Background: an optimization exercise with open tools, aiming at small area. Do not read the settings as production practice. The RTL was checked by simulation tests, not by an equivalence proof against the original design. Not every run is shown, and edits may drop behaviour that the tests do not exercise.

`design/flow/run.sh`:
```
#!/bin/bash
# synth_recipe.tcl (not shown) runs the flow's synth.tcl, then flattens the netlist and writes it again
# the make line also repeats each setting of config.mk as NAME=value (left out here)
make -C /OpenROAD-flow-scripts/flow DESIGN_CONFIG=/design/flow/config.mk WORK_HOME=/design/flow/orfs CLKGATE_MAP_FILE= SYNTH_SCRIPT=/design/flow/synth_recipe.tcl finish
```
`design/flow/config.mk`:
```
export PLATFORM = sky130hd
export DESIGN_NAME = top
export DESIGN_NICKNAME = top
export VERILOG_FILES = /design/flow/design.v
export SDC_FILE = /design/flow/constraint.sdc
export NUM_CORES = 4
export LEC_CHECK = 0
export CAP_MARGIN = 20
export CORE_MARGIN = 2
export CORE_UTILIZATION = 40
export PLACE_DENSITY = 0.6
export SLEW_MARGIN = 20
```
`design/flow/constraint.sdc`:
```
create_clock -name core_clock -period 20.0 [get_ports {CLK100MHZ}]
set_input_delay 4.0000 -clock core_clock [delete_from_list [all_inputs] [get_ports {CLK100MHZ}]]
set_output_delay 4.0000 -clock core_clock [all_outputs]
set_load 0.01 [all_outputs]
```
`design/flow/design.v`:
```
`timescale 1ns / 10ps
package types_pkg;
  parameter int BITS = 16;
  parameter int DIGITS = 8;
  typedef logic [BITS-1:0] word_t;
  typedef logic [$clog2(BITS+1)-1:0] word_log2_t;
  typedef logic [BITS/2-1:0] word_half_t;
  typedef logic [7:0] byte_t;
  typedef byte_t display_t [7:0];
  typedef enum bit [2:0] {
    RESET = 3'b000,
    ADD = 3'b001,
    SUB = 3'b010,
    MUL = 3'b011,
    LEADING_ONES = 3'b100,
    COUNT_ONES = 3'b101
  } opr_mode_t;
  function automatic [$clog2(BITS+1)-1:0] count_ones_fn(input [BITS-1:0] vec);
    reg [$clog2(BITS+1)-1:0] count;
    integer i;
    begin
      count = 0;
      for (i = 0; i < BITS; i = i + 1) count = count + vec[i];
      count_ones_fn = count;
    end
  endfunction
  function automatic [$clog2(BITS+1)-1:0] leading_ones_fn(input [BITS-1:0] vec);
    integer i;
    begin
      leading_ones_fn = 0;
      for (i = 0; i < BITS; i = i + 1) if (vec[i]) leading_ones_fn = i + 1;
    end
  endfunction
endpackage
`timescale 1ns / 10ps
module unbounce_btn (
    input  logic CPU_RESET,   
    input  logic CLOCK,
    input  logic BTN_IN,
    output logic BTN_OUT
);
  parameter int WAIT_COUNT = 3;
  typedef enum logic [1:0] {
    BTN_OFF        = 2'b00,
    BTN_BEFORE_ON  = 2'b01,
    BTN_ON         = 2'b10,
    BTN_BEFORE_OFF = 2'b11
  } btn_status_t;
  btn_status_t btn_status;
  int count;
  logic [1:0] button_sync;
  always_comb begin
    case (btn_status)
      BTN_OFF, BTN_BEFORE_ON: BTN_OUT = 1'b0;
      BTN_ON, BTN_BEFORE_OFF: BTN_OUT = 1'b1;
      default:                BTN_OUT = 1'b0;
    endcase
  end
  always_ff @(posedge CLOCK or posedge CPU_RESET) begin
    if (CPU_RESET) begin
      btn_status  <= BTN_OFF;
      count       <= 0;
      button_sync <= 2'b00;   
    end else begin
      button_sync <= {button_sync[0], BTN_IN};
      if (button_sync == 2'b01 && btn_status == BTN_OFF) begin
        btn_status <= BTN_BEFORE_ON;
      end else if (button_sync == 2'b10 && btn_status == BTN_ON) begin
        btn_status <= BTN_BEFORE_OFF;
      end else begin
        if (btn_status == BTN_ON && button_sync == 2'b00) btn_status <= BTN_BEFORE_OFF;
        else if (btn_status == BTN_OFF && button_sync == 2'b11) btn_status <= BTN_BEFORE_ON;
      end
      case (btn_status)
        BTN_BEFORE_ON, BTN_BEFORE_OFF: begin
          count <= count + 1;
          if (count == WAIT_COUNT) begin
            btn_status <= (btn_status == BTN_BEFORE_ON) ? BTN_ON : BTN_OFF;
            count <= 0;
          end
        end
        default: count <= 0;
      endcase
    end
  end
endmodule
`timescale 1ns / 10ps
module unbounce_array #(
    parameter int BITS       = 16,   
    parameter int WAIT_COUNT = 3     
) (
    input  logic            CPU_RESET,   
    input  logic            CLOCK,
    input  logic [BITS-1:0] BTN_IN,      
    output logic [BITS-1:0] BTN_OUT      
);
  genvar i;
  for (i = 0; i < BITS; i++) begin : gen_btn
    unbounce_btn #(
        .WAIT_COUNT(WAIT_COUNT)
    ) u_btn (
        .CPU_RESET(CPU_RESET),
        .CLOCK(CLOCK),
        .BTN_IN(BTN_IN[i]),
        .BTN_OUT(BTN_OUT[i])
    );
  end
endmodule
`timescale 1ns / 1ps
module edge_detect (
    input  logic clk,
    input  logic rst,
    input  logic sig,
    output logic rise
);
  logic [1:0] d;
  always_ff @(posedge clk) begin
    if (rst) begin
      d <= 2'b00;
    end else begin
      d <= {d[0], sig};
    end
  end
  assign rise = (d == 2'b01);
endmodule
`timescale 1ns / 10ps
import types_pkg::*;
module divider_nr #(
    parameter BITS = 16
) (
    input  wire                     clk,
    input  wire                     reset,
    input  wire                     start,
    input  wire unsigned [BITS-1:0] dividend,
    input  wire unsigned [BITS-1:0] divisor,
    output logic                     done,
    output logic unsigned [BITS-1:0] quotient,
    output logic unsigned [BITS-1:0] remainder
);
    logic signed [BITS-1:0] divisor_s;
    logic signed [BITS:0]   int_remainder;
    assign divisor_s = $signed(divisor);
    localparam BC = $clog2(BITS);
    logic [BC:0] num_bits_w;
    logic [BC:0] num_bits;
    assign num_bits_w = types_pkg::leading_ones_fn(dividend);
    enum logic [3:0] {
        IDLE,
        INIT,
        LEFT_SHIFT,
        ADJ_REMAINDER0,
        ADJ_REMAINDER1,
        UPDATE_QUOTIENT,
        TEST_N,
        TEST_REMAINDER1,
        ADJ_REMAINDER2,
        DIV_DONE
    } state;
    always_ff @(posedge clk) begin
        if (reset) begin
            state         <= IDLE;
            done          <= 0;
            quotient      <= 0;
            int_remainder <= 0;
            num_bits      <= 0;
        end else begin
            done <= 0;
            case (state)
                IDLE: begin
                    if (start)
                        state <= INIT;
                end
                INIT: begin
                    quotient      <= dividend << (BITS - num_bits_w);
                    int_remainder <= '0;
                    num_bits      <= num_bits_w;
                    state         <= LEFT_SHIFT;
                end
                LEFT_SHIFT: begin
                    {int_remainder, quotient} <= {int_remainder, quotient} << 1;
                    if (int_remainder[BITS])
                        state <= ADJ_REMAINDER0;   
                    else
                        state <= ADJ_REMAINDER1;   
                end
                ADJ_REMAINDER0: begin
                    int_remainder <= int_remainder + divisor_s;
                    state         <= UPDATE_QUOTIENT;
                end
                ADJ_REMAINDER1: begin
                    int_remainder <= int_remainder - divisor_s;
                    state         <= UPDATE_QUOTIENT;
                end
                UPDATE_QUOTIENT: begin
                    quotient[0] <= ~int_remainder[BITS];
                    num_bits    <= num_bits - 1;
                    state       <= TEST_N;
                end
                TEST_N: begin
                    if (num_bits != 0)
                        state <= LEFT_SHIFT;
                    else
                        state <= TEST_REMAINDER1;
                end
                TEST_REMAINDER1: begin
                    if (int_remainder[BITS])
                        state <= ADJ_REMAINDER2;   
                    else
                        state <= DIV_DONE;
                end
                ADJ_REMAINDER2: begin
                    int_remainder <= int_remainder + divisor_s;
                    state         <= DIV_DONE;
                end
                DIV_DONE: begin
                    done  <= 1;
                    state <= IDLE;
                end
                default: state <= IDLE;
            endcase
        end
    end
    assign remainder = int_remainder[BITS-1:0];
endmodule
`timescale 1ns / 10ps
import types_pkg::*;
module select_btn_action (
    input  logic [BITS-1:0] SW,
    output logic [BITS-1:0] LED,
    input  wire   rst,
    input  wire   clk,
    input  wire   BTNC,
    input  wire   BTNU,
    input  wire   BTNL,
    input  wire   BTNR,
    input  wire   BTND,
    output int    calc_displayed,
    output logic  isEdit
);
  logic signed [BITS-1:0] total;
  always_comb begin
    LED = SW;
    calc_displayed = isEdit ? {{(32-BITS){1'b0}}, SW} : {{(32-BITS){total[BITS-1]}}, total};
  end
  logic rise_u, rise_d, rise_r, rise_l, rise_c;
  edge_detect ed_u (.clk(clk), .rst(rst), .sig(BTNU), .rise(rise_u));
  edge_detect ed_d (.clk(clk), .rst(rst), .sig(BTND), .rise(rise_d));
  edge_detect ed_r (.clk(clk), .rst(rst), .sig(BTNR), .rise(rise_r));
  edge_detect ed_l (.clk(clk), .rst(rst), .sig(BTNL), .rise(rise_l));
  edge_detect ed_c (.clk(clk), .rst(rst), .sig(BTNC), .rise(rise_c));
  logic        div_start, div_done, div_busy;
  logic [BITS-1:0] div_quotient, div_remainder;
  divider_nr u_divider (
      .clk(clk),
      .reset(rst),
      .start(div_start),
      .dividend(dividend_abs),
      .divisor(divisor_abs),
      .done(div_done),
      .quotient(div_quotient),
      .remainder(div_remainder)
  );
  logic signed [BITS-1:0] dividend_s, divisor_s;
  assign dividend_s = total;
  assign divisor_s  = $signed(SW);
  logic result_negative;
  assign result_negative = (dividend_s < 0) ^ (divisor_s < 0);
  logic [BITS-1:0] dividend_abs, divisor_abs;
  assign dividend_abs = dividend_s < 0 ? -dividend_s : dividend_s;
  assign divisor_abs  = divisor_s  < 0 ? -divisor_s  : divisor_s;
  logic signed [BITS-1:0] quotient_s;
  always_ff @(posedge clk) begin
    if (rst) begin
      total     <= '0;
      isEdit    <= 1;
      div_start <= 0;
      div_busy  <= 0;
    end else begin
      div_start <= 0;
      if (rise_u) total <= total + $signed(SW);
      if (rise_d) total <= total - $signed(SW);
      if (rise_r) total <= total * $signed(SW);
      if (rise_c) isEdit <= ~isEdit;
      if (rise_l && !div_busy && SW != 0) begin
        div_start <= 1;
        div_busy  <= 1;
      end
      if (div_done) begin
        quotient_s = result_negative
                     ? -$signed(div_quotient)
                     :  $signed(div_quotient);
        total    <= quotient_s;
        div_busy <= 0;
      end
    end
  end
endmodule
`timescale 1ns / 10ps
import types_pkg::*;
module bin_to_bcd (
    input logic [BITS-1:0] bin,
    output logic [DIGITS*4-1:0] bcd
);
  integer i, j;
  logic [DIGITS*4-1:0] temp;
  logic [BITS-1:0] bin_work;   
  int first_used;
  bit found;
  always_comb begin
    bin_work = bin;
    for (j = 0; j < DIGITS; j++) temp[j*4+:4] = 4'd00;
    for (i = BITS - 1; i >= 0; i--) begin
      for (j = 0; j < DIGITS; j++) begin
        if (temp[j*4+:4] >= 5) temp[j*4+:4] = temp[j*4+:4] + 3;
      end
      {temp, bin_work} = {temp, bin_work} << 1;
    end
    bcd = temp;
    first_used = DIGITS;
    found = 0;
    for (j = DIGITS - 1; j >= 0; j--) begin
      if (!found && bcd[j*4+:4] != 0) begin
        first_used = j + 1;
        found = 1;
      end
    end
    if (!found) begin
      bcd[0+:4] = 4'd00;   
      for (j = 1; j < DIGITS; j++) begin
        bcd[j*4+:4] = 4'd10;   
      end
    end else begin
      for (j = 0; j < DIGITS; j++) begin
        if (j >= first_used) bcd[j*4+:4] = 4'd10;
      end
    end
  end
endmodule
`timescale 1ns / 10ps
import types_pkg::*;
module  dec_cat_map (
    input  [3:0] encoded,
    output logic [7:0] cathode
);
always @* begin
    case (encoded)
        4'h0: cathode = 8'b11000000;
        4'h1: cathode = 8'b11111001;
        4'h2: cathode = 8'b10100100;
        4'h3: cathode = 8'b10110000;
        4'h4: cathode = 8'b10011001;
        4'h5: cathode = 8'b10010010;
        4'h6: cathode = 8'b10000010;
        4'h7: cathode = 8'b11111000;
        4'h8: cathode = 8'b10000000;
        4'h9: cathode = 8'b10010000;
        default: cathode = 8'b11111111;
    endcase
end
endmodule
`timescale 1ns / 10ps
import types_pkg::*;
module seg_display_calc (
    output logic  [DIGITS*8-1:0] display,   
    input  wire                  clk,
    input  wire                  rst,
    input  logic [BITS-1:0]                SW,
    output logic [BITS-1:0]                LED,
    input  wire                  BTNC,
    input  wire                  BTNU,
    input  wire                  BTNL,
    input  wire                  BTNR,
    input  wire                  BTND
);
  int   calc_displayed;
  logic isEdit;
  select_btn_action select_btn_action_inst (
      .SW(SW),
      .LED(LED),
      .rst(rst),
      .clk(clk),
      .BTNU(BTNU),
      .BTNC(BTNC),
      .BTNL(BTNL),
      .BTNR(BTNR),
      .BTND(BTND),
      .calc_displayed(calc_displayed),
      .isEdit(isEdit)
  );
  int signed calc_displayed_signed;
  int signed calc_displayed_abs;
  logic [DIGITS*4-1:0] bcd;
  logic [3:0] encoded[DIGITS];
  logic [7:0]      cathode[DIGITS];
  genvar i;
  generate
    for (i = 0; i < DIGITS; i++) begin : decoders
      dec_cat_map dec_cat_map_inst (
          .encoded(encoded[i]),
          .cathode(cathode[i])
      );
    end
  endgenerate
  always_comb begin
    calc_displayed_signed = $signed(calc_displayed);
    calc_displayed_abs =
        (calc_displayed_signed < 0)
        ? -calc_displayed_signed
        :  calc_displayed_signed;
  end
  bin_to_bcd bin_to_bcd_module (
      .bin(calc_displayed_abs[BITS-1:0]),
      .bcd(bcd)
  );
  always_comb begin
    for (int k = 0; k < DIGITS; k++)
      encoded[k] = bcd[k*4 +: 4];
  end
  always_comb begin
    for (int k = 0; k < DIGITS; k++) begin
      if (isEdit && k == DIGITS - 1)
        display[k*8 +: 8] = 8'b0000_0110;   
      else if (!isEdit && k == DIGITS - 1 && calc_displayed_signed < 0)
        display[k*8 +: 8] = 8'b1011_1111;   
      else
        display[k*8 +: 8] = cathode[k];
    end
  end
endmodule
module clock_seg_display #(
    parameter CLK_PER   = 10,
    parameter REFR_RATE = 1000
) (
    input  logic clk,
    input  logic rst,
    output logic tick
);
  localparam INTERVAL = int'(100000000 / (CLK_PER * REFR_RATE));
  localparam CNT_W = $clog2(INTERVAL);
  logic [CNT_W-1:0] cnt;
  always @(posedge clk) begin
    if (rst) begin
      cnt  <= '0;
      tick <= 1'b0;
    end else begin
      if (cnt == CNT_W'(INTERVAL - 1)) begin
        cnt  <= '0;
        tick <= 1'b1;
      end else begin
        cnt  <= cnt + 1'b1;
        tick <= 1'b0;
      end
    end
  end
endmodule
module seg_display #(
    parameter NUM_SEGMENTS = 8
)(
    input  logic clk,
    input  logic rst,
    input  logic tick,                      
    input  logic [NUM_SEGMENTS*8-1:0] display,
    output logic [7:0] AN,
    output logic       CA, CB, CC, CD, CE, CF, CG, DP
);
  logic [7:0] cathode;
  assign {DP, CG, CF, CE, CD, CC, CB, CA} = cathode;
  logic [$clog2(NUM_SEGMENTS)-1:0] anode_count;
  always @(posedge clk) begin
    if (rst) begin
      anode_count <= '0;
    end else if (tick) begin
      anode_count <= anode_count + 1'b1;
    end
    AN              <= '1;
    AN[anode_count] <= '0;
    cathode         <= display[anode_count*8+:8];
  end
endmodule
`timescale 1ns / 100ps
module sys_pll #(
) (
    input  wire clk_in1,
    output wire clk_out1
);
  assign clk_out1 = clk_in1;
endmodule
`timescale 1ns / 100ps
import types_pkg::*;
module top #(
    parameter NUM_SEGMENTS = 8,
    parameter CLK_PER      = 10,    
    parameter REFR_RATE    = 1000   
) (
    input  wire                    CLK100MHZ,
    input  wire                    CPU_RESETN,
    input  wire         [    15:0] SW,
    output logic signed [BITS-1:0] LED,
    input  wire                    BTNC,
    input  wire                    BTNU,
    input  wire                    BTNL,
    input  wire                    BTNR,
    input  wire                    BTND,
    output logic        [     7:0] AN,
    output logic                   CA,
    output logic                   CB,
    output logic                   CC,
    output logic                   CD,
    output logic                   CE,
    output logic                   CF,
    output logic                   CG,
    output logic                   DP,
    output logic                   LED16_B,
    output logic                   LED16_G,
    output logic                   LED16_R,
    output logic                   LED17_B,
    output logic                   LED17_G,
    output logic                   LED17_R
);
  assign {LED16_B, LED16_G, LED16_R, LED17_B, LED17_G, LED17_R} = 6'b000000;
  wire rst;
  assign rst = ~CPU_RESETN;
  wire clk;
  assign clk = CLK100MHZ;
  logic clk_50;
  sys_pll u_sys_pll (
      .clk_in1 (clk),
      .clk_out1(clk_50)
  );
  logic  BTNC_DEB;
  logic  BTNU_DEB;
  logic  BTNL_DEB;
  logic  BTNR_DEB;
  logic  BTND_DEB;
  logic [BITS-1:0] SW_DEB;
  unbounce_btn #(
      .WAIT_COUNT(3)
  ) deb_btnC (
      .CPU_RESET(rst),
      .CLOCK(clk),
      .BTN_IN(BTNC),
      .BTN_OUT(BTNC_DEB)
  );
  unbounce_btn #(
      .WAIT_COUNT(3)
  ) deb_btnU (
      .CPU_RESET(rst),
      .CLOCK(clk),
      .BTN_IN(BTNU),
      .BTN_OUT(BTNU_DEB)
  );
  unbounce_btn #(
      .WAIT_COUNT(3)
  ) deb_btnL (
      .CPU_RESET(rst),
      .CLOCK(clk),
      .BTN_IN(BTNL),
      .BTN_OUT(BTNL_DEB)
  );
  unbounce_btn #(
      .WAIT_COUNT(3)
  ) deb_btnR (
      .CPU_RESET(rst),
      .CLOCK(clk),
      .BTN_IN(BTNR),
      .BTN_OUT(BTNR_DEB)
  );
  unbounce_btn #(
      .WAIT_COUNT(3)
  ) deb_btnD (
      .CPU_RESET(rst),
      .CLOCK(clk),
      .BTN_IN(BTND),
      .BTN_OUT(BTND_DEB)
  );
  unbounce_array debouncer (
      .CPU_RESET(rst),
      .CLOCK(clk),
      .BTN_IN(SW),
      .BTN_OUT(SW_DEB)
  );
  logic [DIGITS*8-1:0] display;
  seg_display_calc seg_display_calc_inst (
      .display(display),
      .clk(clk),
      .rst(rst),
      .SW(SW_DEB),
      .LED(LED),
      .BTNC(BTNC_DEB),
      .BTNU(BTNU_DEB),
      .BTNL(BTNL_DEB),
      .BTNR(BTNR_DEB),
      .BTND(BTND_DEB)
  );
  logic tick_seg;   
  clock_seg_display clock_seg_display_inst (
      .clk (clk_50),
      .rst (rst),
      .tick(tick_seg)
  );
  seg_display seg_display_inst (
      .display(display),
      .clk(clk_50),
      .rst(rst),
      .tick(tick_seg),
      .AN(AN),
      .CA(CA),
      .CB(CB),
      .CC(CC),
      .CD(CD),
      .CE(CE),
      .CF(CF),
      .CG(CG),
      .DP(DP)
  );
endmodule
```
### PDN straps and rails, run 1

Pins as bars on the die edge.
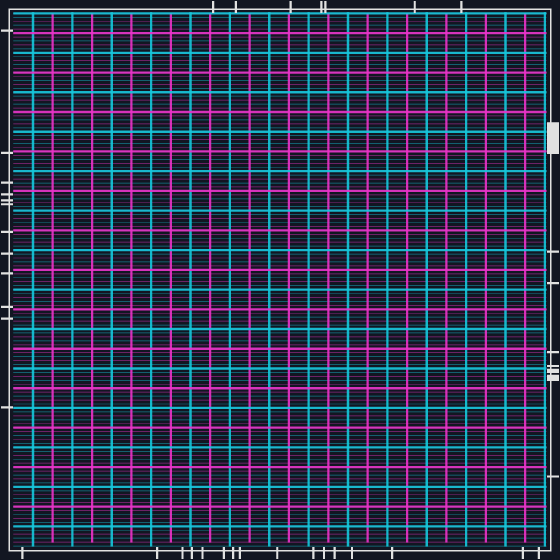
legend:
  VDD:
    colour: magenta
  VSS:
    colour: cyan
rows: 135
signal pins: 61
met4 straps: 27

### Placed cells, one colour a class, run 1

Bar = 100 um. Fill, decap, tap and diode cells in grey.
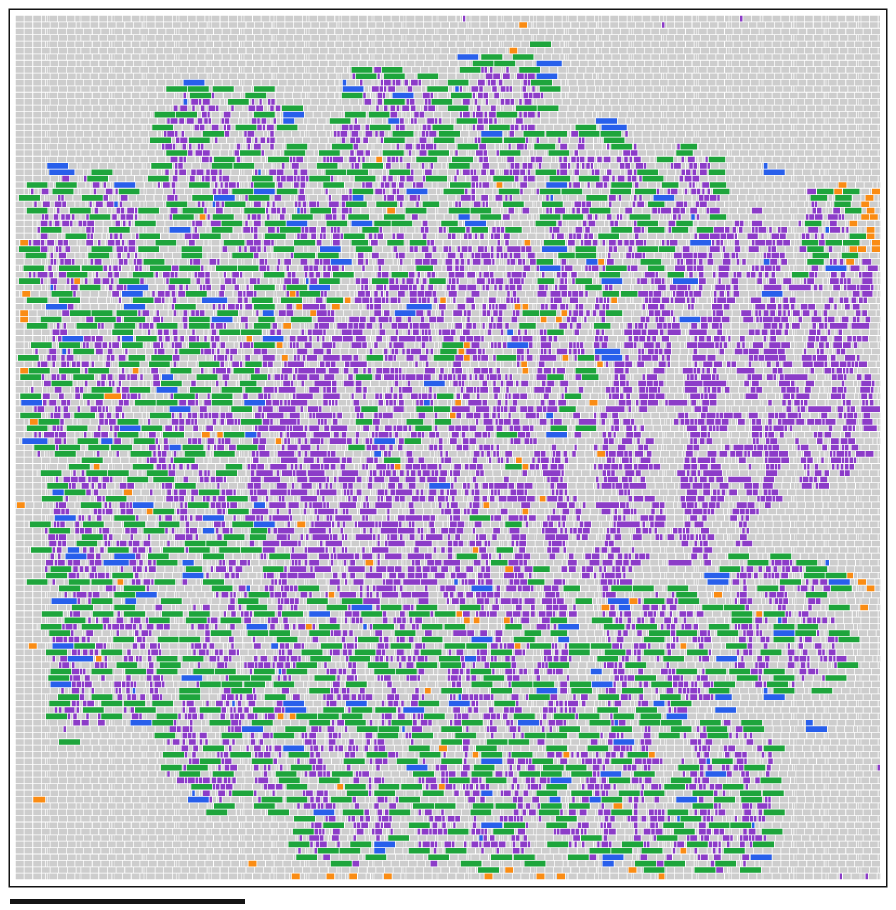
legend:
  clock drivers and dummy loads:
    colour: blue
    cells: 177
    share_of_their_area: 5.9%
  all other logic:
    colour: purple
    cells: 5070
    share_of_their_area: 57%
  flip-flops:
    colour: green
    cells: 841
    share_of_their_area: 36%
  other buffers and delay cells:
    colour: orange
    cells: 119
    share_of_their_area: 1.8%

==> impl_metrics.toml, run 1 <==
[outcome]
status = "no timing/DRC/antenna violations"

[floorplan]
rows = 135
core_um2 = 135000
ios = 61
dieArea_um2 = 138600

[grt]
grt_pass1_vias = 41258
overflow = 0
grt_use_total = 0.1782
grt.busiest_layer = "met2"
antenna_found_initial = 0
use_met2 = 0.2859
grt_start_max_net_pins = 164

[route]
ant_nets = 0
drt_iter0_markers = 2642
wl_per_cell_um = 15.40
wl_um = 123000
drc = 0

[place]
dpl.hpwl_um = 85910
gp_congestion = 0.8686
place_area_um2 = 56500

[final_layout]
buf_share = 0.01751
multi_input_area_share = 0.5252
antenna_cells = 0
fillers = 13132
final_cell_mix = "nor2_1 (975), dfrtp_1 (735), xor2_1 (539), nand2_1 (484), nand3_1 (374)"
final_common_cell = "nor2_1"
seq_cells = 841
comb.multi_input.count = 4742

[synthesis]
syn-cell-area_um2 = 54240
yosysSeqAreaShare = 0.3782
synth-seq-cells = 841
synth_flop_cell = "dfrtp_1"
synth_top_area_frac = 0.3391
synth.avg_cell_area_um2 = 8.788

[critical_path]
path_class = "reg -> reg"
cpMaxStageDelayCell = "dfxtp_4"
arrival_ns = 19.06
path_common_cell = "ha_1"

[cts]
cts_root_buf = "clkbuf_16"

[sta]
rsz0062_at_grt = "false"
relSlewSlack = 0.3219
### Clock wires, drivers and flops, run 1

Bar = 100 um.
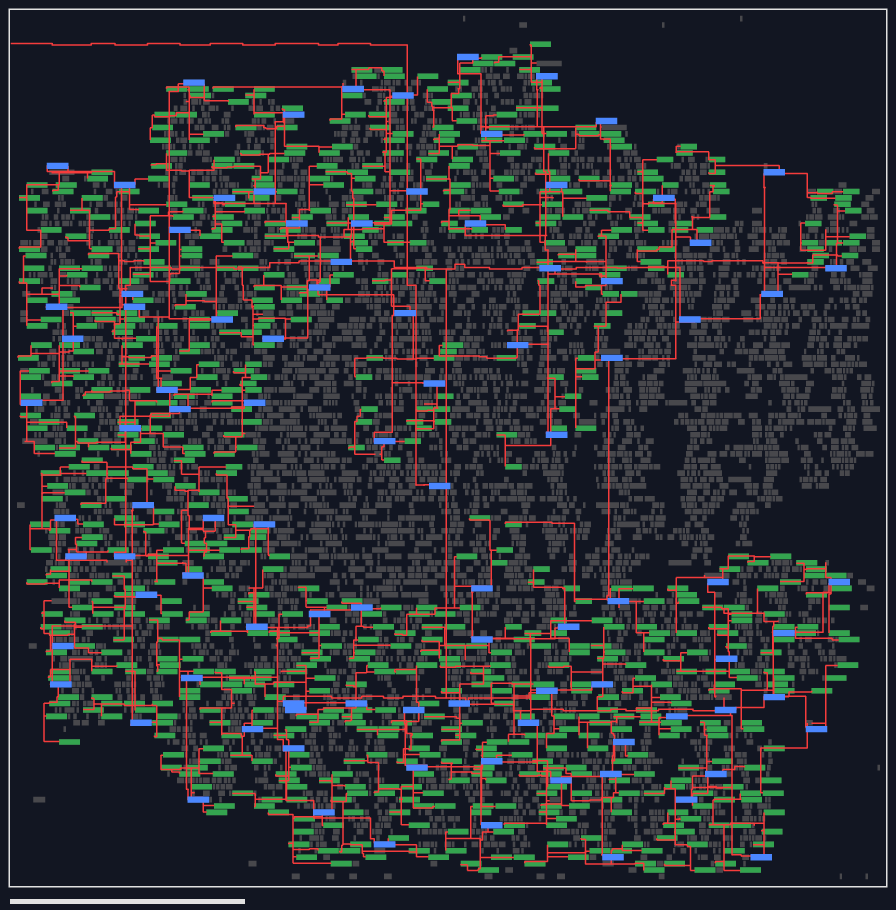
legend:
  clock wires:
    colour: red
    length: 12300 um
  cells driving clock nets:
    colour: blue
    count: 96
  flip-flops:
    colour: green
    count: 841
flops lie: all over the die

[run 1: routing by layer]
| metal | part of all wire | up-vias | routed length (um) |
|---|---|---|---|
| li1 | - | 21151 | - |
| met1 | 0.48 | 20553 | 59350 |
| met2 | 0.45 | 720 | 55700 |
| met3 | 0.041 | 181 | 5002 |
| met4 | 0.024 | 0 | 2935 |
| met5 | 0 | - | 0 |
[run 1: metrics by stage]
stage	setup WS, ns	instances
floorplan	3.839	6177
detailed placement	1.406	7811
global placement	2.047	7811
CTS	1.333	7988
global route	0.002521	7988
finish	1.534	7988
[run 1: timing repair]
| action | 4_1_cts | 5_1_grt |
|---|---|---|
| endpoints found under the hold margin | 0 | 0 |
| buffers inserted | 0 | 0 |
| resized for setup | 0 | 2 |
| endpoints found under the setup margin | 0 | 6 |
| hold buffers | 0 | 0 |
[run 1: sequential cells by signal, summed over array words and instances (netlist names), 14 cells and up, named ones only]
register and flops:
clock_seg_display_inst.cnt 14, deb_btnC.count 32, deb_btnD.count 32, deb_btnL.count 32, deb_btnR.count 32, deb_btnU.count 32
debouncer.gen_btn.u_btn.btn_status 32, debouncer.gen_btn.u_btn.button_sync 16, debouncer.gen_btn.u_btn.count 512, seg_display_calc_inst.select_btn_action_inst.total 16
[run 1: path summary, 6_finish.rpt]
check	start	endpoint	slack (ns)	cells past startpoint
max in group asynchronous	CPU_RESETN	debouncer.gen_btn[15].u_btn.count[18]$_DFF_PN0_	13.97	4
min in group asynchronous	CPU_RESETN	deb_btnL.count[3]$_DFF_PN0_	3.29	1
max reg2reg	flip-flop	seg_display_inst.cathode[4]$_DFF_P_	1.53	77
max	flip-flop	seg_display_inst.cathode[4]$_DFF_P_	1.53	77
min	flip-flop	flip-flop	0.46	1
min reg2reg	flip-flop	flip-flop	0.46	1
[run 1: kinds of logic (layout without fill, tap and decap cells)]
logic type,count (synthesis),count (layout),synth area share
other cells,1,6,0.00006914
compound gates,852,852,0.1104
mux,85,85,0.01707
buf+inv,594,624,0.04376
flops,841,841,0.3782
fa+ha+maj,281,281,0.07604
simple gates,2704,2704,0.2406
xor+xnor,814,814,0.1338
### Clock tree after CTS, run 1

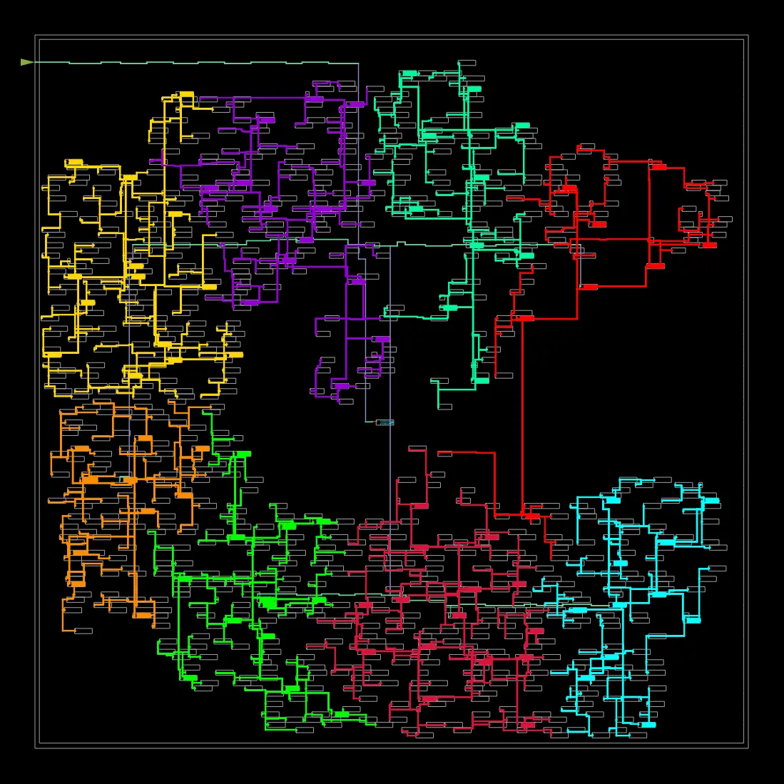

==> run 2: a larger rewrite; changed files in full <==
==> design/flow/design.v <==
`timescale 1ns / 10ps
package types_pkg;
  parameter int BITS = 16;
  parameter int DIGITS = 8;
endpackage
`timescale 1ns / 10ps
module unbounce_btn #(
    parameter bit FRESH = 1'b0
) (
    input  logic CPU_RESET,   
    input  logic CLOCK,
    input  logic BTN_IN,
    output logic BTN_OUT,
    output logic FRESH_HI    
);
  logic [2:0] p;
  assign FRESH_HI = BTN_OUT & (p[2] ^ p[1]) & (p[1] ^ p[0]);
  logic x;
  assign x = BTN_IN ^ BTN_OUT;
  always_ff @(posedge CLOCK or posedge CPU_RESET) begin
    if (CPU_RESET) begin
      p       <= 3'b000;
      BTN_OUT <= 1'b0;
    end else begin
      case (p)
        3'b000:  p <= {2'b00, x};
        3'b001:  p <= 3'b011;
        3'b011:  p <= 3'b111;
        3'b111:  p <= 3'b110;
        3'b110:  p <= 3'b100;
        3'b100:  p <= FRESH ? (x ? 3'b010 : 3'b101) : {2'b00, ~x};
        3'b010:  p <= {2'b00, x};
        default: p <= 3'b011;
      endcase
      if (p == 3'b100) BTN_OUT <= ~BTN_OUT;
    end
  end
endmodule
module unbounce_rise (
    input  logic CPU_RESET,
    input  logic CLOCK,
    input  logic rst,         
    input  logic BTN_IN,
    output logic rise
);
  logic o, fresh_hi;
  unbounce_btn #(.FRESH(1'b1)) u_deb (
      .CPU_RESET(CPU_RESET),
      .CLOCK(CLOCK),
      .BTN_IN(BTN_IN),
      .BTN_OUT(o),
      .FRESH_HI(fresh_hi)
  );
  always_ff @(posedge CLOCK) begin
    if (rst) rise <= 1'b0;
    else rise <= fresh_hi;
  end
endmodule
`timescale 1ns / 10ps
module unbounce_array #(
    parameter int BITS = 16
) (
    input  logic            CPU_RESET,   
    input  logic            CLOCK,
    input  logic [BITS-1:0] BTN_IN,
    output logic [BITS-1:0] BTN_OUT
);
  genvar i;
  for (i = 0; i < BITS; i++) begin : gen_btn
    unbounce_btn u_btn (
        .CPU_RESET(CPU_RESET),
        .CLOCK(CLOCK),
        .BTN_IN(BTN_IN[i]),
        .BTN_OUT(BTN_OUT[i]),
        .FRESH_HI()
    );
  end
endmodule
`timescale 1ns / 1ps
`timescale 1ns / 10ps
module divider_nr (
    input  wire         clk,
    input  wire         init,
    input  wire         adj,
    input  wire         adj_sub,
    input  wire         uq,
    input  wire  [15:0] dividend,
    input  wire  [15:0] divisor,      
    input  wire         divisor_neg,  
    output logic [15:0] quotient,
    output logic        rem_neg,
    output logic        last
);
  logic [16:0] rem;
  logic [4:0] count;
  logic [15:0] v1, v2, v3, v4;
  logic s3, s2, s1, s0;
  assign s3 = dividend[15:8] == 8'd0;
  assign v1 = s3 ? {dividend[7:0], 8'd0} : dividend;
  assign s2 = v1[15:12] == 4'd0;
  assign v2 = s2 ? {v1[11:0], 4'd0} : v1;
  assign s1 = v2[15:14] == 2'd0;
  assign v3 = s1 ? {v2[13:0], 2'd0} : v2;
  assign s0 = ~v3[15];
  assign v4 = s0 ? {v3[14:0], 1'b0} : v3;
  logic f;
  assign f = adj_sub ^ divisor_neg;
  logic [16:0] sum;
  assign sum = {rem[15:0], quotient[15]} + ({divisor[15], divisor} ^ {17{f}}) + {16'd0, f};
  assign rem_neg = rem[16];
  assign last = count == 5'd16;
  always_ff @(posedge clk) begin
    if (init) begin
      quotient <= v4;
      rem      <= '0;
      count    <= v4[15] ? {1'b0, s3, s2, s1, s0} : 5'd16;
    end else begin
      if (adj) rem <= sum;
      if (uq) begin
        quotient <= {quotient[14:0], ~rem[16]};
        count    <= count + 5'd1;
      end
    end
  end
endmodule
`timescale 1ns / 10ps
module select_btn_action (
    input  logic        clk,
    input  logic        rst,
    input  logic [15:0] SW,
    input  logic        rise_u,
    input  logic        rise_d,
    input  logic        rise_r,
    input  logic        rise_l,
    input  logic        rise_c,
    output logic [15:0] value,      
    output logic        isEdit,
    output logic        total_neg
);
  localparam logic [3:0]
      IDLE  = 4'd0,    
      START = 4'd1,    
      INIT  = 4'd2,
      LS    = 4'd3,
      ADJ0  = 4'd4,
      ADJ1  = 4'd5,
      UQ    = 4'd6,
      TN    = 4'd7,
      TR1   = 4'd8,
      ADJ2  = 4'd9,
      DONE  = 4'd10,
      FIN   = 4'd11;   
  logic [3:0] st;
  logic signed [15:0] total;
  logic [15:0] abs_total;
  logic [15:0] quotient;
  logic rem_neg, last;
  logic sw_lo_nz;
  assign total_neg = total[15];
  assign abs_total = total[15] ? -total : total;
  assign value = isEdit ? SW : abs_total;
  assign sw_lo_nz = SW[14:0] != 15'd0;
  divider_nr u_divider (
      .clk(clk),
      .init(st == INIT),
      .adj(st == ADJ0 || st == ADJ1),
      .adj_sub(st == ADJ1),
      .uq(st == UQ),
      .dividend(abs_total),
      .divisor(SW),
      .divisor_neg(SW[15] & sw_lo_nz),
      .quotient(quotient),
      .rem_neg(rem_neg),
      .last(last)
  );
  always_ff @(posedge clk) begin
    if (rst) begin
      st <= IDLE;
    end else begin
      case (st)
        IDLE:    if (rise_l && (SW[15] || sw_lo_nz)) st <= START;
        START:   st <= INIT;
        INIT:    st <= LS;
        LS:      st <= rem_neg ? ADJ0 : ADJ1;
        ADJ0:    st <= UQ;
        ADJ1:    st <= UQ;
        UQ:      st <= TN;
        TN:      st <= last ? TR1 : LS;
        TR1:     st <= rem_neg ? ADJ2 : DONE;
        ADJ2:    st <= DONE;
        DONE:    st <= FIN;
        default: st <= IDLE;
      endcase
    end
  end
  always_ff @(posedge clk) begin
    if (rst) begin
      total  <= '0;
      isEdit <= 1'b1;
    end else begin
      if (st == FIN) total <= (total[15] ^ SW[15]) ? -quotient : quotient;
      else if (rise_r) total <= total * $signed(SW);
      else if (rise_d) total <= total - $signed(SW);
      else if (rise_u) total <= total + $signed(SW);
      if (rise_c) isEdit <= ~isEdit;
    end
  end
endmodule
`timescale 1ns / 10ps
module bin_to_bcd (
    input  logic [15:0] bin,
    output logic [19:0] bcd
);
  integer i, j;
  logic [19:0] temp;
  logic [15:0] bin_work;
  always_comb begin
    bin_work = bin;
    temp = '0;
    for (i = 15; i >= 0; i--) begin
      for (j = 0; j < 5; j++) begin
        if (temp[j*4+:4] >= 5) temp[j*4+:4] = temp[j*4+:4] + 4'd3;
      end
      {temp, bin_work} = {temp, bin_work} << 1;
    end
    bcd = temp;
  end
endmodule
`timescale 1ns / 10ps
module dec_cat_map (
    input  [3:0] encoded,
    output logic [7:0] cathode
);
  always @* begin
    case (encoded)
      4'h0: cathode = 8'b11000000;
      4'h1: cathode = 8'b11111001;
      4'h2: cathode = 8'b10100100;
      4'h3: cathode = 8'b10110000;
      4'h4: cathode = 8'b10011001;
      4'h5: cathode = 8'b10010010;
      4'h6: cathode = 8'b10000010;
      4'h7: cathode = 8'b11111000;
      4'h8: cathode = 8'b10000000;
      4'h9: cathode = 8'b10010000;
      4'hb: cathode = 8'b10111111;
      4'hc: cathode = 8'b00000110;
      default: cathode = 8'b11111111;
    endcase
  end
endmodule
`timescale 1ns / 10ps
module seg_display_calc (
    input  logic [15:0] value,
    input  logic        isEdit,
    input  logic        total_neg,
    input  logic [2:0]  digit,
    output logic [3:0]  code
);
  logic [19:0] bcd;
  bin_to_bcd u_bcd (
      .bin(value),
      .bcd(bcd)
  );
  logic z1, z2, z3, z4;
  assign z4 = bcd[19:16] == 4'd0;
  assign z3 = z4 & (bcd[15:12] == 4'd0);
  assign z2 = z3 & (bcd[11:8] == 4'd0);
  assign z1 = z2 & (bcd[7:4] == 4'd0);
  always_comb begin
    case (digit)
      3'd0: code = bcd[3:0];
      3'd1: code = z1 ? 4'd10 : bcd[7:4];
      3'd2: code = z2 ? 4'd10 : bcd[11:8];
      3'd3: code = z3 ? 4'd10 : bcd[15:12];
      3'd4: code = z4 ? 4'd10 : bcd[19:16];
      3'd7: code = isEdit ? 4'd12 : (total_neg ? 4'd11 : 4'd10);
      default: code = 4'd10;
    endcase
  end
endmodule
module clock_seg_display (
    input  logic clk,
    input  logic rst,
    output logic step
);
  localparam logic [13:0] RST_STATE = 14'h3ea0;   
  localparam logic [13:0] LOOP_STATE = 14'h3a80;   
  localparam logic [13:0] HIT_MASK = 14'h3eb7;   
  localparam logic [13:0] HIT_VALUE = 14'h1236;
  logic [13:0] s;
  logic fb;
  assign fb   = ~(s[13] ^ s[4] ^ s[2] ^ s[0]);
  assign step = (s & HIT_MASK) == HIT_VALUE;
  always_ff @(posedge clk) begin
    if (rst) s <= RST_STATE;
    else if (step) s <= LOOP_STATE;
    else s <= {s[12:0], fb};
  end
endmodule
module seg_display (
    input  logic       clk,
    input  logic       rst,
    input  logic       step,
    input  logic [3:0] code_next,
    output logic [2:0] digit_next,
    output logic [7:0] AN,
    output logic       CA, CB, CC, CD, CE, CF, CG, DP
);
  logic [2:0] digit;
  logic [3:0] code;
  logic [7:0] cathode;
  assign digit_next = digit + {2'b00, step};
  always_ff @(posedge clk) begin
    if (rst) digit <= 3'd0;
    else digit <= digit_next;
    code <= code_next;
  end
  always_comb begin
    AN = 8'hff;
    AN[digit] = 1'b0;
  end
  dec_cat_map u_map (
      .encoded(code),
      .cathode(cathode)
  );
  assign {DP, CG, CF, CE, CD, CC, CB, CA} = cathode;
endmodule
`timescale 1ns / 100ps
module sys_pll (
    input  wire clk_in1,
    output wire clk_out1
);
  assign clk_out1 = clk_in1;
endmodule
`timescale 1ns / 100ps
module top (
    input  wire          CLK100MHZ,
    input  wire          CPU_RESETN,
    input  wire   [15:0] SW,
    output logic  [15:0] LED,
    input  wire          BTNC,
    input  wire          BTNU,
    input  wire          BTNL,
    input  wire          BTNR,
    input  wire          BTND,
    output logic  [ 7:0] AN,
    output logic         CA,
    output logic         CB,
    output logic         CC,
    output logic         CD,
    output logic         CE,
    output logic         CF,
    output logic         CG,
    output logic         DP,
    output logic         LED16_B,
    output logic         LED16_G,
    output logic         LED16_R,
    output logic         LED17_B,
    output logic         LED17_G,
    output logic         LED17_R
);
  assign {LED16_B, LED16_G, LED16_R, LED17_B, LED17_G, LED17_R} = 6'b000000;
  wire rst = ~CPU_RESETN;
  wire clk;
  sys_pll u_sys_pll (
      .clk_in1 (CLK100MHZ),
      .clk_out1(clk)
  );
  logic rise_c, rise_u, rise_l, rise_r, rise_d;
  logic [15:0] SW_DEB;
  unbounce_rise deb_btnC (.CPU_RESET(rst), .CLOCK(clk), .rst(rst), .BTN_IN(BTNC), .rise(rise_c));
  unbounce_rise deb_btnU (.CPU_RESET(rst), .CLOCK(clk), .rst(rst), .BTN_IN(BTNU), .rise(rise_u));
  unbounce_rise deb_btnL (.CPU_RESET(rst), .CLOCK(clk), .rst(rst), .BTN_IN(BTNL), .rise(rise_l));
  unbounce_rise deb_btnR (.CPU_RESET(rst), .CLOCK(clk), .rst(rst), .BTN_IN(BTNR), .rise(rise_r));
  unbounce_rise deb_btnD (.CPU_RESET(rst), .CLOCK(clk), .rst(rst), .BTN_IN(BTND), .rise(rise_d));
  unbounce_array debouncer (
      .CPU_RESET(rst),
      .CLOCK(clk),
      .BTN_IN(SW),
      .BTN_OUT(SW_DEB)
  );
  assign LED = SW_DEB;
  logic [15:0] value;
  logic isEdit, total_neg;
  select_btn_action u_calc (
      .clk(clk),
      .rst(rst),
      .SW(SW_DEB),
      .rise_u(rise_u),
      .rise_d(rise_d),
      .rise_r(rise_r),
      .rise_l(rise_l),
      .rise_c(rise_c),
      .value(value),
      .isEdit(isEdit),
      .total_neg(total_neg)
  );
  logic step;
  clock_seg_display u_timer (
      .clk (clk),
      .rst (rst),
      .step(step)
  );
  logic [2:0] digit_next;
  logic [3:0] code_next;
  seg_display_calc u_code (
      .value(value),
      .isEdit(isEdit),
      .total_neg(total_neg),
      .digit(digit_next),
      .code(code_next)
  );
  seg_display u_disp (
      .clk(clk),
      .rst(rst),
      .step(step),
      .code_next(code_next),
      .digit_next(digit_next),
      .AN(AN),
      .CA(CA), .CB(CB), .CC(CC), .CD(CD), .CE(CE), .CF(CF), .CG(CG), .DP(DP)
  );
endmodule
==> design/flow/config.mk <==
export PLATFORM = sky130hd
export DESIGN_NAME = top
export DESIGN_NICKNAME = top
export VERILOG_FILES = /design/flow/design.v
export SDC_FILE = /design/flow/constraint.sdc
export NUM_CORES = 4
export LEC_CHECK = 0
export ABC_AREA = 1
export CAP_MARGIN = 20
export CORE_MARGIN = 2
export CORE_UTILIZATION = 40
export PLACE_DENSITY = 0.6
export SLEW_MARGIN = 20
### Clock tree after CTS, run 2

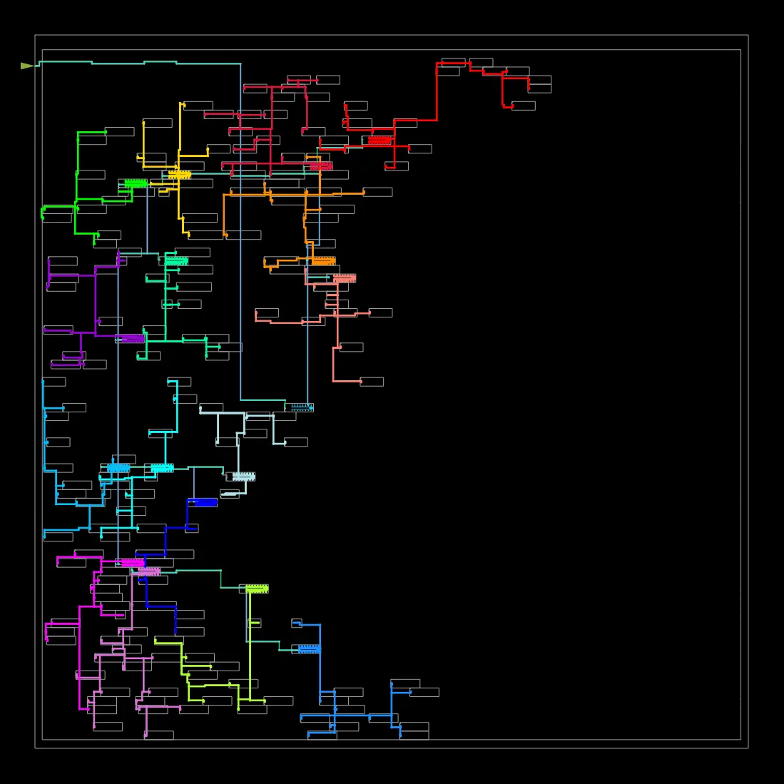
number of sequential cells: 173
CTS Sinks: 173

### Wiring by layer, run 2

Only two layers are drawn.
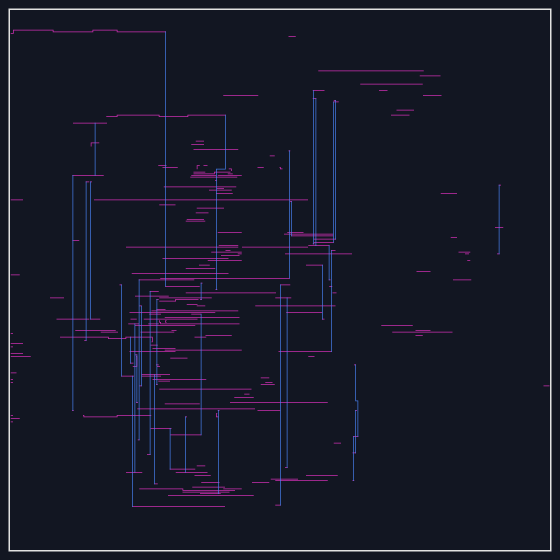
legend:
  met3:
    colour: magenta
    wire_length: 2230 um
  met4:
    colour: blue
    wire_length: 1640 um

==> run 2 against run 1 <==
Against the previous run: still clean on timing, DRC and antenna; final cell count down 57%; die area fell by 63%; via count decreased by 59%; synthesized cell count is 55% lower; worst setup slack improved by 4.5 ns; fmax rose by 32%; global-route usage increased by 2.1 points; critical path type unchanged; largest cell class unchanged.
==> impl_metrics.toml, run 2 <==
[final_layout]
antenna_cells = 0
drive_gt1_frac = 0.08812
largest-register = "debouncer.gen_btn.u_btn.p"
largest_reg_flops = 48
num-nets-final = 3069
final_cell_mix = "nand2_1 (613), inv_1 (507), nor2_1 (190), ha_1 (175), nand3_1 (160)"
stdcell_count = 3418
top_regs = "debouncer.gen_btn.u_btn.p: 48 flops, u_calc.u_divider.rem: 17 flops"
final_common_cell = "nand2_1"
final_area_um2 = 21070

[sta]
rsz0062_at_grt = "false"
setup_viol = 0
fin_crit_ns = 13.97
fmax_mhz = 71.59
fin_ws_ns = 6.031
maxSlewViolCount = 0
relSlewSlack = 0.3557
period_share = 0.6985
worst_slew_pin_slew_ns = 0.9576
fin_worst_skew_ns = 0.01301

[critical_path]
path_class = "reg -> reg"
r2r_setup_slack_ns = 6.03
cp_max_fo = 18
crit_path_start = "u_calc.total[0]$_SDFFE_PN0P_"
end_kind = "flip-flop"
cpMaxStageDelayCell = "dfxtp_1"
cp.required_ns = 20.41
slowest_delay_ns = 0.82
rr_endpoint = "u_disp.cathode[5]$_DFF_P_"
rr_startpoint = "u_calc.total[0]$_SDFFE_PN0P_"
arrival_ns = 14.37
reg2regPathDepth = 110
crit_path_start_kind = "flip-flop"
path_common_cell = "nand2_1"

[route]
vias = 17281
wl_per_cell_um = 14.33
wl_um = 48990
viasPerCell = 5.056
drt_iter0_markers = 988
ant_nets = 0
drc = 0
drt-pass1-iter-count = 6

[floorplan]
ios = 61
initial_utilization = 0.4074
die_h_um = 225.0
die_w_um = 225.0
dieArea_um2 = 50620
core_um2 = 47950

[cts]
clockBufferDepth = 2
postCtsHoldBufs = 0
cts.repair.resized = 0
cts.clk_slew.worst_paths_ns = 0.08
cts_buffers = 17
cts_max_level = 4
postCtsSetupBuffers = 0
tritoncts = "done"
insertion_delay_ns = 0.46
cts_root_buf = "clkbuf_16"

[min_path]
worstHoldPathCells = 0
whs_endpoint = "debouncer.gen_btn[0].u_btn.p[1]$_DFF_PN0_"
hp-start = "debouncer.gen_btn[0].u_btn.p[0]$_DFF_PN0_"

[synthesis]
yosysSeqAreaShare = 0.2096
yosysMostFrequentCell = "nand2_1"
synth.avg_cell_area_um2 = 6.976
synth_top_area_frac = 0.1178
yosysTopAreaCell = "nand2_1"
synth_edf_count = 21
ys_warn_count = 10
syn-cell-area_um2 = 19530
synth-seq-cells = 173
synth.distinct_cells = 65
ys_async_sr_fraction = 0.4855
synth_flop_cell = "dfrtp_1"

[grt]
grt_use_total = 0.1992
overflow = 0
grt_pass1_vias = 16834
antenna_found_initial = 0
grt_start_max_net_pins = 60

[place]
place_area_um2 = 20480
dp_cells = 3386
dpl.hpwl_um = 37730
gp_congestion = 0.8808
pre_cts_ws_ns = 6.131
io_buffers = 54

[outcome]
status = "no timing/DRC/antenna violations"

[flow_run]
drv_cap = 0
### Placed standard cells, run 2

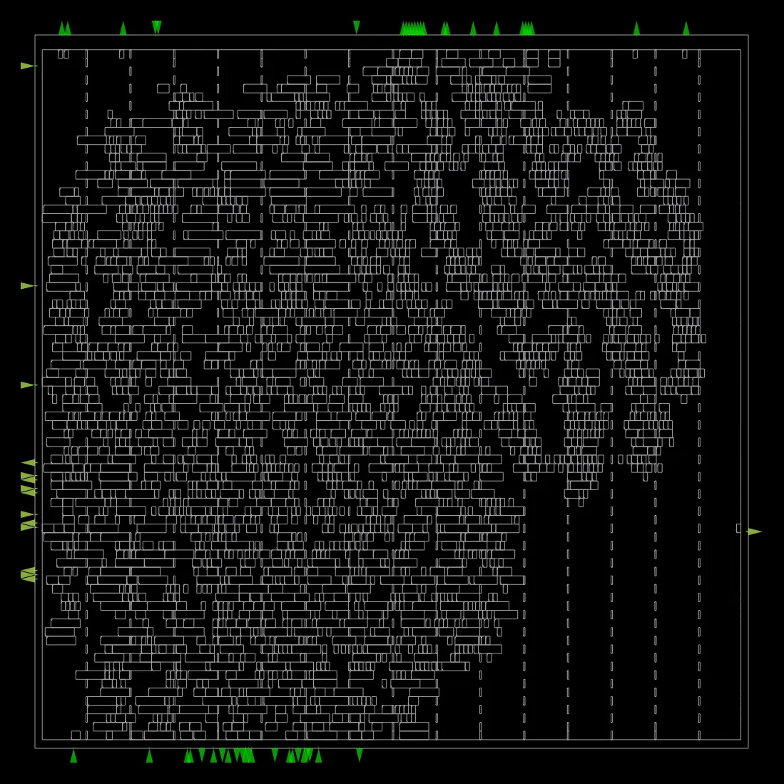
FP Rows: 80
FILL cells: 4832
fraction of area in registers: 0.1943

## run 2: how the worst max path moves through the flow
stage / endpoint / slack [ns] / cells after the start
2_1_floorplan: u_disp.cathode[5]$_DFF_P_ / 8.20 / 110
3_3_place_gp: u_disp.cathode[5]$_DFF_P_ / 6.93 / 110
3_5_place_dp: u_disp.cathode[5]$_DFF_P_ / 6.13 / 110
4_1_cts: u_disp.cathode[5]$_DFF_P_ / 6.07 / 110
5_1_grt: u_disp.cathode[5]$_DFF_P_ / 4.28 / 110
6_report: u_disp.cathode[5]$_DFF_P_ / 6.03 / 110
## run 2: cell families (layout without fill, tap and decap cells)
family | Yosys count | in the layout | synth area share
compound gates | 384 | 384 | 0.1174
xor+xnor | 153 | 153 | 0.06937
fa+ha+maj | 256 | 256 | 0.1951
buf+inv | 651 | 649 | 0.1312
flops | 173 | 173 | 0.2096
mux | 1 | 1 | 0.0005124
other cells | 1 | 6 | 0.0001920
simple gates | 1181 | 1181 | 0.2766
## run 2: stage by stage
step                      hold slack (ns)    util
after detailed placement           0.3715  0.4272
after global routing               0.3934  0.4394
after CTS                          0.3815  0.4394
final                              0.3770  0.4394
after floorplan                    0.3925       -
after global placement             0.3564  0.4272
## run 2: area by class of cell
cell class,instances,area [um2]
sequential,173,4094
tap,615,769.5
clock inverter,13,122.6
fill,4832,26880
clock buffer,19,464.2
multi-input combinational,1981,12900
timing repair buffer,70,658.1
inverter,547,2057
## run 2: critical path, delay by kind of cell, from the launching register on
kind / cells / cell delay, ns
xor gates and xnor gates: 3 / 0.80
buffers and inverters: 26 / 1.98
AOI/OAI and AO/OA: 8 / 1.47
adders and majority gates: 16 / 3.23
DFF: 1 / 0.82
and+or+nand+nor: 57 / 5.60
## run 2: metal layers
metal | track usage | share of wire | up-vias
li1 | - | - | 8759
met5 | 0 | 0 | -
met2 | 0.3376 | 0.46 | 371
met4 | 0.07541 | 0.033 | 0
met3 | 0.02451 | 0.046 | 77
met1 | 0.2593 | 0.46 | 8074
### Clock wires, drivers and flops, run 2

Bar = 50 um.
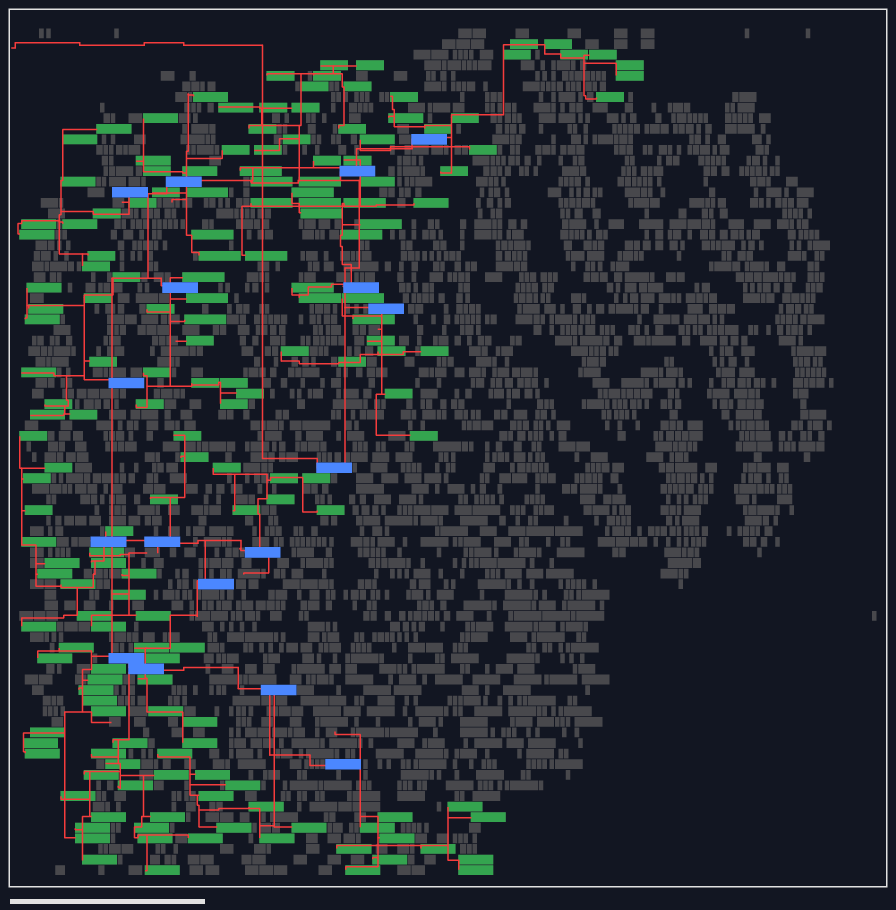

## Run 3: files that changed since run 2, shown whole
removed: design/flow/run.sh
==> design/flow/design.v <==
`timescale 1ns / 10ps
package types_pkg;
  parameter int BITS = 16;
  parameter int DIGITS = 8;
endpackage
`timescale 1ns / 10ps
module unbounce_btn (
    input  logic CPU_RESET,   
    input  logic CLOCK,
    input  logic BTN_IN,
    output logic BTN_OUT,
    output logic RISE
);
  logic [2:0] p;
  logic x, last, rise1;
  assign x = BTN_IN ^ BTN_OUT;
  assign last = p[2] & ~p[1];
  always_ff @(posedge CLOCK or posedge CPU_RESET) begin
    if (CPU_RESET) begin
      p       <= 3'b000;
      BTN_OUT <= 1'b0;
    end else begin
      p[2]    <= p[1];
      p[1]    <= p[0];
      p[0]    <= (p[1] | p[0]) ? ~p[2] : (p[2] ^ x);
      BTN_OUT <= BTN_OUT ^ last;
    end
  end
  always_ff @(posedge CLOCK) begin
    rise1 <= last & ~BTN_OUT;
    RISE  <= rise1;
  end
endmodule
`timescale 1ns / 10ps
module unbounce_array #(
    parameter int BITS = 16
) (
    input  logic            CPU_RESET,   
    input  logic            CLOCK,
    input  logic [BITS-1:0] BTN_IN,
    output logic [BITS-1:0] BTN_OUT
);
  genvar i;
  for (i = 0; i < BITS; i++) begin : gen_btn
    unbounce_btn u_btn (
        .CPU_RESET(CPU_RESET),
        .CLOCK(CLOCK),
        .BTN_IN(BTN_IN[i]),
        .BTN_OUT(BTN_OUT[i]),
        .RISE()
    );
  end
endmodule
`timescale 1ns / 1ps
`timescale 1ns / 10ps
module divider_nr (
    input  wire         clk,
    input  wire         init,
    input  wire         adj,
    input  wire         adj_sub,
    input  wire         uq,
    input  wire  [15:0] dividend,
    input  wire  [15:0] divisor,      
    input  wire         divisor_neg,  
    output logic [15:0] quotient,
    output logic        rem_neg,
    output logic        last
);
  logic [16:0] rem;
  logic [4:0] count;
  logic [15:0] v1, v2, v3, v4;
  logic s3, s2, s1, s0;
  assign s3 = dividend[15:8] == 8'd0;
  assign v1 = s3 ? {dividend[7:0], 8'd0} : dividend;
  assign s2 = v1[15:12] == 4'd0;
  assign v2 = s2 ? {v1[11:0], 4'd0} : v1;
  assign s1 = v2[15:14] == 2'd0;
  assign v3 = s1 ? {v2[13:0], 2'd0} : v2;
  assign s0 = ~v3[15];
  assign v4 = s0 ? {v3[14:0], 1'b0} : v3;
  logic f;
  assign f = adj_sub ^ divisor_neg;
  logic [16:0] ra, rb, sum;
  logic [17:0] c;
  assign ra = {rem[15:0], quotient[15]};
  assign rb = {divisor[15], divisor} ^ {17{f}};
  assign c[0] = f;
  genvar i;
  for (i = 0; i < 17; i++) begin : g_add
    assign sum[i] = ra[i] ^ rb[i] ^ c[i];
    assign c[i+1] = (ra[i] & rb[i]) | (ra[i] & c[i]) | (rb[i] & c[i]);
  end
  logic [4:0] count_inc;
  assign count_inc[0] = ~count[0];
  assign count_inc[1] = count[1] ^ count[0];
  assign count_inc[2] = count[2] ^ (count[1] & count[0]);
  assign count_inc[3] = count[3] ^ (count[2] & count[1] & count[0]);
  assign count_inc[4] = count[4] ^ (count[3] & count[2] & count[1] & count[0]);
  assign rem_neg = rem[16];
  assign last = count == 5'd16;
  always_ff @(posedge clk) begin
    if (init) begin
      quotient <= v4;
      rem      <= '0;
      count    <= v4[15] ? {1'b0, s3, s2, s1, s0} : 5'd16;
    end else begin
      if (adj) rem <= sum;
      if (uq) begin
        quotient <= {quotient[14:0], ~rem[16]};
        count    <= count_inc;
      end
    end
  end
endmodule
`timescale 1ns / 10ps
module select_btn_action (
    input  logic        clk,
    input  logic        rst,
    input  logic [15:0] SW,
    input  logic        rise_u,
    input  logic        rise_d,
    input  logic        rise_r,
    input  logic        rise_l,
    input  logic        rise_c,
    output logic [15:0] value,      
    output logic        isEdit,
    output logic        total_neg
);
  localparam logic [3:0]
      IDLE  = 4'd0,    
      START = 4'd1,    
      INIT  = 4'd2,
      LS    = 4'd3,
      ADJ0  = 4'd4,
      ADJ1  = 4'd5,
      UQ    = 4'd6,
      TN    = 4'd7,
      TR1   = 4'd8,
      ADJ2  = 4'd9,
      DONE  = 4'd10,
      FIN   = 4'd11;   
  logic [3:0] st;
  logic [15:0] total;
  logic [15:0] abs_total;
  logic [15:0] quotient;
  logic rem_neg, last;
  logic sw_lo_nz;
  assign total_neg = total[15];
  logic [15:0] low_or;
  assign low_or[0] = 1'b0;
  genvar i;
  for (i = 1; i < 16; i++) begin : g_abs
    assign low_or[i] = low_or[i-1] | total[i-1];
  end
  assign abs_total = total ^ ({16{total[15]}} & low_or);
  assign value = isEdit ? SW : abs_total;
  assign sw_lo_nz = SW[14:0] != 15'd0;
  divider_nr u_divider (
      .clk(clk),
      .init(st == INIT),
      .adj(st == ADJ0 || st == ADJ1),
      .adj_sub(st == ADJ1),
      .uq(st == UQ),
      .dividend(abs_total),
      .divisor(SW),
      .divisor_neg(SW[15] & sw_lo_nz),
      .quotient(quotient),
      .rem_neg(rem_neg),
      .last(last)
  );
  always_ff @(posedge clk) begin
    if (rst) begin
      st <= IDLE;
    end else begin
      case (st)
        IDLE:    if (rise_l && (SW[15] || sw_lo_nz)) st <= START;
        START:   st <= INIT;
        INIT:    st <= LS;
        LS:      st <= rem_neg ? ADJ0 : ADJ1;
        ADJ0:    st <= UQ;
        ADJ1:    st <= UQ;
        UQ:      st <= TN;
        TN:      st <= last ? TR1 : LS;
        TR1:     st <= rem_neg ? ADJ2 : DONE;
        ADJ2:    st <= DONE;
        DONE:    st <= FIN;
        default: st <= IDLE;
      endcase
    end
  end
  logic fin, neg, cin;
  logic [15:0] m, e, y;
  assign fin = st == FIN;
  assign neg = total[15] ^ SW[15];
  always_comb begin
    m = 16'd1;
    e = 16'd0;
    cin = 1'b0;
    if (rst) begin
      m = 16'd0;
    end else if (fin) begin
      m = 16'd0;
      e = quotient ^ {16{neg}};
      cin = neg;
    end else if (rise_r) begin
      m = SW;
    end else if (rise_d) begin
      e = ~SW;
      cin = 1'b1;
    end else if (rise_u) begin
      e = SW;
    end
  end
  mac16 u_mac (
      .a(total),
      .m(m),
      .e(e),
      .cin(cin),
      .y(y)
  );
  always_ff @(posedge clk) begin
    total <= y;
    if (rst) isEdit <= 1'b1;
    else if (rise_c) isEdit <= ~isEdit;
  end
endmodule
module mac16 (
    input  logic [15:0] a,
    input  logic [15:0] m,
    input  logic [15:0] e,
    input  logic        cin,
    output logic [15:0] y
);
  wire one_0 = m[0] ^ 1'b0;
  wire two_0 = (m[1] & ~m[0] & ~1'b0) | (~m[1] & m[0] & 1'b0);
  wire neg_0 = m[1];
  wire pp_0_0 = (a[0] & one_0) ^ neg_0;
  wire pp_0_1 = ((a[1] & one_0) | (a[0] & two_0)) ^ neg_0;
  wire pp_0_2 = ((a[2] & one_0) | (a[1] & two_0)) ^ neg_0;
  wire pp_0_3 = ((a[3] & one_0) | (a[2] & two_0)) ^ neg_0;
  wire pp_0_4 = ((a[4] & one_0) | (a[3] & two_0)) ^ neg_0;
  wire pp_0_5 = ((a[5] & one_0) | (a[4] & two_0)) ^ neg_0;
  wire pp_0_6 = ((a[6] & one_0) | (a[5] & two_0)) ^ neg_0;
  wire pp_0_7 = ((a[7] & one_0) | (a[6] & two_0)) ^ neg_0;
  wire pp_0_8 = ((a[8] & one_0) | (a[7] & two_0)) ^ neg_0;
  wire pp_0_9 = ((a[9] & one_0) | (a[8] & two_0)) ^ neg_0;
  wire pp_0_10 = ((a[10] & one_0) | (a[9] & two_0)) ^ neg_0;
  wire pp_0_11 = ((a[11] & one_0) | (a[10] & two_0)) ^ neg_0;
  wire pp_0_12 = ((a[12] & one_0) | (a[11] & two_0)) ^ neg_0;
  wire pp_0_13 = ((a[13] & one_0) | (a[12] & two_0)) ^ neg_0;
  wire pp_0_14 = ((a[14] & one_0) | (a[13] & two_0)) ^ neg_0;
  wire pp_0_15 = ((a[15] & one_0) | (a[14] & two_0)) ^ neg_0;
  wire one_1 = m[2] ^ m[1];
  wire two_1 = (m[3] & ~m[2] & ~m[1]) | (~m[3] & m[2] & m[1]);
  wire neg_1 = m[3];
  wire pp_1_0 = (a[0] & one_1) ^ neg_1;
  wire pp_1_1 = ((a[1] & one_1) | (a[0] & two_1)) ^ neg_1;
  wire pp_1_2 = ((a[2] & one_1) | (a[1] & two_1)) ^ neg_1;
  wire pp_1_3 = ((a[3] & one_1) | (a[2] & two_1)) ^ neg_1;
  wire pp_1_4 = ((a[4] & one_1) | (a[3] & two_1)) ^ neg_1;
  wire pp_1_5 = ((a[5] & one_1) | (a[4] & two_1)) ^ neg_1;
  wire pp_1_6 = ((a[6] & one_1) | (a[5] & two_1)) ^ neg_1;
  wire pp_1_7 = ((a[7] & one_1) | (a[6] & two_1)) ^ neg_1;
  wire pp_1_8 = ((a[8] & one_1) | (a[7] & two_1)) ^ neg_1;
  wire pp_1_9 = ((a[9] & one_1) | (a[8] & two_1)) ^ neg_1;
  wire pp_1_10 = ((a[10] & one_1) | (a[9] & two_1)) ^ neg_1;
  wire pp_1_11 = ((a[11] & one_1) | (a[10] & two_1)) ^ neg_1;
  wire pp_1_12 = ((a[12] & one_1) | (a[11] & two_1)) ^ neg_1;
  wire pp_1_13 = ((a[13] & one_1) | (a[12] & two_1)) ^ neg_1;
  wire one_2 = m[4] ^ m[3];
  wire two_2 = (m[5] & ~m[4] & ~m[3]) | (~m[5] & m[4] & m[3]);
  wire neg_2 = m[5];
  wire pp_2_0 = (a[0] & one_2) ^ neg_2;
  wire pp_2_1 = ((a[1] & one_2) | (a[0] & two_2)) ^ neg_2;
  wire pp_2_2 = ((a[2] & one_2) | (a[1] & two_2)) ^ neg_2;
  wire pp_2_3 = ((a[3] & one_2) | (a[2] & two_2)) ^ neg_2;
  wire pp_2_4 = ((a[4] & one_2) | (a[3] & two_2)) ^ neg_2;
  wire pp_2_5 = ((a[5] & one_2) | (a[4] & two_2)) ^ neg_2;
  wire pp_2_6 = ((a[6] & one_2) | (a[5] & two_2)) ^ neg_2;
  wire pp_2_7 = ((a[7] & one_2) | (a[6] & two_2)) ^ neg_2;
  wire pp_2_8 = ((a[8] & one_2) | (a[7] & two_2)) ^ neg_2;
  wire pp_2_9 = ((a[9] & one_2) | (a[8] & two_2)) ^ neg_2;
  wire pp_2_10 = ((a[10] & one_2) | (a[9] & two_2)) ^ neg_2;
  wire pp_2_11 = ((a[11] & one_2) | (a[10] & two_2)) ^ neg_2;
  wire one_3 = m[6] ^ m[5];
  wire two_3 = (m[7] & ~m[6] & ~m[5]) | (~m[7] & m[6] & m[5]);
  wire neg_3 = m[7];
  wire pp_3_0 = (a[0] & one_3) ^ neg_3;
  wire pp_3_1 = ((a[1] & one_3) | (a[0] & two_3)) ^ neg_3;
  wire pp_3_2 = ((a[2] & one_3) | (a[1] & two_3)) ^ neg_3;
  wire pp_3_3 = ((a[3] & one_3) | (a[2] & two_3)) ^ neg_3;
  wire pp_3_4 = ((a[4] & one_3) | (a[3] & two_3)) ^ neg_3;
  wire pp_3_5 = ((a[5] & one_3) | (a[4] & two_3)) ^ neg_3;
  wire pp_3_6 = ((a[6] & one_3) | (a[5] & two_3)) ^ neg_3;
  wire pp_3_7 = ((a[7] & one_3) | (a[6] & two_3)) ^ neg_3;
  wire pp_3_8 = ((a[8] & one_3) | (a[7] & two_3)) ^ neg_3;
  wire pp_3_9 = ((a[9] & one_3) | (a[8] & two_3)) ^ neg_3;
  wire one_4 = m[8] ^ m[7];
  wire two_4 = (m[9] & ~m[8] & ~m[7]) | (~m[9] & m[8] & m[7]);
  wire neg_4 = m[9];
  wire pp_4_0 = (a[0] & one_4) ^ neg_4;
  wire pp_4_1 = ((a[1] & one_4) | (a[0] & two_4)) ^ neg_4;
  wire pp_4_2 = ((a[2] & one_4) | (a[1] & two_4)) ^ neg_4;
  wire pp_4_3 = ((a[3] & one_4) | (a[2] & two_4)) ^ neg_4;
  wire pp_4_4 = ((a[4] & one_4) | (a[3] & two_4)) ^ neg_4;
  wire pp_4_5 = ((a[5] & one_4) | (a[4] & two_4)) ^ neg_4;
  wire pp_4_6 = ((a[6] & one_4) | (a[5] & two_4)) ^ neg_4;
  wire pp_4_7 = ((a[7] & one_4) | (a[6] & two_4)) ^ neg_4;
  wire one_5 = m[10] ^ m[9];
  wire two_5 = (m[11] & ~m[10] & ~m[9]) | (~m[11] & m[10] & m[9]);
  wire neg_5 = m[11];
  wire pp_5_0 = (a[0] & one_5) ^ neg_5;
  wire pp_5_1 = ((a[1] & one_5) | (a[0] & two_5)) ^ neg_5;
  wire pp_5_2 = ((a[2] & one_5) | (a[1] & two_5)) ^ neg_5;
  wire pp_5_3 = ((a[3] & one_5) | (a[2] & two_5)) ^ neg_5;
  wire pp_5_4 = ((a[4] & one_5) | (a[3] & two_5)) ^ neg_5;
  wire pp_5_5 = ((a[5] & one_5) | (a[4] & two_5)) ^ neg_5;
  wire one_6 = m[12] ^ m[11];
  wire two_6 = (m[13] & ~m[12] & ~m[11]) | (~m[13] & m[12] & m[11]);
  wire neg_6 = m[13];
  wire pp_6_0 = (a[0] & one_6) ^ neg_6;
  wire pp_6_1 = ((a[1] & one_6) | (a[0] & two_6)) ^ neg_6;
  wire pp_6_2 = ((a[2] & one_6) | (a[1] & two_6)) ^ neg_6;
  wire pp_6_3 = ((a[3] & one_6) | (a[2] & two_6)) ^ neg_6;
  wire one_7 = m[14] ^ m[13];
  wire two_7 = (m[15] & ~m[14] & ~m[13]) | (~m[15] & m[14] & m[13]);
  wire neg_7 = m[15];
  wire pp_7_0 = (a[0] & one_7) ^ neg_7;
  wire pp_7_1 = ((a[1] & one_7) | (a[0] & two_7)) ^ neg_7;
  wire fs_0 = pp_0_0 ^ neg_0 ^ e[0];
  wire fc_0 = (pp_0_0 & neg_0) | (pp_0_0 & e[0]) | (neg_0 & e[0]);
  wire hs_0 = cin ^ fs_0;
  wire hc_0 = cin & fs_0;
  assign y[0] = hs_0;
  wire fs_1 = pp_0_1 ^ e[1] ^ fc_0;
  wire fc_1 = (pp_0_1 & e[1]) | (pp_0_1 & fc_0) | (e[1] & fc_0);
  wire hs_1 = hc_0 ^ fs_1;
  wire hc_1 = hc_0 & fs_1;
  assign y[1] = hs_1;
  wire fs_2 = pp_0_2 ^ pp_1_0 ^ neg_1;
  wire fc_2 = (pp_0_2 & pp_1_0) | (pp_0_2 & neg_1) | (pp_1_0 & neg_1);
  wire fs_3 = e[2] ^ fc_1 ^ hc_1;
  wire fc_3 = (e[2] & fc_1) | (e[2] & hc_1) | (fc_1 & hc_1);
  wire hs_2 = fs_2 ^ fs_3;
  wire hc_2 = fs_2 & fs_3;
  assign y[2] = hs_2;
  wire fs_4 = pp_0_3 ^ pp_1_1 ^ e[3];
  wire fc_4 = (pp_0_3 & pp_1_1) | (pp_0_3 & e[3]) | (pp_1_1 & e[3]);
  wire fs_5 = fc_2 ^ fc_3 ^ hc_2;
  wire fc_5 = (fc_2 & fc_3) | (fc_2 & hc_2) | (fc_3 & hc_2);
  wire hs_3 = fs_4 ^ fs_5;
  wire hc_3 = fs_4 & fs_5;
  assign y[3] = hs_3;
  wire fs_6 = pp_0_4 ^ pp_1_2 ^ pp_2_0;
  wire fc_6 = (pp_0_4 & pp_1_2) | (pp_0_4 & pp_2_0) | (pp_1_2 & pp_2_0);
  wire fs_7 = neg_2 ^ e[4] ^ fc_4;
  wire fc_7 = (neg_2 & e[4]) | (neg_2 & fc_4) | (e[4] & fc_4);
  wire fs_8 = fc_5 ^ hc_3 ^ fs_6;
  wire fc_8 = (fc_5 & hc_3) | (fc_5 & fs_6) | (hc_3 & fs_6);
  wire hs_4 = fs_7 ^ fs_8;
  wire hc_4 = fs_7 & fs_8;
  assign y[4] = hs_4;
  wire fs_9 = pp_0_5 ^ pp_1_3 ^ pp_2_1;
  wire fc_9 = (pp_0_5 & pp_1_3) | (pp_0_5 & pp_2_1) | (pp_1_3 & pp_2_1);
  wire fs_10 = e[5] ^ fc_6 ^ fc_7;
  wire fc_10 = (e[5] & fc_6) | (e[5] & fc_7) | (fc_6 & fc_7);
  wire fs_11 = fc_8 ^ hc_4 ^ fs_9;
  wire fc_11 = (fc_8 & hc_4) | (fc_8 & fs_9) | (hc_4 & fs_9);
  wire hs_5 = fs_10 ^ fs_11;
  wire hc_5 = fs_10 & fs_11;
  assign y[5] = hs_5;
  wire fs_12 = pp_0_6 ^ pp_1_4 ^ pp_2_2;
  wire fc_12 = (pp_0_6 & pp_1_4) | (pp_0_6 & pp_2_2) | (pp_1_4 & pp_2_2);
  wire fs_13 = pp_3_0 ^ neg_3 ^ e[6];
  wire fc_13 = (pp_3_0 & neg_3) | (pp_3_0 & e[6]) | (neg_3 & e[6]);
  wire fs_14 = fc_9 ^ fc_10 ^ fc_11;
  wire fc_14 = (fc_9 & fc_10) | (fc_9 & fc_11) | (fc_10 & fc_11);
  wire fs_15 = hc_5 ^ fs_12 ^ fs_13;
  wire fc_15 = (hc_5 & fs_12) | (hc_5 & fs_13) | (fs_12 & fs_13);
  wire hs_6 = fs_14 ^ fs_15;
  wire hc_6 = fs_14 & fs_15;
  assign y[6] = hs_6;
  wire fs_16 = pp_0_7 ^ pp_1_5 ^ pp_2_3;
  wire fc_16 = (pp_0_7 & pp_1_5) | (pp_0_7 & pp_2_3) | (pp_1_5 & pp_2_3);
  wire fs_17 = pp_3_1 ^ e[7] ^ fc_12;
  wire fc_17 = (pp_3_1 & e[7]) | (pp_3_1 & fc_12) | (e[7] & fc_12);
  wire fs_18 = fc_13 ^ fc_14 ^ fc_15;
  wire fc_18 = (fc_13 & fc_14) | (fc_13 & fc_15) | (fc_14 & fc_15);
  wire fs_19 = hc_6 ^ fs_16 ^ fs_17;
  wire fc_19 = (hc_6 & fs_16) | (hc_6 & fs_17) | (fs_16 & fs_17);
  wire hs_7 = fs_18 ^ fs_19;
  wire hc_7 = fs_18 & fs_19;
  assign y[7] = hs_7;
  wire fs_20 = pp_0_8 ^ pp_1_6 ^ pp_2_4;
  wire fc_20 = (pp_0_8 & pp_1_6) | (pp_0_8 & pp_2_4) | (pp_1_6 & pp_2_4);
  wire fs_21 = pp_3_2 ^ pp_4_0 ^ neg_4;
  wire fc_21 = (pp_3_2 & pp_4_0) | (pp_3_2 & neg_4) | (pp_4_0 & neg_4);
  wire fs_22 = e[8] ^ fc_16 ^ fc_17;
  wire fc_22 = (e[8] & fc_16) | (e[8] & fc_17) | (fc_16 & fc_17);
  wire fs_23 = fc_18 ^ fc_19 ^ hc_7;
  wire fc_23 = (fc_18 & fc_19) | (fc_18 & hc_7) | (fc_19 & hc_7);
  wire fs_24 = fs_20 ^ fs_21 ^ fs_22;
  wire fc_24 = (fs_20 & fs_21) | (fs_20 & fs_22) | (fs_21 & fs_22);
  wire hs_8 = fs_23 ^ fs_24;
  wire hc_8 = fs_23 & fs_24;
  assign y[8] = hs_8;
  wire fs_25 = pp_0_9 ^ pp_1_7 ^ pp_2_5;
  wire fc_25 = (pp_0_9 & pp_1_7) | (pp_0_9 & pp_2_5) | (pp_1_7 & pp_2_5);
  wire fs_26 = pp_3_3 ^ pp_4_1 ^ e[9];
  wire fc_26 = (pp_3_3 & pp_4_1) | (pp_3_3 & e[9]) | (pp_4_1 & e[9]);
  wire fs_27 = fc_20 ^ fc_21 ^ fc_22;
  wire fc_27 = (fc_20 & fc_21) | (fc_20 & fc_22) | (fc_21 & fc_22);
  wire fs_28 = fc_23 ^ fc_24 ^ hc_8;
  wire fc_28 = (fc_23 & fc_24) | (fc_23 & hc_8) | (fc_24 & hc_8);
  wire fs_29 = fs_25 ^ fs_26 ^ fs_27;
  wire fc_29 = (fs_25 & fs_26) | (fs_25 & fs_27) | (fs_26 & fs_27);
  wire hs_9 = fs_28 ^ fs_29;
  wire hc_9 = fs_28 & fs_29;
  assign y[9] = hs_9;
  wire fs_30 = pp_0_10 ^ pp_1_8 ^ pp_2_6;
  wire fc_30 = (pp_0_10 & pp_1_8) | (pp_0_10 & pp_2_6) | (pp_1_8 & pp_2_6);
  wire fs_31 = pp_3_4 ^ pp_4_2 ^ pp_5_0;
  wire fc_31 = (pp_3_4 & pp_4_2) | (pp_3_4 & pp_5_0) | (pp_4_2 & pp_5_0);
  wire fs_32 = neg_5 ^ e[10] ^ fc_25;
  wire fc_32 = (neg_5 & e[10]) | (neg_5 & fc_25) | (e[10] & fc_25);
  wire fs_33 = fc_26 ^ fc_27 ^ fc_28;
  wire fc_33 = (fc_26 & fc_27) | (fc_26 & fc_28) | (fc_27 & fc_28);
  wire fs_34 = fc_29 ^ hc_9 ^ fs_30;
  wire fc_34 = (fc_29 & hc_9) | (fc_29 & fs_30) | (hc_9 & fs_30);
  wire fs_35 = fs_31 ^ fs_32 ^ fs_33;
  wire fc_35 = (fs_31 & fs_32) | (fs_31 & fs_33) | (fs_32 & fs_33);
  wire hs_10 = fs_34 ^ fs_35;
  wire hc_10 = fs_34 & fs_35;
  assign y[10] = hs_10;
  wire fs_36 = pp_0_11 ^ pp_1_9 ^ pp_2_7;
  wire fc_36 = (pp_0_11 & pp_1_9) | (pp_0_11 & pp_2_7) | (pp_1_9 & pp_2_7);
  wire fs_37 = pp_3_5 ^ pp_4_3 ^ pp_5_1;
  wire fc_37 = (pp_3_5 & pp_4_3) | (pp_3_5 & pp_5_1) | (pp_4_3 & pp_5_1);
  wire fs_38 = e[11] ^ fc_30 ^ fc_31;
  wire fc_38 = (e[11] & fc_30) | (e[11] & fc_31) | (fc_30 & fc_31);
  wire fs_39 = fc_32 ^ fc_33 ^ fc_34;
  wire fc_39 = (fc_32 & fc_33) | (fc_32 & fc_34) | (fc_33 & fc_34);
  wire fs_40 = fc_35 ^ hc_10 ^ fs_36;
  wire fc_40 = (fc_35 & hc_10) | (fc_35 & fs_36) | (hc_10 & fs_36);
  wire fs_41 = fs_37 ^ fs_38 ^ fs_39;
  wire fc_41 = (fs_37 & fs_38) | (fs_37 & fs_39) | (fs_38 & fs_39);
  wire hs_11 = fs_40 ^ fs_41;
  wire hc_11 = fs_40 & fs_41;
  assign y[11] = hs_11;
  wire fs_42 = pp_0_12 ^ pp_1_10 ^ pp_2_8;
  wire fc_42 = (pp_0_12 & pp_1_10) | (pp_0_12 & pp_2_8) | (pp_1_10 & pp_2_8);
  wire fs_43 = pp_3_6 ^ pp_4_4 ^ pp_5_2;
  wire fc_43 = (pp_3_6 & pp_4_4) | (pp_3_6 & pp_5_2) | (pp_4_4 & pp_5_2);
  wire fs_44 = pp_6_0 ^ neg_6 ^ e[12];
  wire fc_44 = (pp_6_0 & neg_6) | (pp_6_0 & e[12]) | (neg_6 & e[12]);
  wire fs_45 = fc_36 ^ fc_37 ^ fc_38;
  wire fc_45 = (fc_36 & fc_37) | (fc_36 & fc_38) | (fc_37 & fc_38);
  wire fs_46 = fc_39 ^ fc_40 ^ fc_41;
  wire fc_46 = (fc_39 & fc_40) | (fc_39 & fc_41) | (fc_40 & fc_41);
  wire fs_47 = hc_11 ^ fs_42 ^ fs_43;
  wire fc_47 = (hc_11 & fs_42) | (hc_11 & fs_43) | (fs_42 & fs_43);
  wire fs_48 = fs_44 ^ fs_45 ^ fs_46;
  wire fc_48 = (fs_44 & fs_45) | (fs_44 & fs_46) | (fs_45 & fs_46);
  wire hs_12 = fs_47 ^ fs_48;
  wire hc_12 = fs_47 & fs_48;
  assign y[12] = hs_12;
  wire fs_49 = pp_0_13 ^ pp_1_11 ^ pp_2_9;
  wire fc_49 = (pp_0_13 & pp_1_11) | (pp_0_13 & pp_2_9) | (pp_1_11 & pp_2_9);
  wire fs_50 = pp_3_7 ^ pp_4_5 ^ pp_5_3;
  wire fc_50 = (pp_3_7 & pp_4_5) | (pp_3_7 & pp_5_3) | (pp_4_5 & pp_5_3);
  wire fs_51 = pp_6_1 ^ e[13] ^ fc_42;
  wire fc_51 = (pp_6_1 & e[13]) | (pp_6_1 & fc_42) | (e[13] & fc_42);
  wire fs_52 = fc_43 ^ fc_44 ^ fc_45;
  wire fc_52 = (fc_43 & fc_44) | (fc_43 & fc_45) | (fc_44 & fc_45);
  wire fs_53 = fc_46 ^ fc_47 ^ fc_48;
  wire fc_53 = (fc_46 & fc_47) | (fc_46 & fc_48) | (fc_47 & fc_48);
  wire fs_54 = hc_12 ^ fs_49 ^ fs_50;
  wire fc_54 = (hc_12 & fs_49) | (hc_12 & fs_50) | (fs_49 & fs_50);
  wire fs_55 = fs_51 ^ fs_52 ^ fs_53;
  wire fc_55 = (fs_51 & fs_52) | (fs_51 & fs_53) | (fs_52 & fs_53);
  wire hs_13 = fs_54 ^ fs_55;
  wire hc_13 = fs_54 & fs_55;
  assign y[13] = hs_13;
  wire fs_56 = pp_0_14 ^ pp_1_12 ^ pp_2_10;
  wire fc_56 = (pp_0_14 & pp_1_12) | (pp_0_14 & pp_2_10) | (pp_1_12 & pp_2_10);
  wire fs_57 = pp_3_8 ^ pp_4_6 ^ pp_5_4;
  wire fc_57 = (pp_3_8 & pp_4_6) | (pp_3_8 & pp_5_4) | (pp_4_6 & pp_5_4);
  wire fs_58 = pp_6_2 ^ pp_7_0 ^ neg_7;
  wire fc_58 = (pp_6_2 & pp_7_0) | (pp_6_2 & neg_7) | (pp_7_0 & neg_7);
  wire fs_59 = e[14] ^ fc_49 ^ fc_50;
  wire fc_59 = (e[14] & fc_49) | (e[14] & fc_50) | (fc_49 & fc_50);
  wire fs_60 = fc_51 ^ fc_52 ^ fc_53;
  wire fc_60 = (fc_51 & fc_52) | (fc_51 & fc_53) | (fc_52 & fc_53);
  wire fs_61 = fc_54 ^ fc_55 ^ hc_13;
  wire fc_61 = (fc_54 & fc_55) | (fc_54 & hc_13) | (fc_55 & hc_13);
  wire fs_62 = fs_56 ^ fs_57 ^ fs_58;
  wire fc_62 = (fs_56 & fs_57) | (fs_56 & fs_58) | (fs_57 & fs_58);
  wire fs_63 = fs_59 ^ fs_60 ^ fs_61;
  wire fc_63 = (fs_59 & fs_60) | (fs_59 & fs_61) | (fs_60 & fs_61);
  wire hs_14 = fs_62 ^ fs_63;
  wire hc_14 = fs_62 & fs_63;
  assign y[14] = hs_14;
  assign y[15] = pp_0_15 ^ pp_1_13 ^ pp_2_11 ^ pp_3_9 ^ pp_4_7 ^ pp_5_5 ^ pp_6_3 ^ pp_7_1 ^ e[15] ^ fc_56 ^ fc_57 ^ fc_58 ^ fc_59 ^ fc_60 ^ fc_61 ^ fc_62 ^ fc_63 ^ hc_14;
endmodule
`timescale 1ns / 10ps
module bin_to_bcd (
    input  logic [15:0] bin,
    output logic [19:0] bcd
);
  function automatic [3:0] add3(input [3:0] d);
    add3[3] = d[3] | (d[2] & (d[1] | d[0]));
    add3[2] = (d[2] & ~d[1] & ~d[0]) | (d[3] & d[0]);
    add3[1] = (~d[2] & d[1]) | (d[1] & d[0]) | (d[3] & ~d[0]);
    add3[0] = (~d[3] & ~d[2] & d[0]) | (d[2] & d[1] & ~d[0]) | (d[3] & ~d[0]);
  endfunction
  integer i, j;
  logic [19:0] temp;
  logic [15:0] bin_work;
  always_comb begin
    bin_work = bin;
    temp = '0;
    for (i = 15; i >= 0; i--) begin
      for (j = 0; j < 5; j++) temp[j*4+:4] = add3(temp[j*4+:4]);
      {temp, bin_work} = {temp, bin_work} << 1;
    end
    bcd = temp;
  end
endmodule
`timescale 1ns / 10ps
module dec_cat_map (
    input  [3:0] encoded,
    output logic [7:0] cathode
);
  always @* begin
    case (encoded)
      4'h0: cathode = 8'b11000000;
      4'h1: cathode = 8'b11111001;
      4'h2: cathode = 8'b10100100;
      4'h3: cathode = 8'b10110000;
      4'h4: cathode = 8'b10011001;
      4'h5: cathode = 8'b10010010;
      4'h6: cathode = 8'b10000010;
      4'h7: cathode = 8'b11111000;
      4'h8: cathode = 8'b10000000;
      4'h9: cathode = 8'b10010000;
      4'hb: cathode = 8'b10111111;
      4'hc: cathode = 8'b00000110;
      default: cathode = 8'b11111111;
    endcase
  end
endmodule
`timescale 1ns / 10ps
module seg_display_calc (
    input  logic [15:0] value,
    input  logic        isEdit,
    input  logic        total_neg,
    input  logic [2:0]  digit,
    output logic [3:0]  code
);
  logic [19:0] bcd;
  bin_to_bcd u_bcd (
      .bin(value),
      .bcd(bcd)
  );
  logic z1, z2, z3, z4;
  assign z4 = bcd[19:16] == 4'd0;
  assign z3 = z4 & (bcd[15:12] == 4'd0);
  assign z2 = z3 & (bcd[11:8] == 4'd0);
  assign z1 = z2 & (bcd[7:4] == 4'd0);
  always_comb begin
    case (digit)
      3'd0: code = bcd[3:0];
      3'd1: code = z1 ? 4'd10 : bcd[7:4];
      3'd2: code = z2 ? 4'd10 : bcd[11:8];
      3'd3: code = z3 ? 4'd10 : bcd[15:12];
      3'd4: code = z4 ? 4'd10 : bcd[19:16];
      3'd7: code = isEdit ? 4'd12 : (total_neg ? 4'd11 : 4'd10);
      default: code = 4'd10;
    endcase
  end
endmodule
module clock_seg_display (
    input  logic clk,
    input  logic rst,
    output logic step
);
  localparam logic [13:0] RST_STATE = 14'h3ea0;   
  localparam logic [13:0] LOOP_STATE = 14'h3a80;   
  localparam logic [13:0] HIT_MASK = 14'h3eb7;   
  localparam logic [13:0] HIT_VALUE = 14'h1236;
  logic [13:0] s;
  logic fb;
  assign fb   = ~(s[13] ^ s[4] ^ s[2] ^ s[0]);
  assign step = (s & HIT_MASK) == HIT_VALUE;
  always_ff @(posedge clk) begin
    if (rst) s <= RST_STATE;
    else if (step) s <= LOOP_STATE;
    else s <= {s[12:0], fb};
  end
endmodule
module seg_display (
    input  logic       clk,
    input  logic       rst,
    input  logic       step,
    input  logic [3:0] code_next,
    output logic [2:0] digit_next,
    output logic [7:0] AN,
    output logic       CA, CB, CC, CD, CE, CF, CG, DP
);
  logic [2:0] digit;
  logic [3:0] code;
  logic [7:0] cathode;
  assign digit_next[0] = digit[0] ^ step;
  assign digit_next[1] = digit[1] ^ (digit[0] & step);
  assign digit_next[2] = digit[2] ^ (digit[1] & digit[0] & step);
  always_ff @(posedge clk) begin
    digit <= rst ? 3'd0 : digit_next;
    code  <= code_next;
  end
  always_comb begin
    AN = 8'hff;
    AN[digit] = 1'b0;
  end
  dec_cat_map u_map (
      .encoded(code),
      .cathode(cathode)
  );
  assign {DP, CG, CF, CE, CD, CC, CB, CA} = cathode;
endmodule
`timescale 1ns / 100ps
module sys_pll (
    input  wire clk_in1,
    output wire clk_out1
);
  assign clk_out1 = clk_in1;
endmodule
`timescale 1ns / 100ps
module top (
    input  wire          CLK100MHZ,
    input  wire          CPU_RESETN,
    input  wire   [15:0] SW,
    output logic  [15:0] LED,
    input  wire          BTNC,
    input  wire          BTNU,
    input  wire          BTNL,
    input  wire          BTNR,
    input  wire          BTND,
    output logic  [ 7:0] AN,
    output logic         CA,
    output logic         CB,
    output logic         CC,
    output logic         CD,
    output logic         CE,
    output logic         CF,
    output logic         CG,
    output logic         DP,
    output logic         LED16_B,
    output logic         LED16_G,
    output logic         LED16_R,
    output logic         LED17_B,
    output logic         LED17_G,
    output logic         LED17_R
);
  assign {LED16_B, LED16_G, LED16_R, LED17_B, LED17_G, LED17_R} = 6'b000000;
  wire rst = ~CPU_RESETN;
  wire clk;
  sys_pll u_sys_pll (
      .clk_in1 (CLK100MHZ),
      .clk_out1(clk)
  );
  logic rise_c, rise_u, rise_l, rise_r, rise_d;
  logic [15:0] SW_DEB;
  unbounce_btn deb_btnC (.CPU_RESET(rst), .CLOCK(clk), .BTN_IN(BTNC), .BTN_OUT(), .RISE(rise_c));
  unbounce_btn deb_btnU (.CPU_RESET(rst), .CLOCK(clk), .BTN_IN(BTNU), .BTN_OUT(), .RISE(rise_u));
  unbounce_btn deb_btnL (.CPU_RESET(rst), .CLOCK(clk), .BTN_IN(BTNL), .BTN_OUT(), .RISE(rise_l));
  unbounce_btn deb_btnR (.CPU_RESET(rst), .CLOCK(clk), .BTN_IN(BTNR), .BTN_OUT(), .RISE(rise_r));
  unbounce_btn deb_btnD (.CPU_RESET(rst), .CLOCK(clk), .BTN_IN(BTND), .BTN_OUT(), .RISE(rise_d));
  unbounce_array debouncer (
      .CPU_RESET(rst),
      .CLOCK(clk),
      .BTN_IN(SW),
      .BTN_OUT(SW_DEB)
  );
  assign LED = SW_DEB;
  logic [15:0] value;
  logic isEdit, total_neg;
  select_btn_action u_calc (
      .clk(clk),
      .rst(rst),
      .SW(SW_DEB),
      .rise_u(rise_u),
      .rise_d(rise_d),
      .rise_r(rise_r),
      .rise_l(rise_l),
      .rise_c(rise_c),
      .value(value),
      .isEdit(isEdit),
      .total_neg(total_neg)
  );
  logic step;
  clock_seg_display u_timer (
      .clk (clk),
      .rst (rst),
      .step(step)
  );
  logic [2:0] digit_next;
  logic [3:0] code_next;
  seg_display_calc u_code (
      .value(value),
      .isEdit(isEdit),
      .total_neg(total_neg),
      .digit(digit_next),
      .code(code_next)
  );
  seg_display u_disp (
      .clk(clk),
      .rst(rst),
      .step(step),
      .code_next(code_next),
      .digit_next(digit_next),
      .AN(AN),
      .CA(CA), .CB(CB), .CC(CC), .CD(CD), .CE(CE), .CF(CF), .CG(CG), .DP(DP)
  );
endmodule
==> design/flow/flow/run.sh <==
#!/bin/bash
# Own layout flow: the standard flow, except that synthesis maps the logic
# with an area-oriented ABC script (amap) and without extract_fa's adder
# cells, which ABC cannot restructure. Registers come out of the same
# synthesis steps as the standard synthesis, so their names and cell types
# are unchanged. Each step's full output goes to a log file here.
set -euo pipefail
here=$(pwd)
rm -rf "$here/scripts_area"
cp -r "$FLOW_HOME/scripts" "$here/scripts_area"
cp "$here/flow/abc_area.script" "$here/scripts_area/abc_area.script"
bash standard.sh SCRIPTS_DIR="$here/scripts_area" ADDER_MAP_FILE= synth > "$here/synth.log" 2>&1
bash standard.sh > "$here/layout.log" 2>&1
test -f "$here/out/final.def"
==> design/flow/flow/abc_area.script <==
strash
dch -f
amap
topo
==> design/flow/standard.sh <==
#!/bin/bash
# synth_recipe.tcl (not shown) runs the flow's synth.tcl, then flattens the netlist and writes it again
# the make line also repeats each setting of config.mk as NAME=value (left out here)
make -C /OpenROAD-flow-scripts/flow DESIGN_CONFIG=/design/flow/config.mk WORK_HOME=/design/flow/orfs CLKGATE_MAP_FILE= SYNTH_SCRIPT=/design/flow/synth_recipe.tcl "${@:-finish}"
### Clock wires, drivers and flops, run 3

Bar = 50 um.
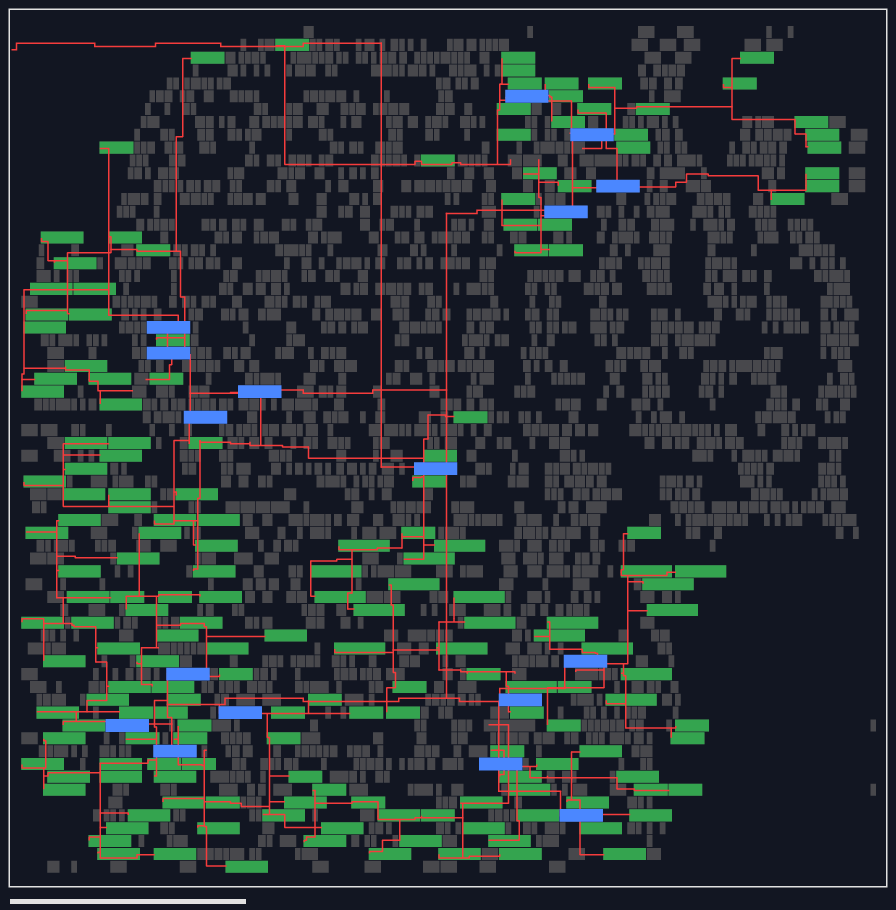
legend:
  cells driving clock nets:
    colour: blue
    count: 17
  clock wires:
    colour: red
    length: 2520 um
  flip-flops:
    colour: green
    count: 178
flops lie: all over the die

### Placed standard cells, run 3

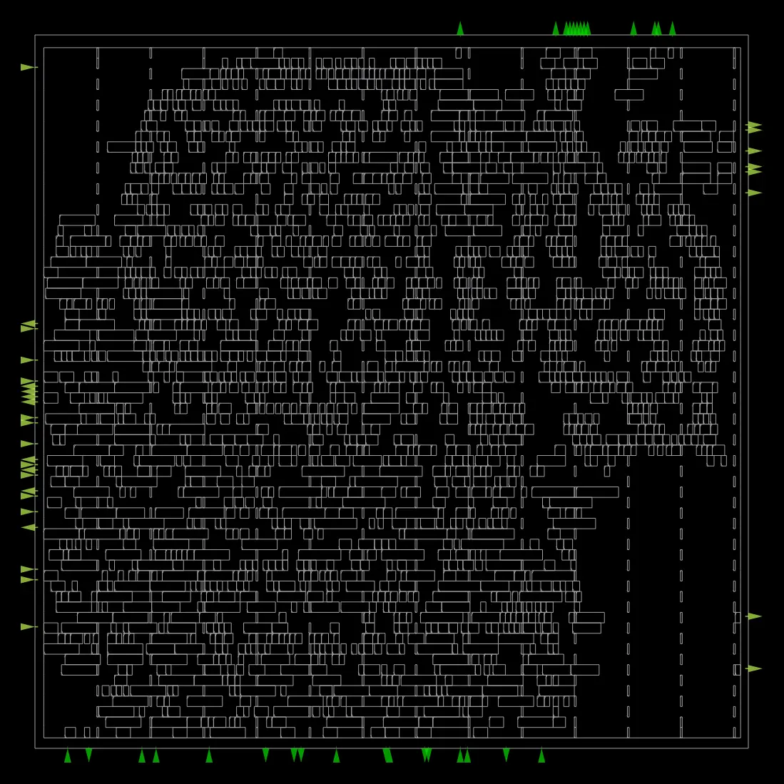
number of sequential cells: 178
FILL cells: 3372
fraction of area in registers: 0.2818
# Taps: 442

### Clock tree after CTS, run 3

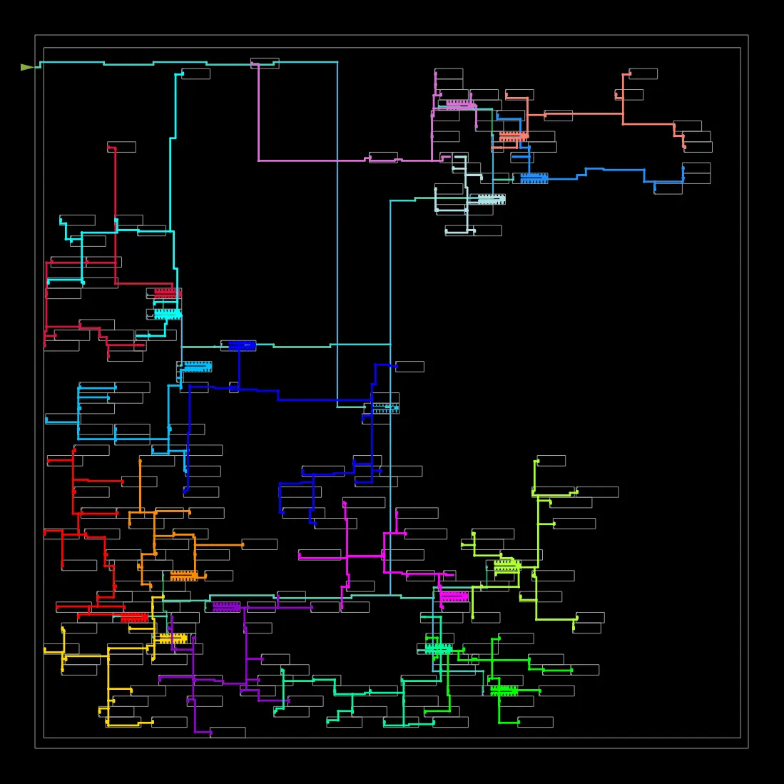
root buffer cell: clkbuf_16
Num CTS Buffers: 17
number of H-tree levels: 4
CTS Sinks: 178

==> run 3 against run 2 <==
Against the previous run: still clean; synthesized area fell by 33%; synthesized cell count fell by 29%; clock skew rose by 0.0065 ns; core utilization rose by 1.8 points; via count fell by 19%; final cell count fell by 26%; count of clock-buffer cells in the layout rose by 1; die area fell by 32%; routed wire length fell by 20%; first-iteration DRC count rose by 34%; largest cell class unchanged; highest routed layer is now met5.
==> impl_metrics.toml, run 3 <==
[place]
gp_congestion = 0.9142
place_area_um2 = 14300
dpl.hpwl_um = 29470
io_buffers = 54

[critical_path]
cpMaxStageDelayCell = "nand2_1"
path_class = "in -> reg"
end_kind = "flip-flop"
path_common_cell = "nor2_1"
rr_startpoint = "u_calc.st[3]$_SDFFE_PN0P_"
crit_path_start_kind = "input port"
arrival_ns = 14.73
cp.required_ns = 20.34

[flow_run]
drv_cap = 0

[synthesis]
ys_warn_count = 8
synth.avg_cell_area_um2 = 6.628
yosysMostFrequentCell = "nor2_1"
synth_top_family_by_area = "compound AO/OA/AOI/OAI gates"
syn-cell-area_um2 = 13180
yosysTopAreaCell = "dfrtp_1"
synthMuxAreaShare = 0
synth_top_area_frac = 0.1594
synth_edf_count = 21
synth-seq-cells = 178
synth.distinct_cells = 47
synth_fa_ha_area_frac = 0
ys_async_sr_fraction = 0.4719
synth-simple-area-share = 0.2552

[route]
drt_iter0_markers = 1320
ant_nets = 0
viasPerCell = 5.573
wl_um = 39030
drt-pass1-iter-count = 9

[final_layout]
regArea_um2 = 4194
num-nets-final = 2087
final_cell_mix = "nor2_1 (462), clkinv_1 (239), a21oi_1 (210), nand2_1 (197), o21ai_0 (182)"
top_regs = "debouncer.gen_btn.u_btn.p: 48 flops, u_calc.u_divider.rem: 17 flops"
largest_reg_flops = 48
antenna_cells = 0
final_area_um2 = 14880

[sta]
setup_viol = 0
worst_slew_pin_slew_ns = 0.8978
fin_ws_ns = 5.614
period_share = 0.7193
rsz0062_at_grt = "false"
fin_crit_ns = 14.39
fin_worst_skew_ns = 0.01956
hold_slack_ns = 0.3276

[floorplan]
dieArea_um2 = 34430
core_um2 = 32540
initial_utilization = 0.4052
die_h_um = 185.6
rows = 66

[cts]
tritoncts = "done"
clockBufferDepth = 2
postCtsSetupBuffers = 0
cts.clk_slew.worst_paths_ns = 0.07
cts.repair.resized = 0

[outcome]
status = "no timing/DRC/antenna violations"

[min_path]
hp-start = "deb_btnL.rise1$_DFF_P_"

[grt]
overflow = 0
grt_pass1_vias = 12456
run 3: changes by cell type after synthesis, moves of 81 or more:
cell / delta
nand2_1: -416
a21oi_1: +114
inv_1: -507
clkinv_1: +233
nor2_1: +272
o22ai_1: +157
xor2_1: -99
nand3_1: -141
fa_1: -81
ha_1: -175
run 3: cell type report:
type,instances,area share
clock buffers,20,0.03002
repair buffers,73,0.04574
inverters,239,0.06029
clock inverters,12,0.008408
flip-flops and latches,178,0.2818
multi-input cells,1555,0.5365
well taps,442,0.03716
run 3: per-layer routing:
metal,share of wire,track usage,vias up
met5,0.00028,0,-
met4,0.025,0.07402,2
met3,0.073,0.05126,58
met2,0.45,0.3767,423
met1,0.45,0.3025,6271
li1,-,-,7285
run 3: worst max-delay path, delay by kind of cell:
family                 cells  cell delay, ns
AOI/OAI and AO/OA         22            3.89
buffers and inverters      5            1.03
and+or+nand+nor           43            5.74
run 3: kinds of logic after synthesis:
logic type             count (synthesis)
AO/OA/AOI/OAI                        732
XOR/XNOR                               5
flip-flops                           178
other                                  1
buffers and inverters                261
AND/OR/NAND/NOR                      812
run 3: path summary, 6_finish.rpt:
path,to,slack (ns),cells after the start
setup / recovery,u_calc.total[15]$_DFF_P_,5.61,70
hold / removal,deb_btnL.RISE$_DFF_P_,0.33,0
setup reg to reg,u_calc.total[15]$_DFF_P_,8.45,72
hold reg to reg,deb_btnL.RISE$_DFF_P_,0.33,0
max in group asynchronous,debouncer.gen_btn[13].u_btn.p[2]$_DFF_PN0_,15.66,2
min in group asynchronous,deb_btnU.p[2]$_DFF_PN0_,3.52,1
run 3: through the flow:
stage,cells,utilization
floorplan,1994,-
global placement,2487,0.4396
detailed placement,2487,0.4396
CTS,2519,0.4572
global route,2519,0.4574
finish,2519,0.4574
### PDN straps and rails, run 3

Pins as bars on the die edge.
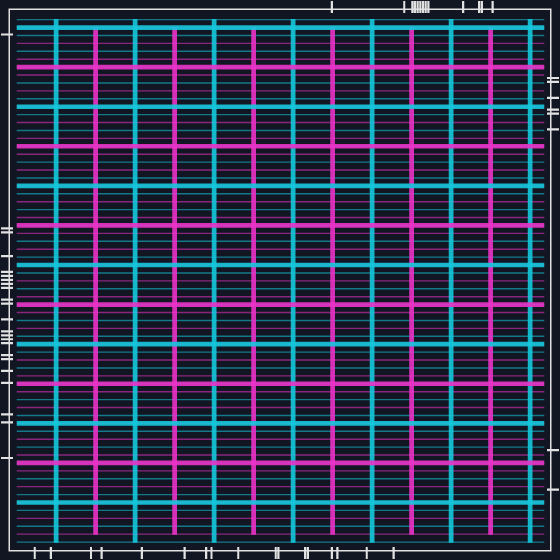

==> run 4, diff against run 3 <==
==> design/flow/run.sh (new file) <==
#!/bin/bash
# synth_recipe.tcl (not shown) runs the flow's synth.tcl, then flattens the netlist and writes it again
# the make line also repeats each setting of config.mk as NAME=value (left out here)
make -C /OpenROAD-flow-scripts/flow DESIGN_CONFIG=/design/flow/config.mk WORK_HOME=/design/flow/orfs CLKGATE_MAP_FILE= SYNTH_SCRIPT=/design/flow/synth_recipe.tcl finish
removed: design/flow/flow/run.sh
removed: design/flow/flow/abc_area.script
removed: design/flow/standard.sh
### PDN straps and rails, run 4

Pins as bars on the die edge.
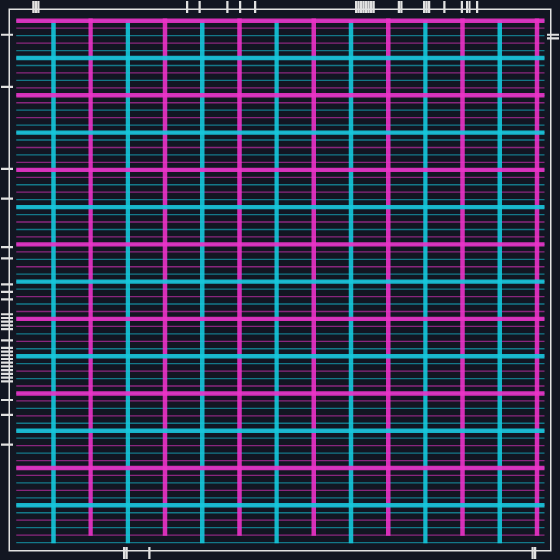
legend:
  VSS:
    colour: cyan
  VDD:
    colour: magenta
rows: 70
met4 straps: 14

### Placed standard cells, run 4

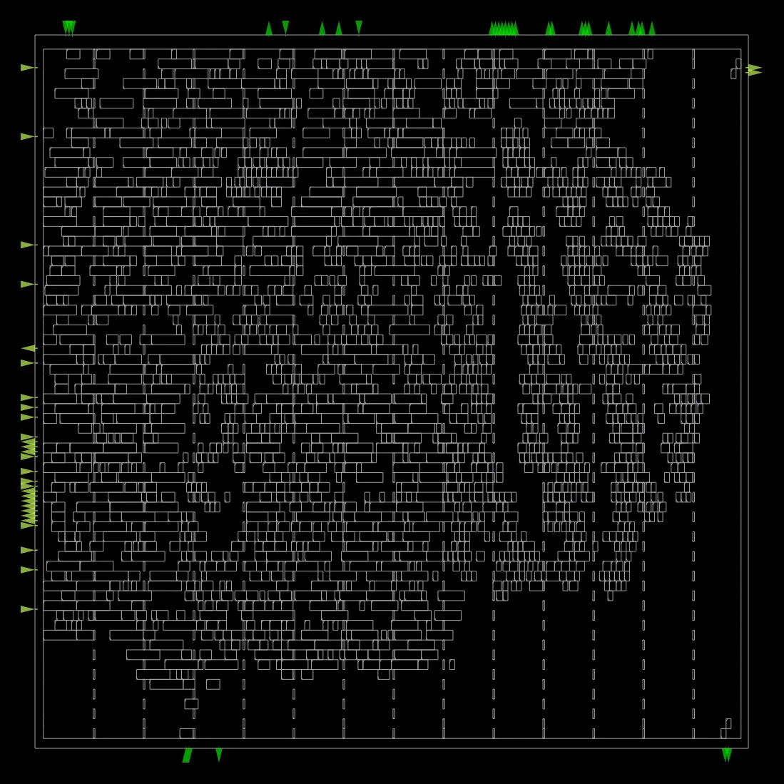
FILL cells: 3662
fraction of area in registers: 0.2562
post-route insts no fill: 2552

### Clock tree after CTS, run 4

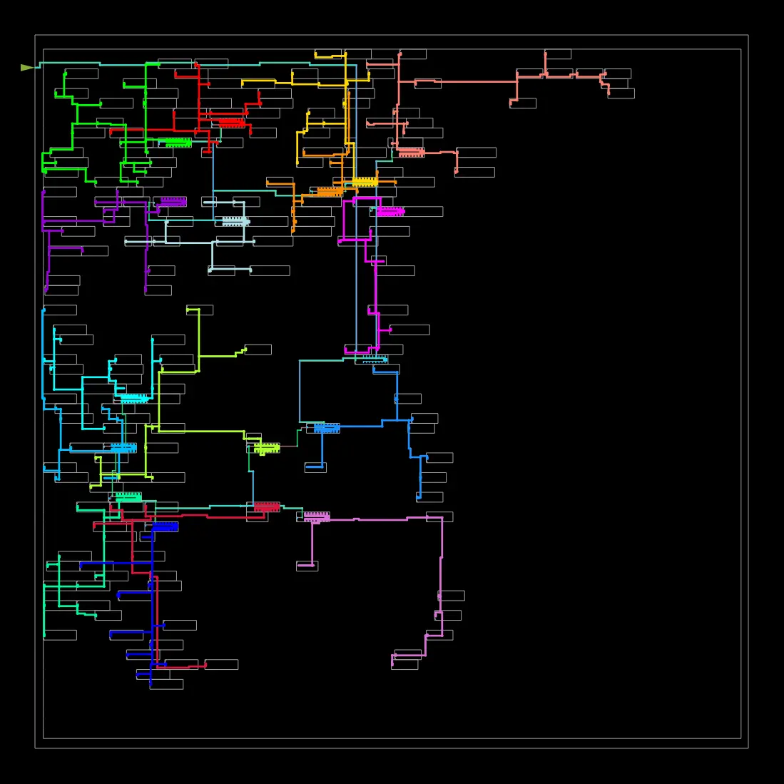

==> run 4 against run 3 <==
Against the previous run: via count down 6.0%; critical path depth fell by 16; routed wire length is 1.2% lower; synthesized cell count rose by 3.2%; first-iteration DRC count decreased by 35%; highest routed layer is now met4; final cell count increased by 1.3%; count of clock-buffer cells in the layout shrank 2; die area up 13%; sequential share of layout area is 2.6 points lower.
==> impl_metrics.toml, run 4 <==
[outcome]
status = "no timing/DRC/antenna violations"

[route]
ant_nets = 0
vias = 13201
drt-pass1-iter-count = 6
wl_per_cell_um = 15.11
drc = 0
wl_um = 38570
drt_iter0_markers = 860

[floorplan]
initial_utilization = 0.4062
dieArea_um2 = 38830
ios = 61
rows = 70

[place]
gp_congestion = 0.9035
io_buffers = 54
dpl.hpwl_um = 29880

[critical_path]
crit_path_start = "CPU_RESETN"
cp_max_fo = 37
cp.required_ns = 20.38
slowest_delay_ns = 0.54
r2r_setup_slack_ns = 6.20
crit_family = "adder cells"
rr_endpoint = "u_calc.total[15]$_DFF_P_"
cp_num_buf_inv = 16
crit_end = "u_calc.total[15]$_DFF_P_"
rr_startpoint = "u_calc.st[1]$_SDFFE_PN0P_"
cp.depth = 54
cpMaxStageDelayCell = "fa_1"
arrival_ns = 17.44
reg2regPathDepth = 56

[synthesis]
synth-seq-cells = 178
synth_edf_count = 21
yosysMostFrequentCell = "nand2_1"
synth.avg_cell_area_um2 = 7.265
syn-cell-area_um2 = 14910
yosysTopAreaCell = "dfrtp_1"
ys_warn_count = 8
ys_async_sr_fraction = 0.4719
synth_top_area_frac = 0.1410

[final_layout]
final_common_cell = "nand2_1"
antenna_cells = 0
top_regs = "debouncer.gen_btn.u_btn.p: 48 flops, u_calc.u_divider.rem: 17 flops"
drive_gt1_frac = 0.07917
final_cell_mix = "nand2_1 (424), inv_1 (287), nor2_1 (169), xor2_1 (141), o21ai_0 (119)"
largest-register = "debouncer.gen_btn.u_btn.p"

[min_path]
whs_endpoint = "deb_btnL.RISE$_DFF_P_"
hp-start = "deb_btnL.rise1$_DFF_P_"

[cts]
postCtsHoldBufs = 0
postCtsSetupBuffers = 0
cts_buffers = 17
cts_max_level = 4
cts_root_buf = "clkbuf_16"
cts.clk_slew.worst_paths_ns = 0.07
cts.repair.resized = 0
insertion_delay_ns = 0.45
clockBufferDepth = 2

[grt]
antenna_found_initial = 0
overflow = 0
grt_use_total = 0.2046

[sta]
fmax_mhz = 58.61
period_share = 0.8531
hold_slack_ns = 0.3309
worst_slew_pin_slew_ns = 1.009
rsz0062_at_grt = "false"
fin_crit_ns = 17.06
relSlewSlack = 0.3271
fin_worst_skew_ns = 0.01683

[power_and_ir_drop]
run 4: cell types whose count changed in the layout (fill, tap and decap cells not counted), sizes merged, moves of 43 or more:
| cell | before | now |
|---|---|---|
| nand2 | 197 | 456 |
| o22ai | 160 | 67 |
| nand3 | 19 | 129 |
| inv | 5 | 322 |
| nor2 | 462 | 184 |
| xor2 | 4 | 141 |
| clkinv | 244 | 24 |
| a21oi | 210 | 101 |
| o21ai | 182 | 139 |
| fa | 0 | 73 |
run 4: routing by layer:
metal	track usage	routed length [um]
met2	0.3341	17340
met3	0.03329	2121
met5	0	0
met1	0.2748	17940
met4	0.07324	1175
run 4: stage by stage:
step	worst slack [ns]	std cells	instance area [um2]	util
finish	2.939	2552	16370	0.4460
global route	2.181	2552	16370	0.4460
CTS	2.936	2552	16370	0.4460
detailed placement	2.461	2520	15780	0.4301
global placement	2.587	2520	15780	0.4301
floorplan	3.490	2057	14930	-
run 4: worst register-to-register path, delay by kind of cell (launching register included):
family | cells | cell delay (ns)
compound gates | 1 | 0.20
xor+xnor | 5 | 0.86
fa+ha+maj | 28 | 10.00
buf+inv | 17 | 1.65
flops | 1 | 0.34
simple gates | 5 | 0.70
run 4: cell type report:
type	count	area, um2
multi-input cells	1479	9155
clock buffers	18	429.2
well taps	468	585.6
repair buffers	62	598.1
clock inverters	14	156.4
inverters	333	1250
flip-flops and latches	178	4194
fillers	3662	20330
run 4: cell families (layout without fill, tap and decap cells):
logic type / Yosys count / in the layout / synth area share
other: 1 / 6 / 0.0002516
muxes: 2 / 2 / 0.001343
DFF: 178 / 178 / 0.2813
AOI/OAI and AO/OA: 363 / 363 / 0.1423
xor gates and xnor gates: 156 / 156 / 0.09166
buffers and inverters: 400 / 427 / 0.1063
adders and majority gates: 105 / 105 / 0.1249
and+or+nand+nor: 847 / 847 / 0.2520
### Wiring by layer, run 4

Only two layers are drawn.
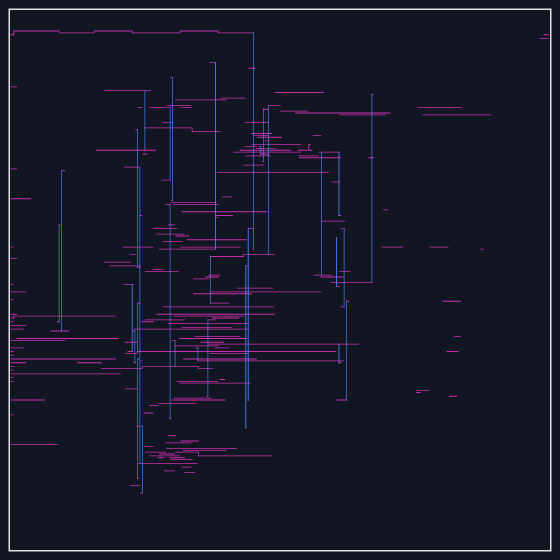

## Run 5: large edit since run 4, in outline
design/flow/design.v: 724 -> 695 lines; modules unchanged: 8
  unbounce_btn: edited, 27 -> 27 lines
  select_btn_action: edited, 111 -> 104 lines
  mac16: edited, 278 -> 260 lines
  bin_to_bcd: edited, 23 -> 19 lines
==> module unbounce_btn as of run 5 <==
module unbounce_btn (
    input  logic CPU_RESET,   
    input  logic CLOCK,
    input  logic BTN_IN,
    output logic BTN_OUT,
    output logic RISE
);
  logic [2:0] p;
  logic x, last, rise1;
  assign x = BTN_IN ^ BTN_OUT;
  assign last = p[2] & ~p[1];
  always_ff @(posedge CLOCK or posedge CPU_RESET) begin
    if (CPU_RESET) begin
      p       <= 3'b000;
      BTN_OUT <= 1'b0;
    end else begin
      p[2]    <= p[1];
      p[1]    <= p[0];
      p[0]    <= ~(p[2] ^ ~(p[1] | p[0] | x));   
      BTN_OUT <= BTN_OUT ^ last;
    end
  end
  always_ff @(posedge CLOCK) begin
    rise1 <= last & ~BTN_OUT;
    RISE  <= rise1;
  end
endmodule
==> module bin_to_bcd as of run 5 <==
module bin_to_bcd (
    input  logic [15:0] bin,
    output logic [19:0] bcd
);
  integer i, j;
  logic [19:0] temp;
  logic [15:0] bin_work;
  always_comb begin
    bin_work = bin;
    temp = '0;
    for (i = 15; i >= 0; i--) begin
      for (j = 0; j < 5; j++) begin
        if (temp[j*4+:4] >= 4'd5) temp[j*4+:4] = temp[j*4+:4] + 4'd3;
      end
      {temp, bin_work} = {temp, bin_work} << 1;
    end
    bcd = temp;
  end
endmodule
==> design/flow/flow/run.sh (new file) <==
#!/bin/bash
# Own layout flow: the standard flow, except that
#  - synthesis maps the logic with an area-oriented ABC script (amap) and
#    without extract_fa's adder cells, which ABC cannot restructure;
#    registers come out of the same synthesis steps as the standard
#    synthesis, so their names and cell types are unchanged;
#  - no buffers from synthesis, and ports are buffered with the smallest
#    buffer;
#  - the clock tree uses small clock buffers and no dummy loads.
# Each step's full output goes to a log file here.
set -euo pipefail
here=$(pwd)
CTS_BUF=${CTS_BUF:-sky130_fd_sc_hd__clkbuf_8}
rm -rf "$here/scripts_area"
cp -r "$FLOW_HOME/scripts" "$here/scripts_area"
cp "$here/flow/abc_area.script" "$here/scripts_area/abc_area.script"
bash standard.sh SCRIPTS_DIR="$here/scripts_area" ADDER_MAP_FILE= SYNTH_INSBUF=0 synth > "$here/synth.log" 2>&1
export REMOVE_ABC_BUFFERS=1
export BUFFER_PORTS_ARGS="-buffer_cell sky130_fd_sc_hd__buf_1"
export CTS_ARGS="-sink_clustering_enable -repair_clock_nets -dont_use_dummy_load -buf_list $CTS_BUF"
bash standard.sh > "$here/layout.log" 2>&1
test -f "$here/out/final.def"
==> design/flow/flow/abc_area.script (new file) <==
strash
dch -f
amap
topo
strash
dch -f
amap
topo
==> design/flow/standard.sh (new file) <==
#!/bin/bash
# synth_recipe.tcl (not shown) runs the flow's synth.tcl, then flattens the netlist and writes it again
# the make line also repeats each setting of config.mk as NAME=value (left out here)
make -C /OpenROAD-flow-scripts/flow DESIGN_CONFIG=/design/flow/config.mk WORK_HOME=/design/flow/orfs CLKGATE_MAP_FILE= SYNTH_SCRIPT=/design/flow/synth_recipe.tcl "${@:-finish}"
--- a/design/flow/config.mk
+++ b/design/flow/config.mk
@@ -10,4 +10,5 @@
 export CORE_MARGIN = 2
 export CORE_UTILIZATION = 40
+export GPL_TIMING_DRIVEN = 0
 export PLACE_DENSITY = 0.6
 export SLEW_MARGIN = 20
removed: design/flow/run.sh
### Wiring by layer, run 5

Only two layers are drawn.
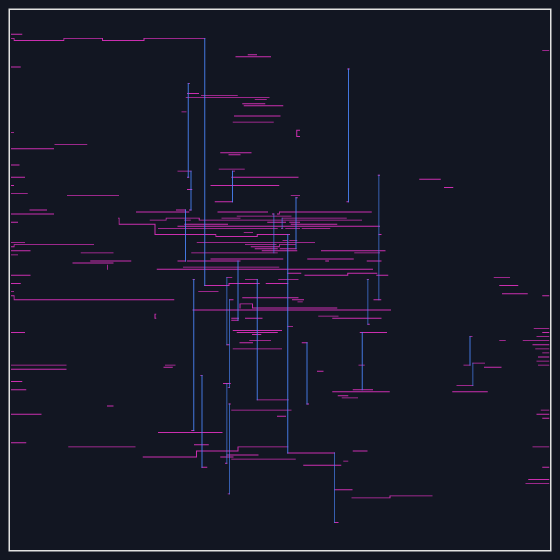
legend:
  met3:
    colour: magenta
    wire_length: 2020 um
  met4:
    colour: blue
    wire_length: 689 um

### Placed cells, one colour a class, run 5

Bar = 50 um. Fill, decap, tap and diode cells in grey.
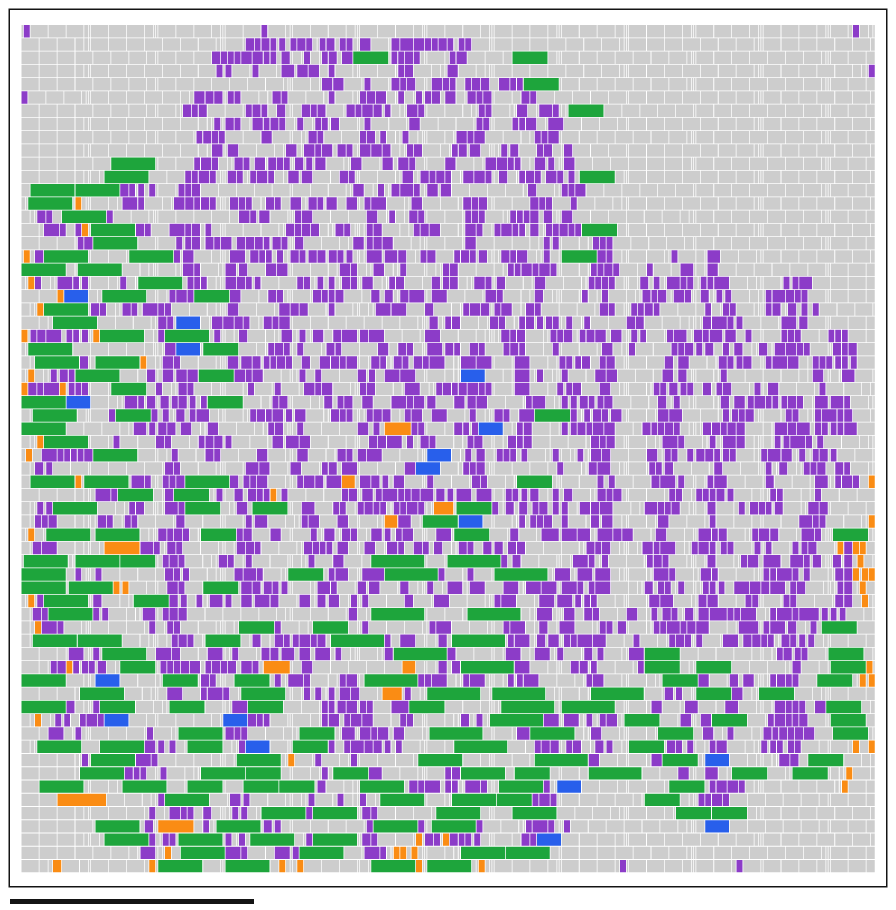
legend:
  cells driving clock nets:
    colour: blue
    cells: 17
    share_of_their_area: 1.8%
  other buffers and delay cells:
    colour: orange
    cells: 64
    share_of_their_area: 2.7%
  all other logic:
    colour: purple
    cells: 1667
    share_of_their_area: 63%
  flip-flops:
    colour: green
    cells: 178
    share_of_their_area: 32%

==> run 5 against run 4 <==
Against the previous run: first-iteration DRC count grew 16%; still clean on timing, DRC and antenna; largest cell class unchanged; worst hold slack lost 0.0070 ns; non-clock buffer count grew 2.
==> impl_metrics.toml, run 5 <==
[sta]
maxSlewViolCount = 0
fin_worst_skew_ns = 0.02824
setup_viol = 0
hold_slack_ns = 0.3239

[route]
viasPerCell = 5.515
dr_wl_met2_um = 15470
ant_nets = 0
wl_per_cell_um = 14.84
wl_um = 34450
drt_iter0_markers = 995

[floorplan]
die_h_um = 179.8
die_w_um = 179.8
dieArea_um2 = 32330
core_um2 = 30510

[final_layout]
final_area_um2 = 13480
final_common_cell = "nor2_1"
final_cell_mix = "nor2_1 (514), a21oi_1 (208), nand2_1 (159), clkinv_1 (155), o21ai_0 (146)"

[grt]
antenna_found_initial = 0
overflow = 0
grt_start_max_net_pins = 34
grt_pass1_vias = 11670

[cts]
cts_root_buf = "clkbuf_8"
cts.repair.resized = 0
postCtsSetupBuffers = 0
insertion_delay_ns = 0.48

[synthesis]
synth.distinct_cells = 44
yosysSeqAreaShare = 0.3393
synth.avg_cell_area_um2 = 6.718
synth-xor-area-share = 0.004251
synth_top_family_by_area = "compound AO/OA/AOI/OAI gates"
yosysTopAreaCell = "dfrtp_1"
synth_flop_cell = "dfrtp_1"

[critical_path]
arrival_ns = 15.42
cp_max_fo = 7

[place]
pre_cts_ws_ns = 5.044

[outcome]
status = "no timing/DRC/antenna violations"
### Placed standard cells, run 5

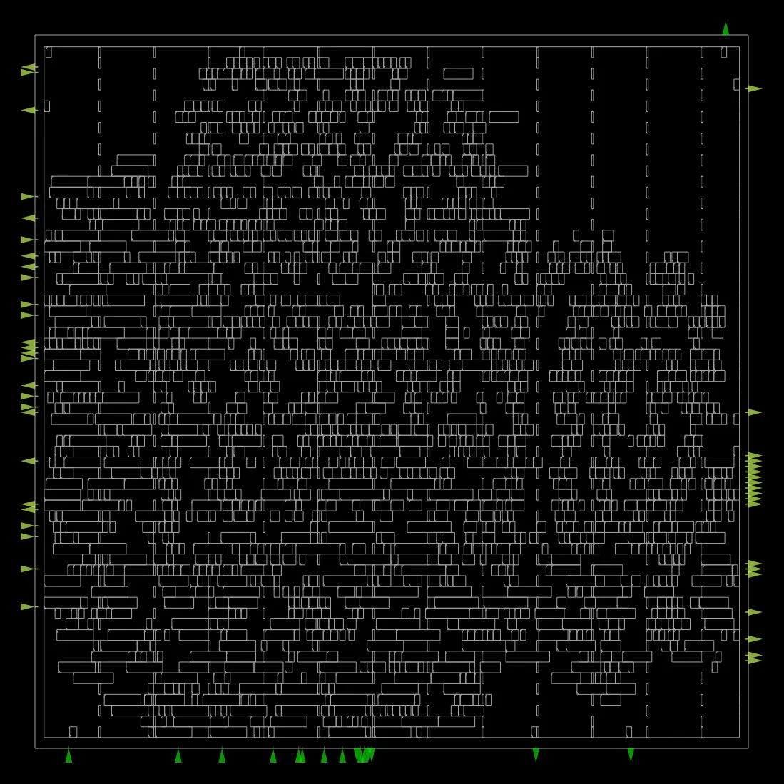
post-route insts no fill: 2322
FP Rows: 64
Layout Utilization: 0.4418
fraction of area in registers: 0.3111

[run 5: changes by cell type in the layout (fill, tap and decap cells not counted), sizes merged, moves of 53 or more]
cell / previous run / this run
nor2: 184 / 517
inv: 322 / 0
nand2: 456 / 159
xor2: 141 / 4
clkinv: 24 / 155
a21oi: 101 / 208
nand3: 129 / 28
fa: 73 / 0
buf: 9 / 64
clkdlybuf4s50: 53 / 0
o22ai: 67 / 120
[run 5: layout make-up]
| class | instances | share of cell area |
|---|---|---|
| Clock buffer | 17 | 0.01736 |
| Inverter | 155 | 0.04316 |
| Multi-Input combinational cell | 1512 | 0.5659 |
| Sequential cell | 178 | 0.3111 |
| Tap cell | 396 | 0.03676 |
| Timing Repair Buffer | 64 | 0.02571 |
[run 5: worst paths after layout]
path                                               from                                    endpoint  slack (ns)  depth (start not counted)
worst max-delay path            u_calc.total[0]$_DFF_P_                   u_disp.cathode[3]$_DFF_P_        4.96                         83
worst min-delay path             deb_btnC.rise1$_DFF_P_                       deb_btnC.RISE$_DFF_P_        0.32                          0
worst max register to register  u_calc.total[0]$_DFF_P_                   u_disp.cathode[3]$_DFF_P_        4.96                         83
worst min register to register   deb_btnC.rise1$_DFF_P_                       deb_btnC.RISE$_DFF_P_        0.32                          0
max in group asynchronous                    CPU_RESETN  debouncer.gen_btn[10].u_btn.p[2]$_DFF_PN0_       15.75                          3
min in group asynchronous                    CPU_RESETN                  deb_btnD.BTN_OUT$_DFF_PN0_        3.50                          1

==> notes/layouts.md <==
Pictures saved along the way, in no particular order.

Placed cells, one colour a class.
Bar = 50 um. Fill, decap, tap and diode cells in grey.
(a)
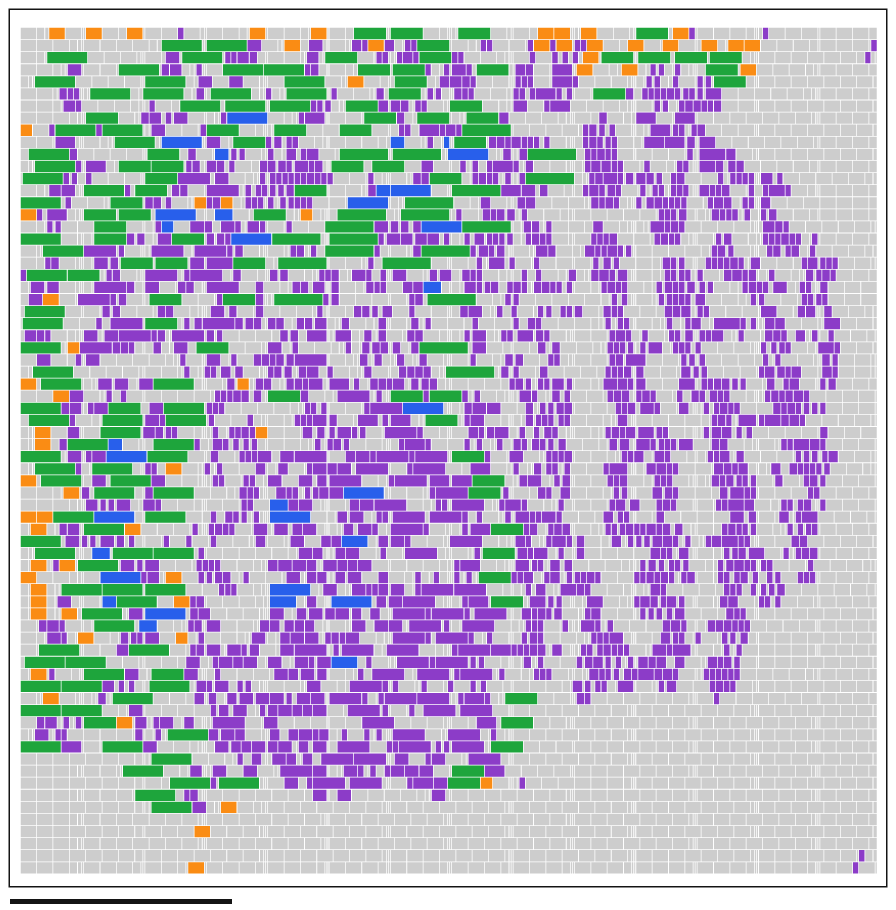
(b)
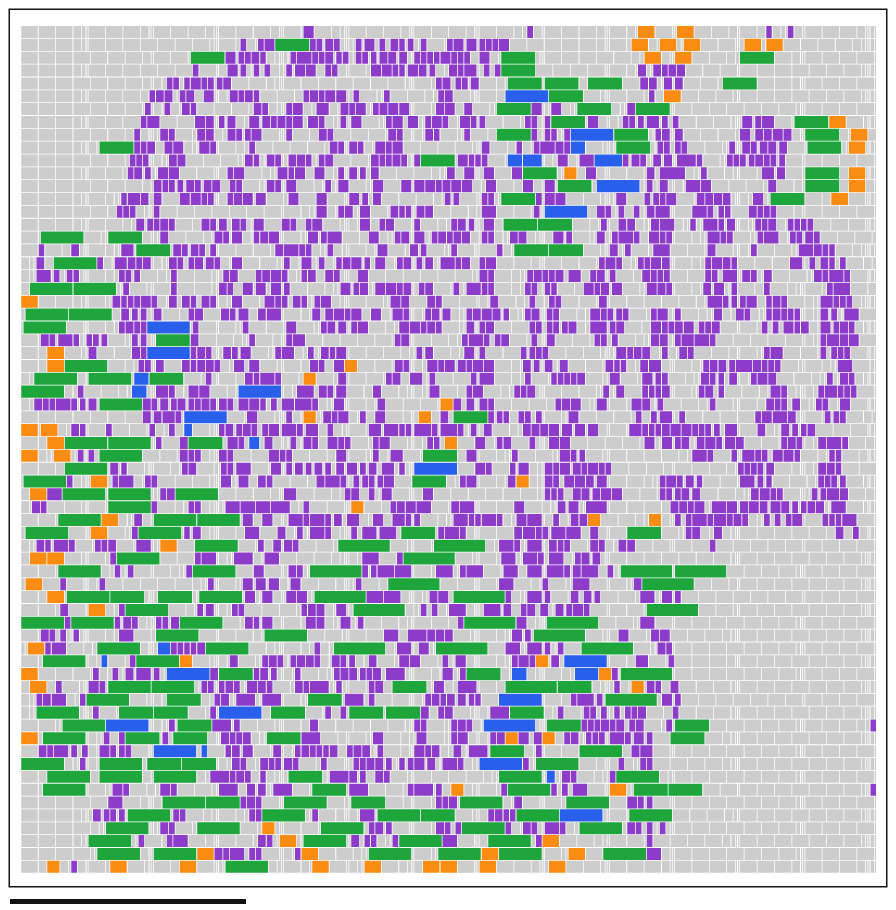
(c)
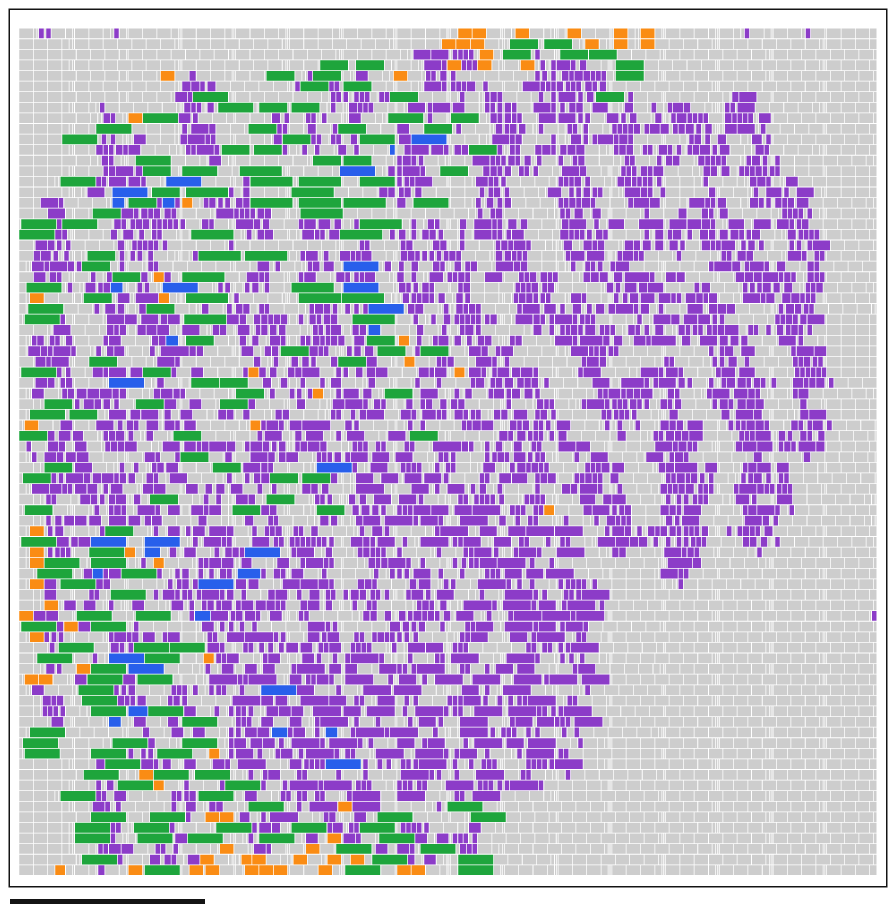
| from | picture |
|---|---|
| run 4 | (a) |
| run 3 | (b) |
| run 2 | (c) |
Of these, largest die: (c)
Of these, most cells: (c)

Key to (b):
legend:
  all other logic:
    colour: purple
    cells: 1794
    share_of_their_area: 62%
  other buffers and delay cells:
    colour: orange
    cells: 73
    share_of_their_area: 4.8%
  clock drivers and dummy loads:
    colour: blue
    cells: 32
    share_of_their_area: 4.0%
  flip-flops:
    colour: green
    cells: 178
    share_of_their_area: 29%

[port drivers added, routing unchanged]
Ports are ideal in the flow. The routed layouts listed here were re-timed in OpenROAD. Step 1 sets driving cells, clkbuf_16 on the clock port and buf_2 on the other inputs (assumed; they add their load-dependent delay and slew). Step 2 adds t to the input delays and takes it off the output delays; t is the mean of the earliest and latest rising clock arrival at the registers after step 1. Input paths then give back, and output paths get back, about the clock's delay inside the block. Slacks: ideal / step 1 / step 2; pairs: ideal / step 1.
run | shift t [ns] | setup WS [ns] | worst data-port slew with drivers (ns)
run 1 | 0.784 | 1.534 / 1.534 / 1.534 | 0.07
run 2 | 0.505 | 6.031 / 6.031 / 6.031 | 0.04
run 3 | 0.498 | 5.614 / 5.644 / 5.145 | 0.05
run 4 | 0.489 | 2.939 / 2.967 / 2.478 | 0.05
run 5 | 0.512 | 4.956 / 4.956 / 4.956 | 0.04
After both steps setup and hold are still met in every run listed. The setup slack of run 3, which loses most, moves by +0.030 ns with the drivers and by -0.469 ns with both steps.
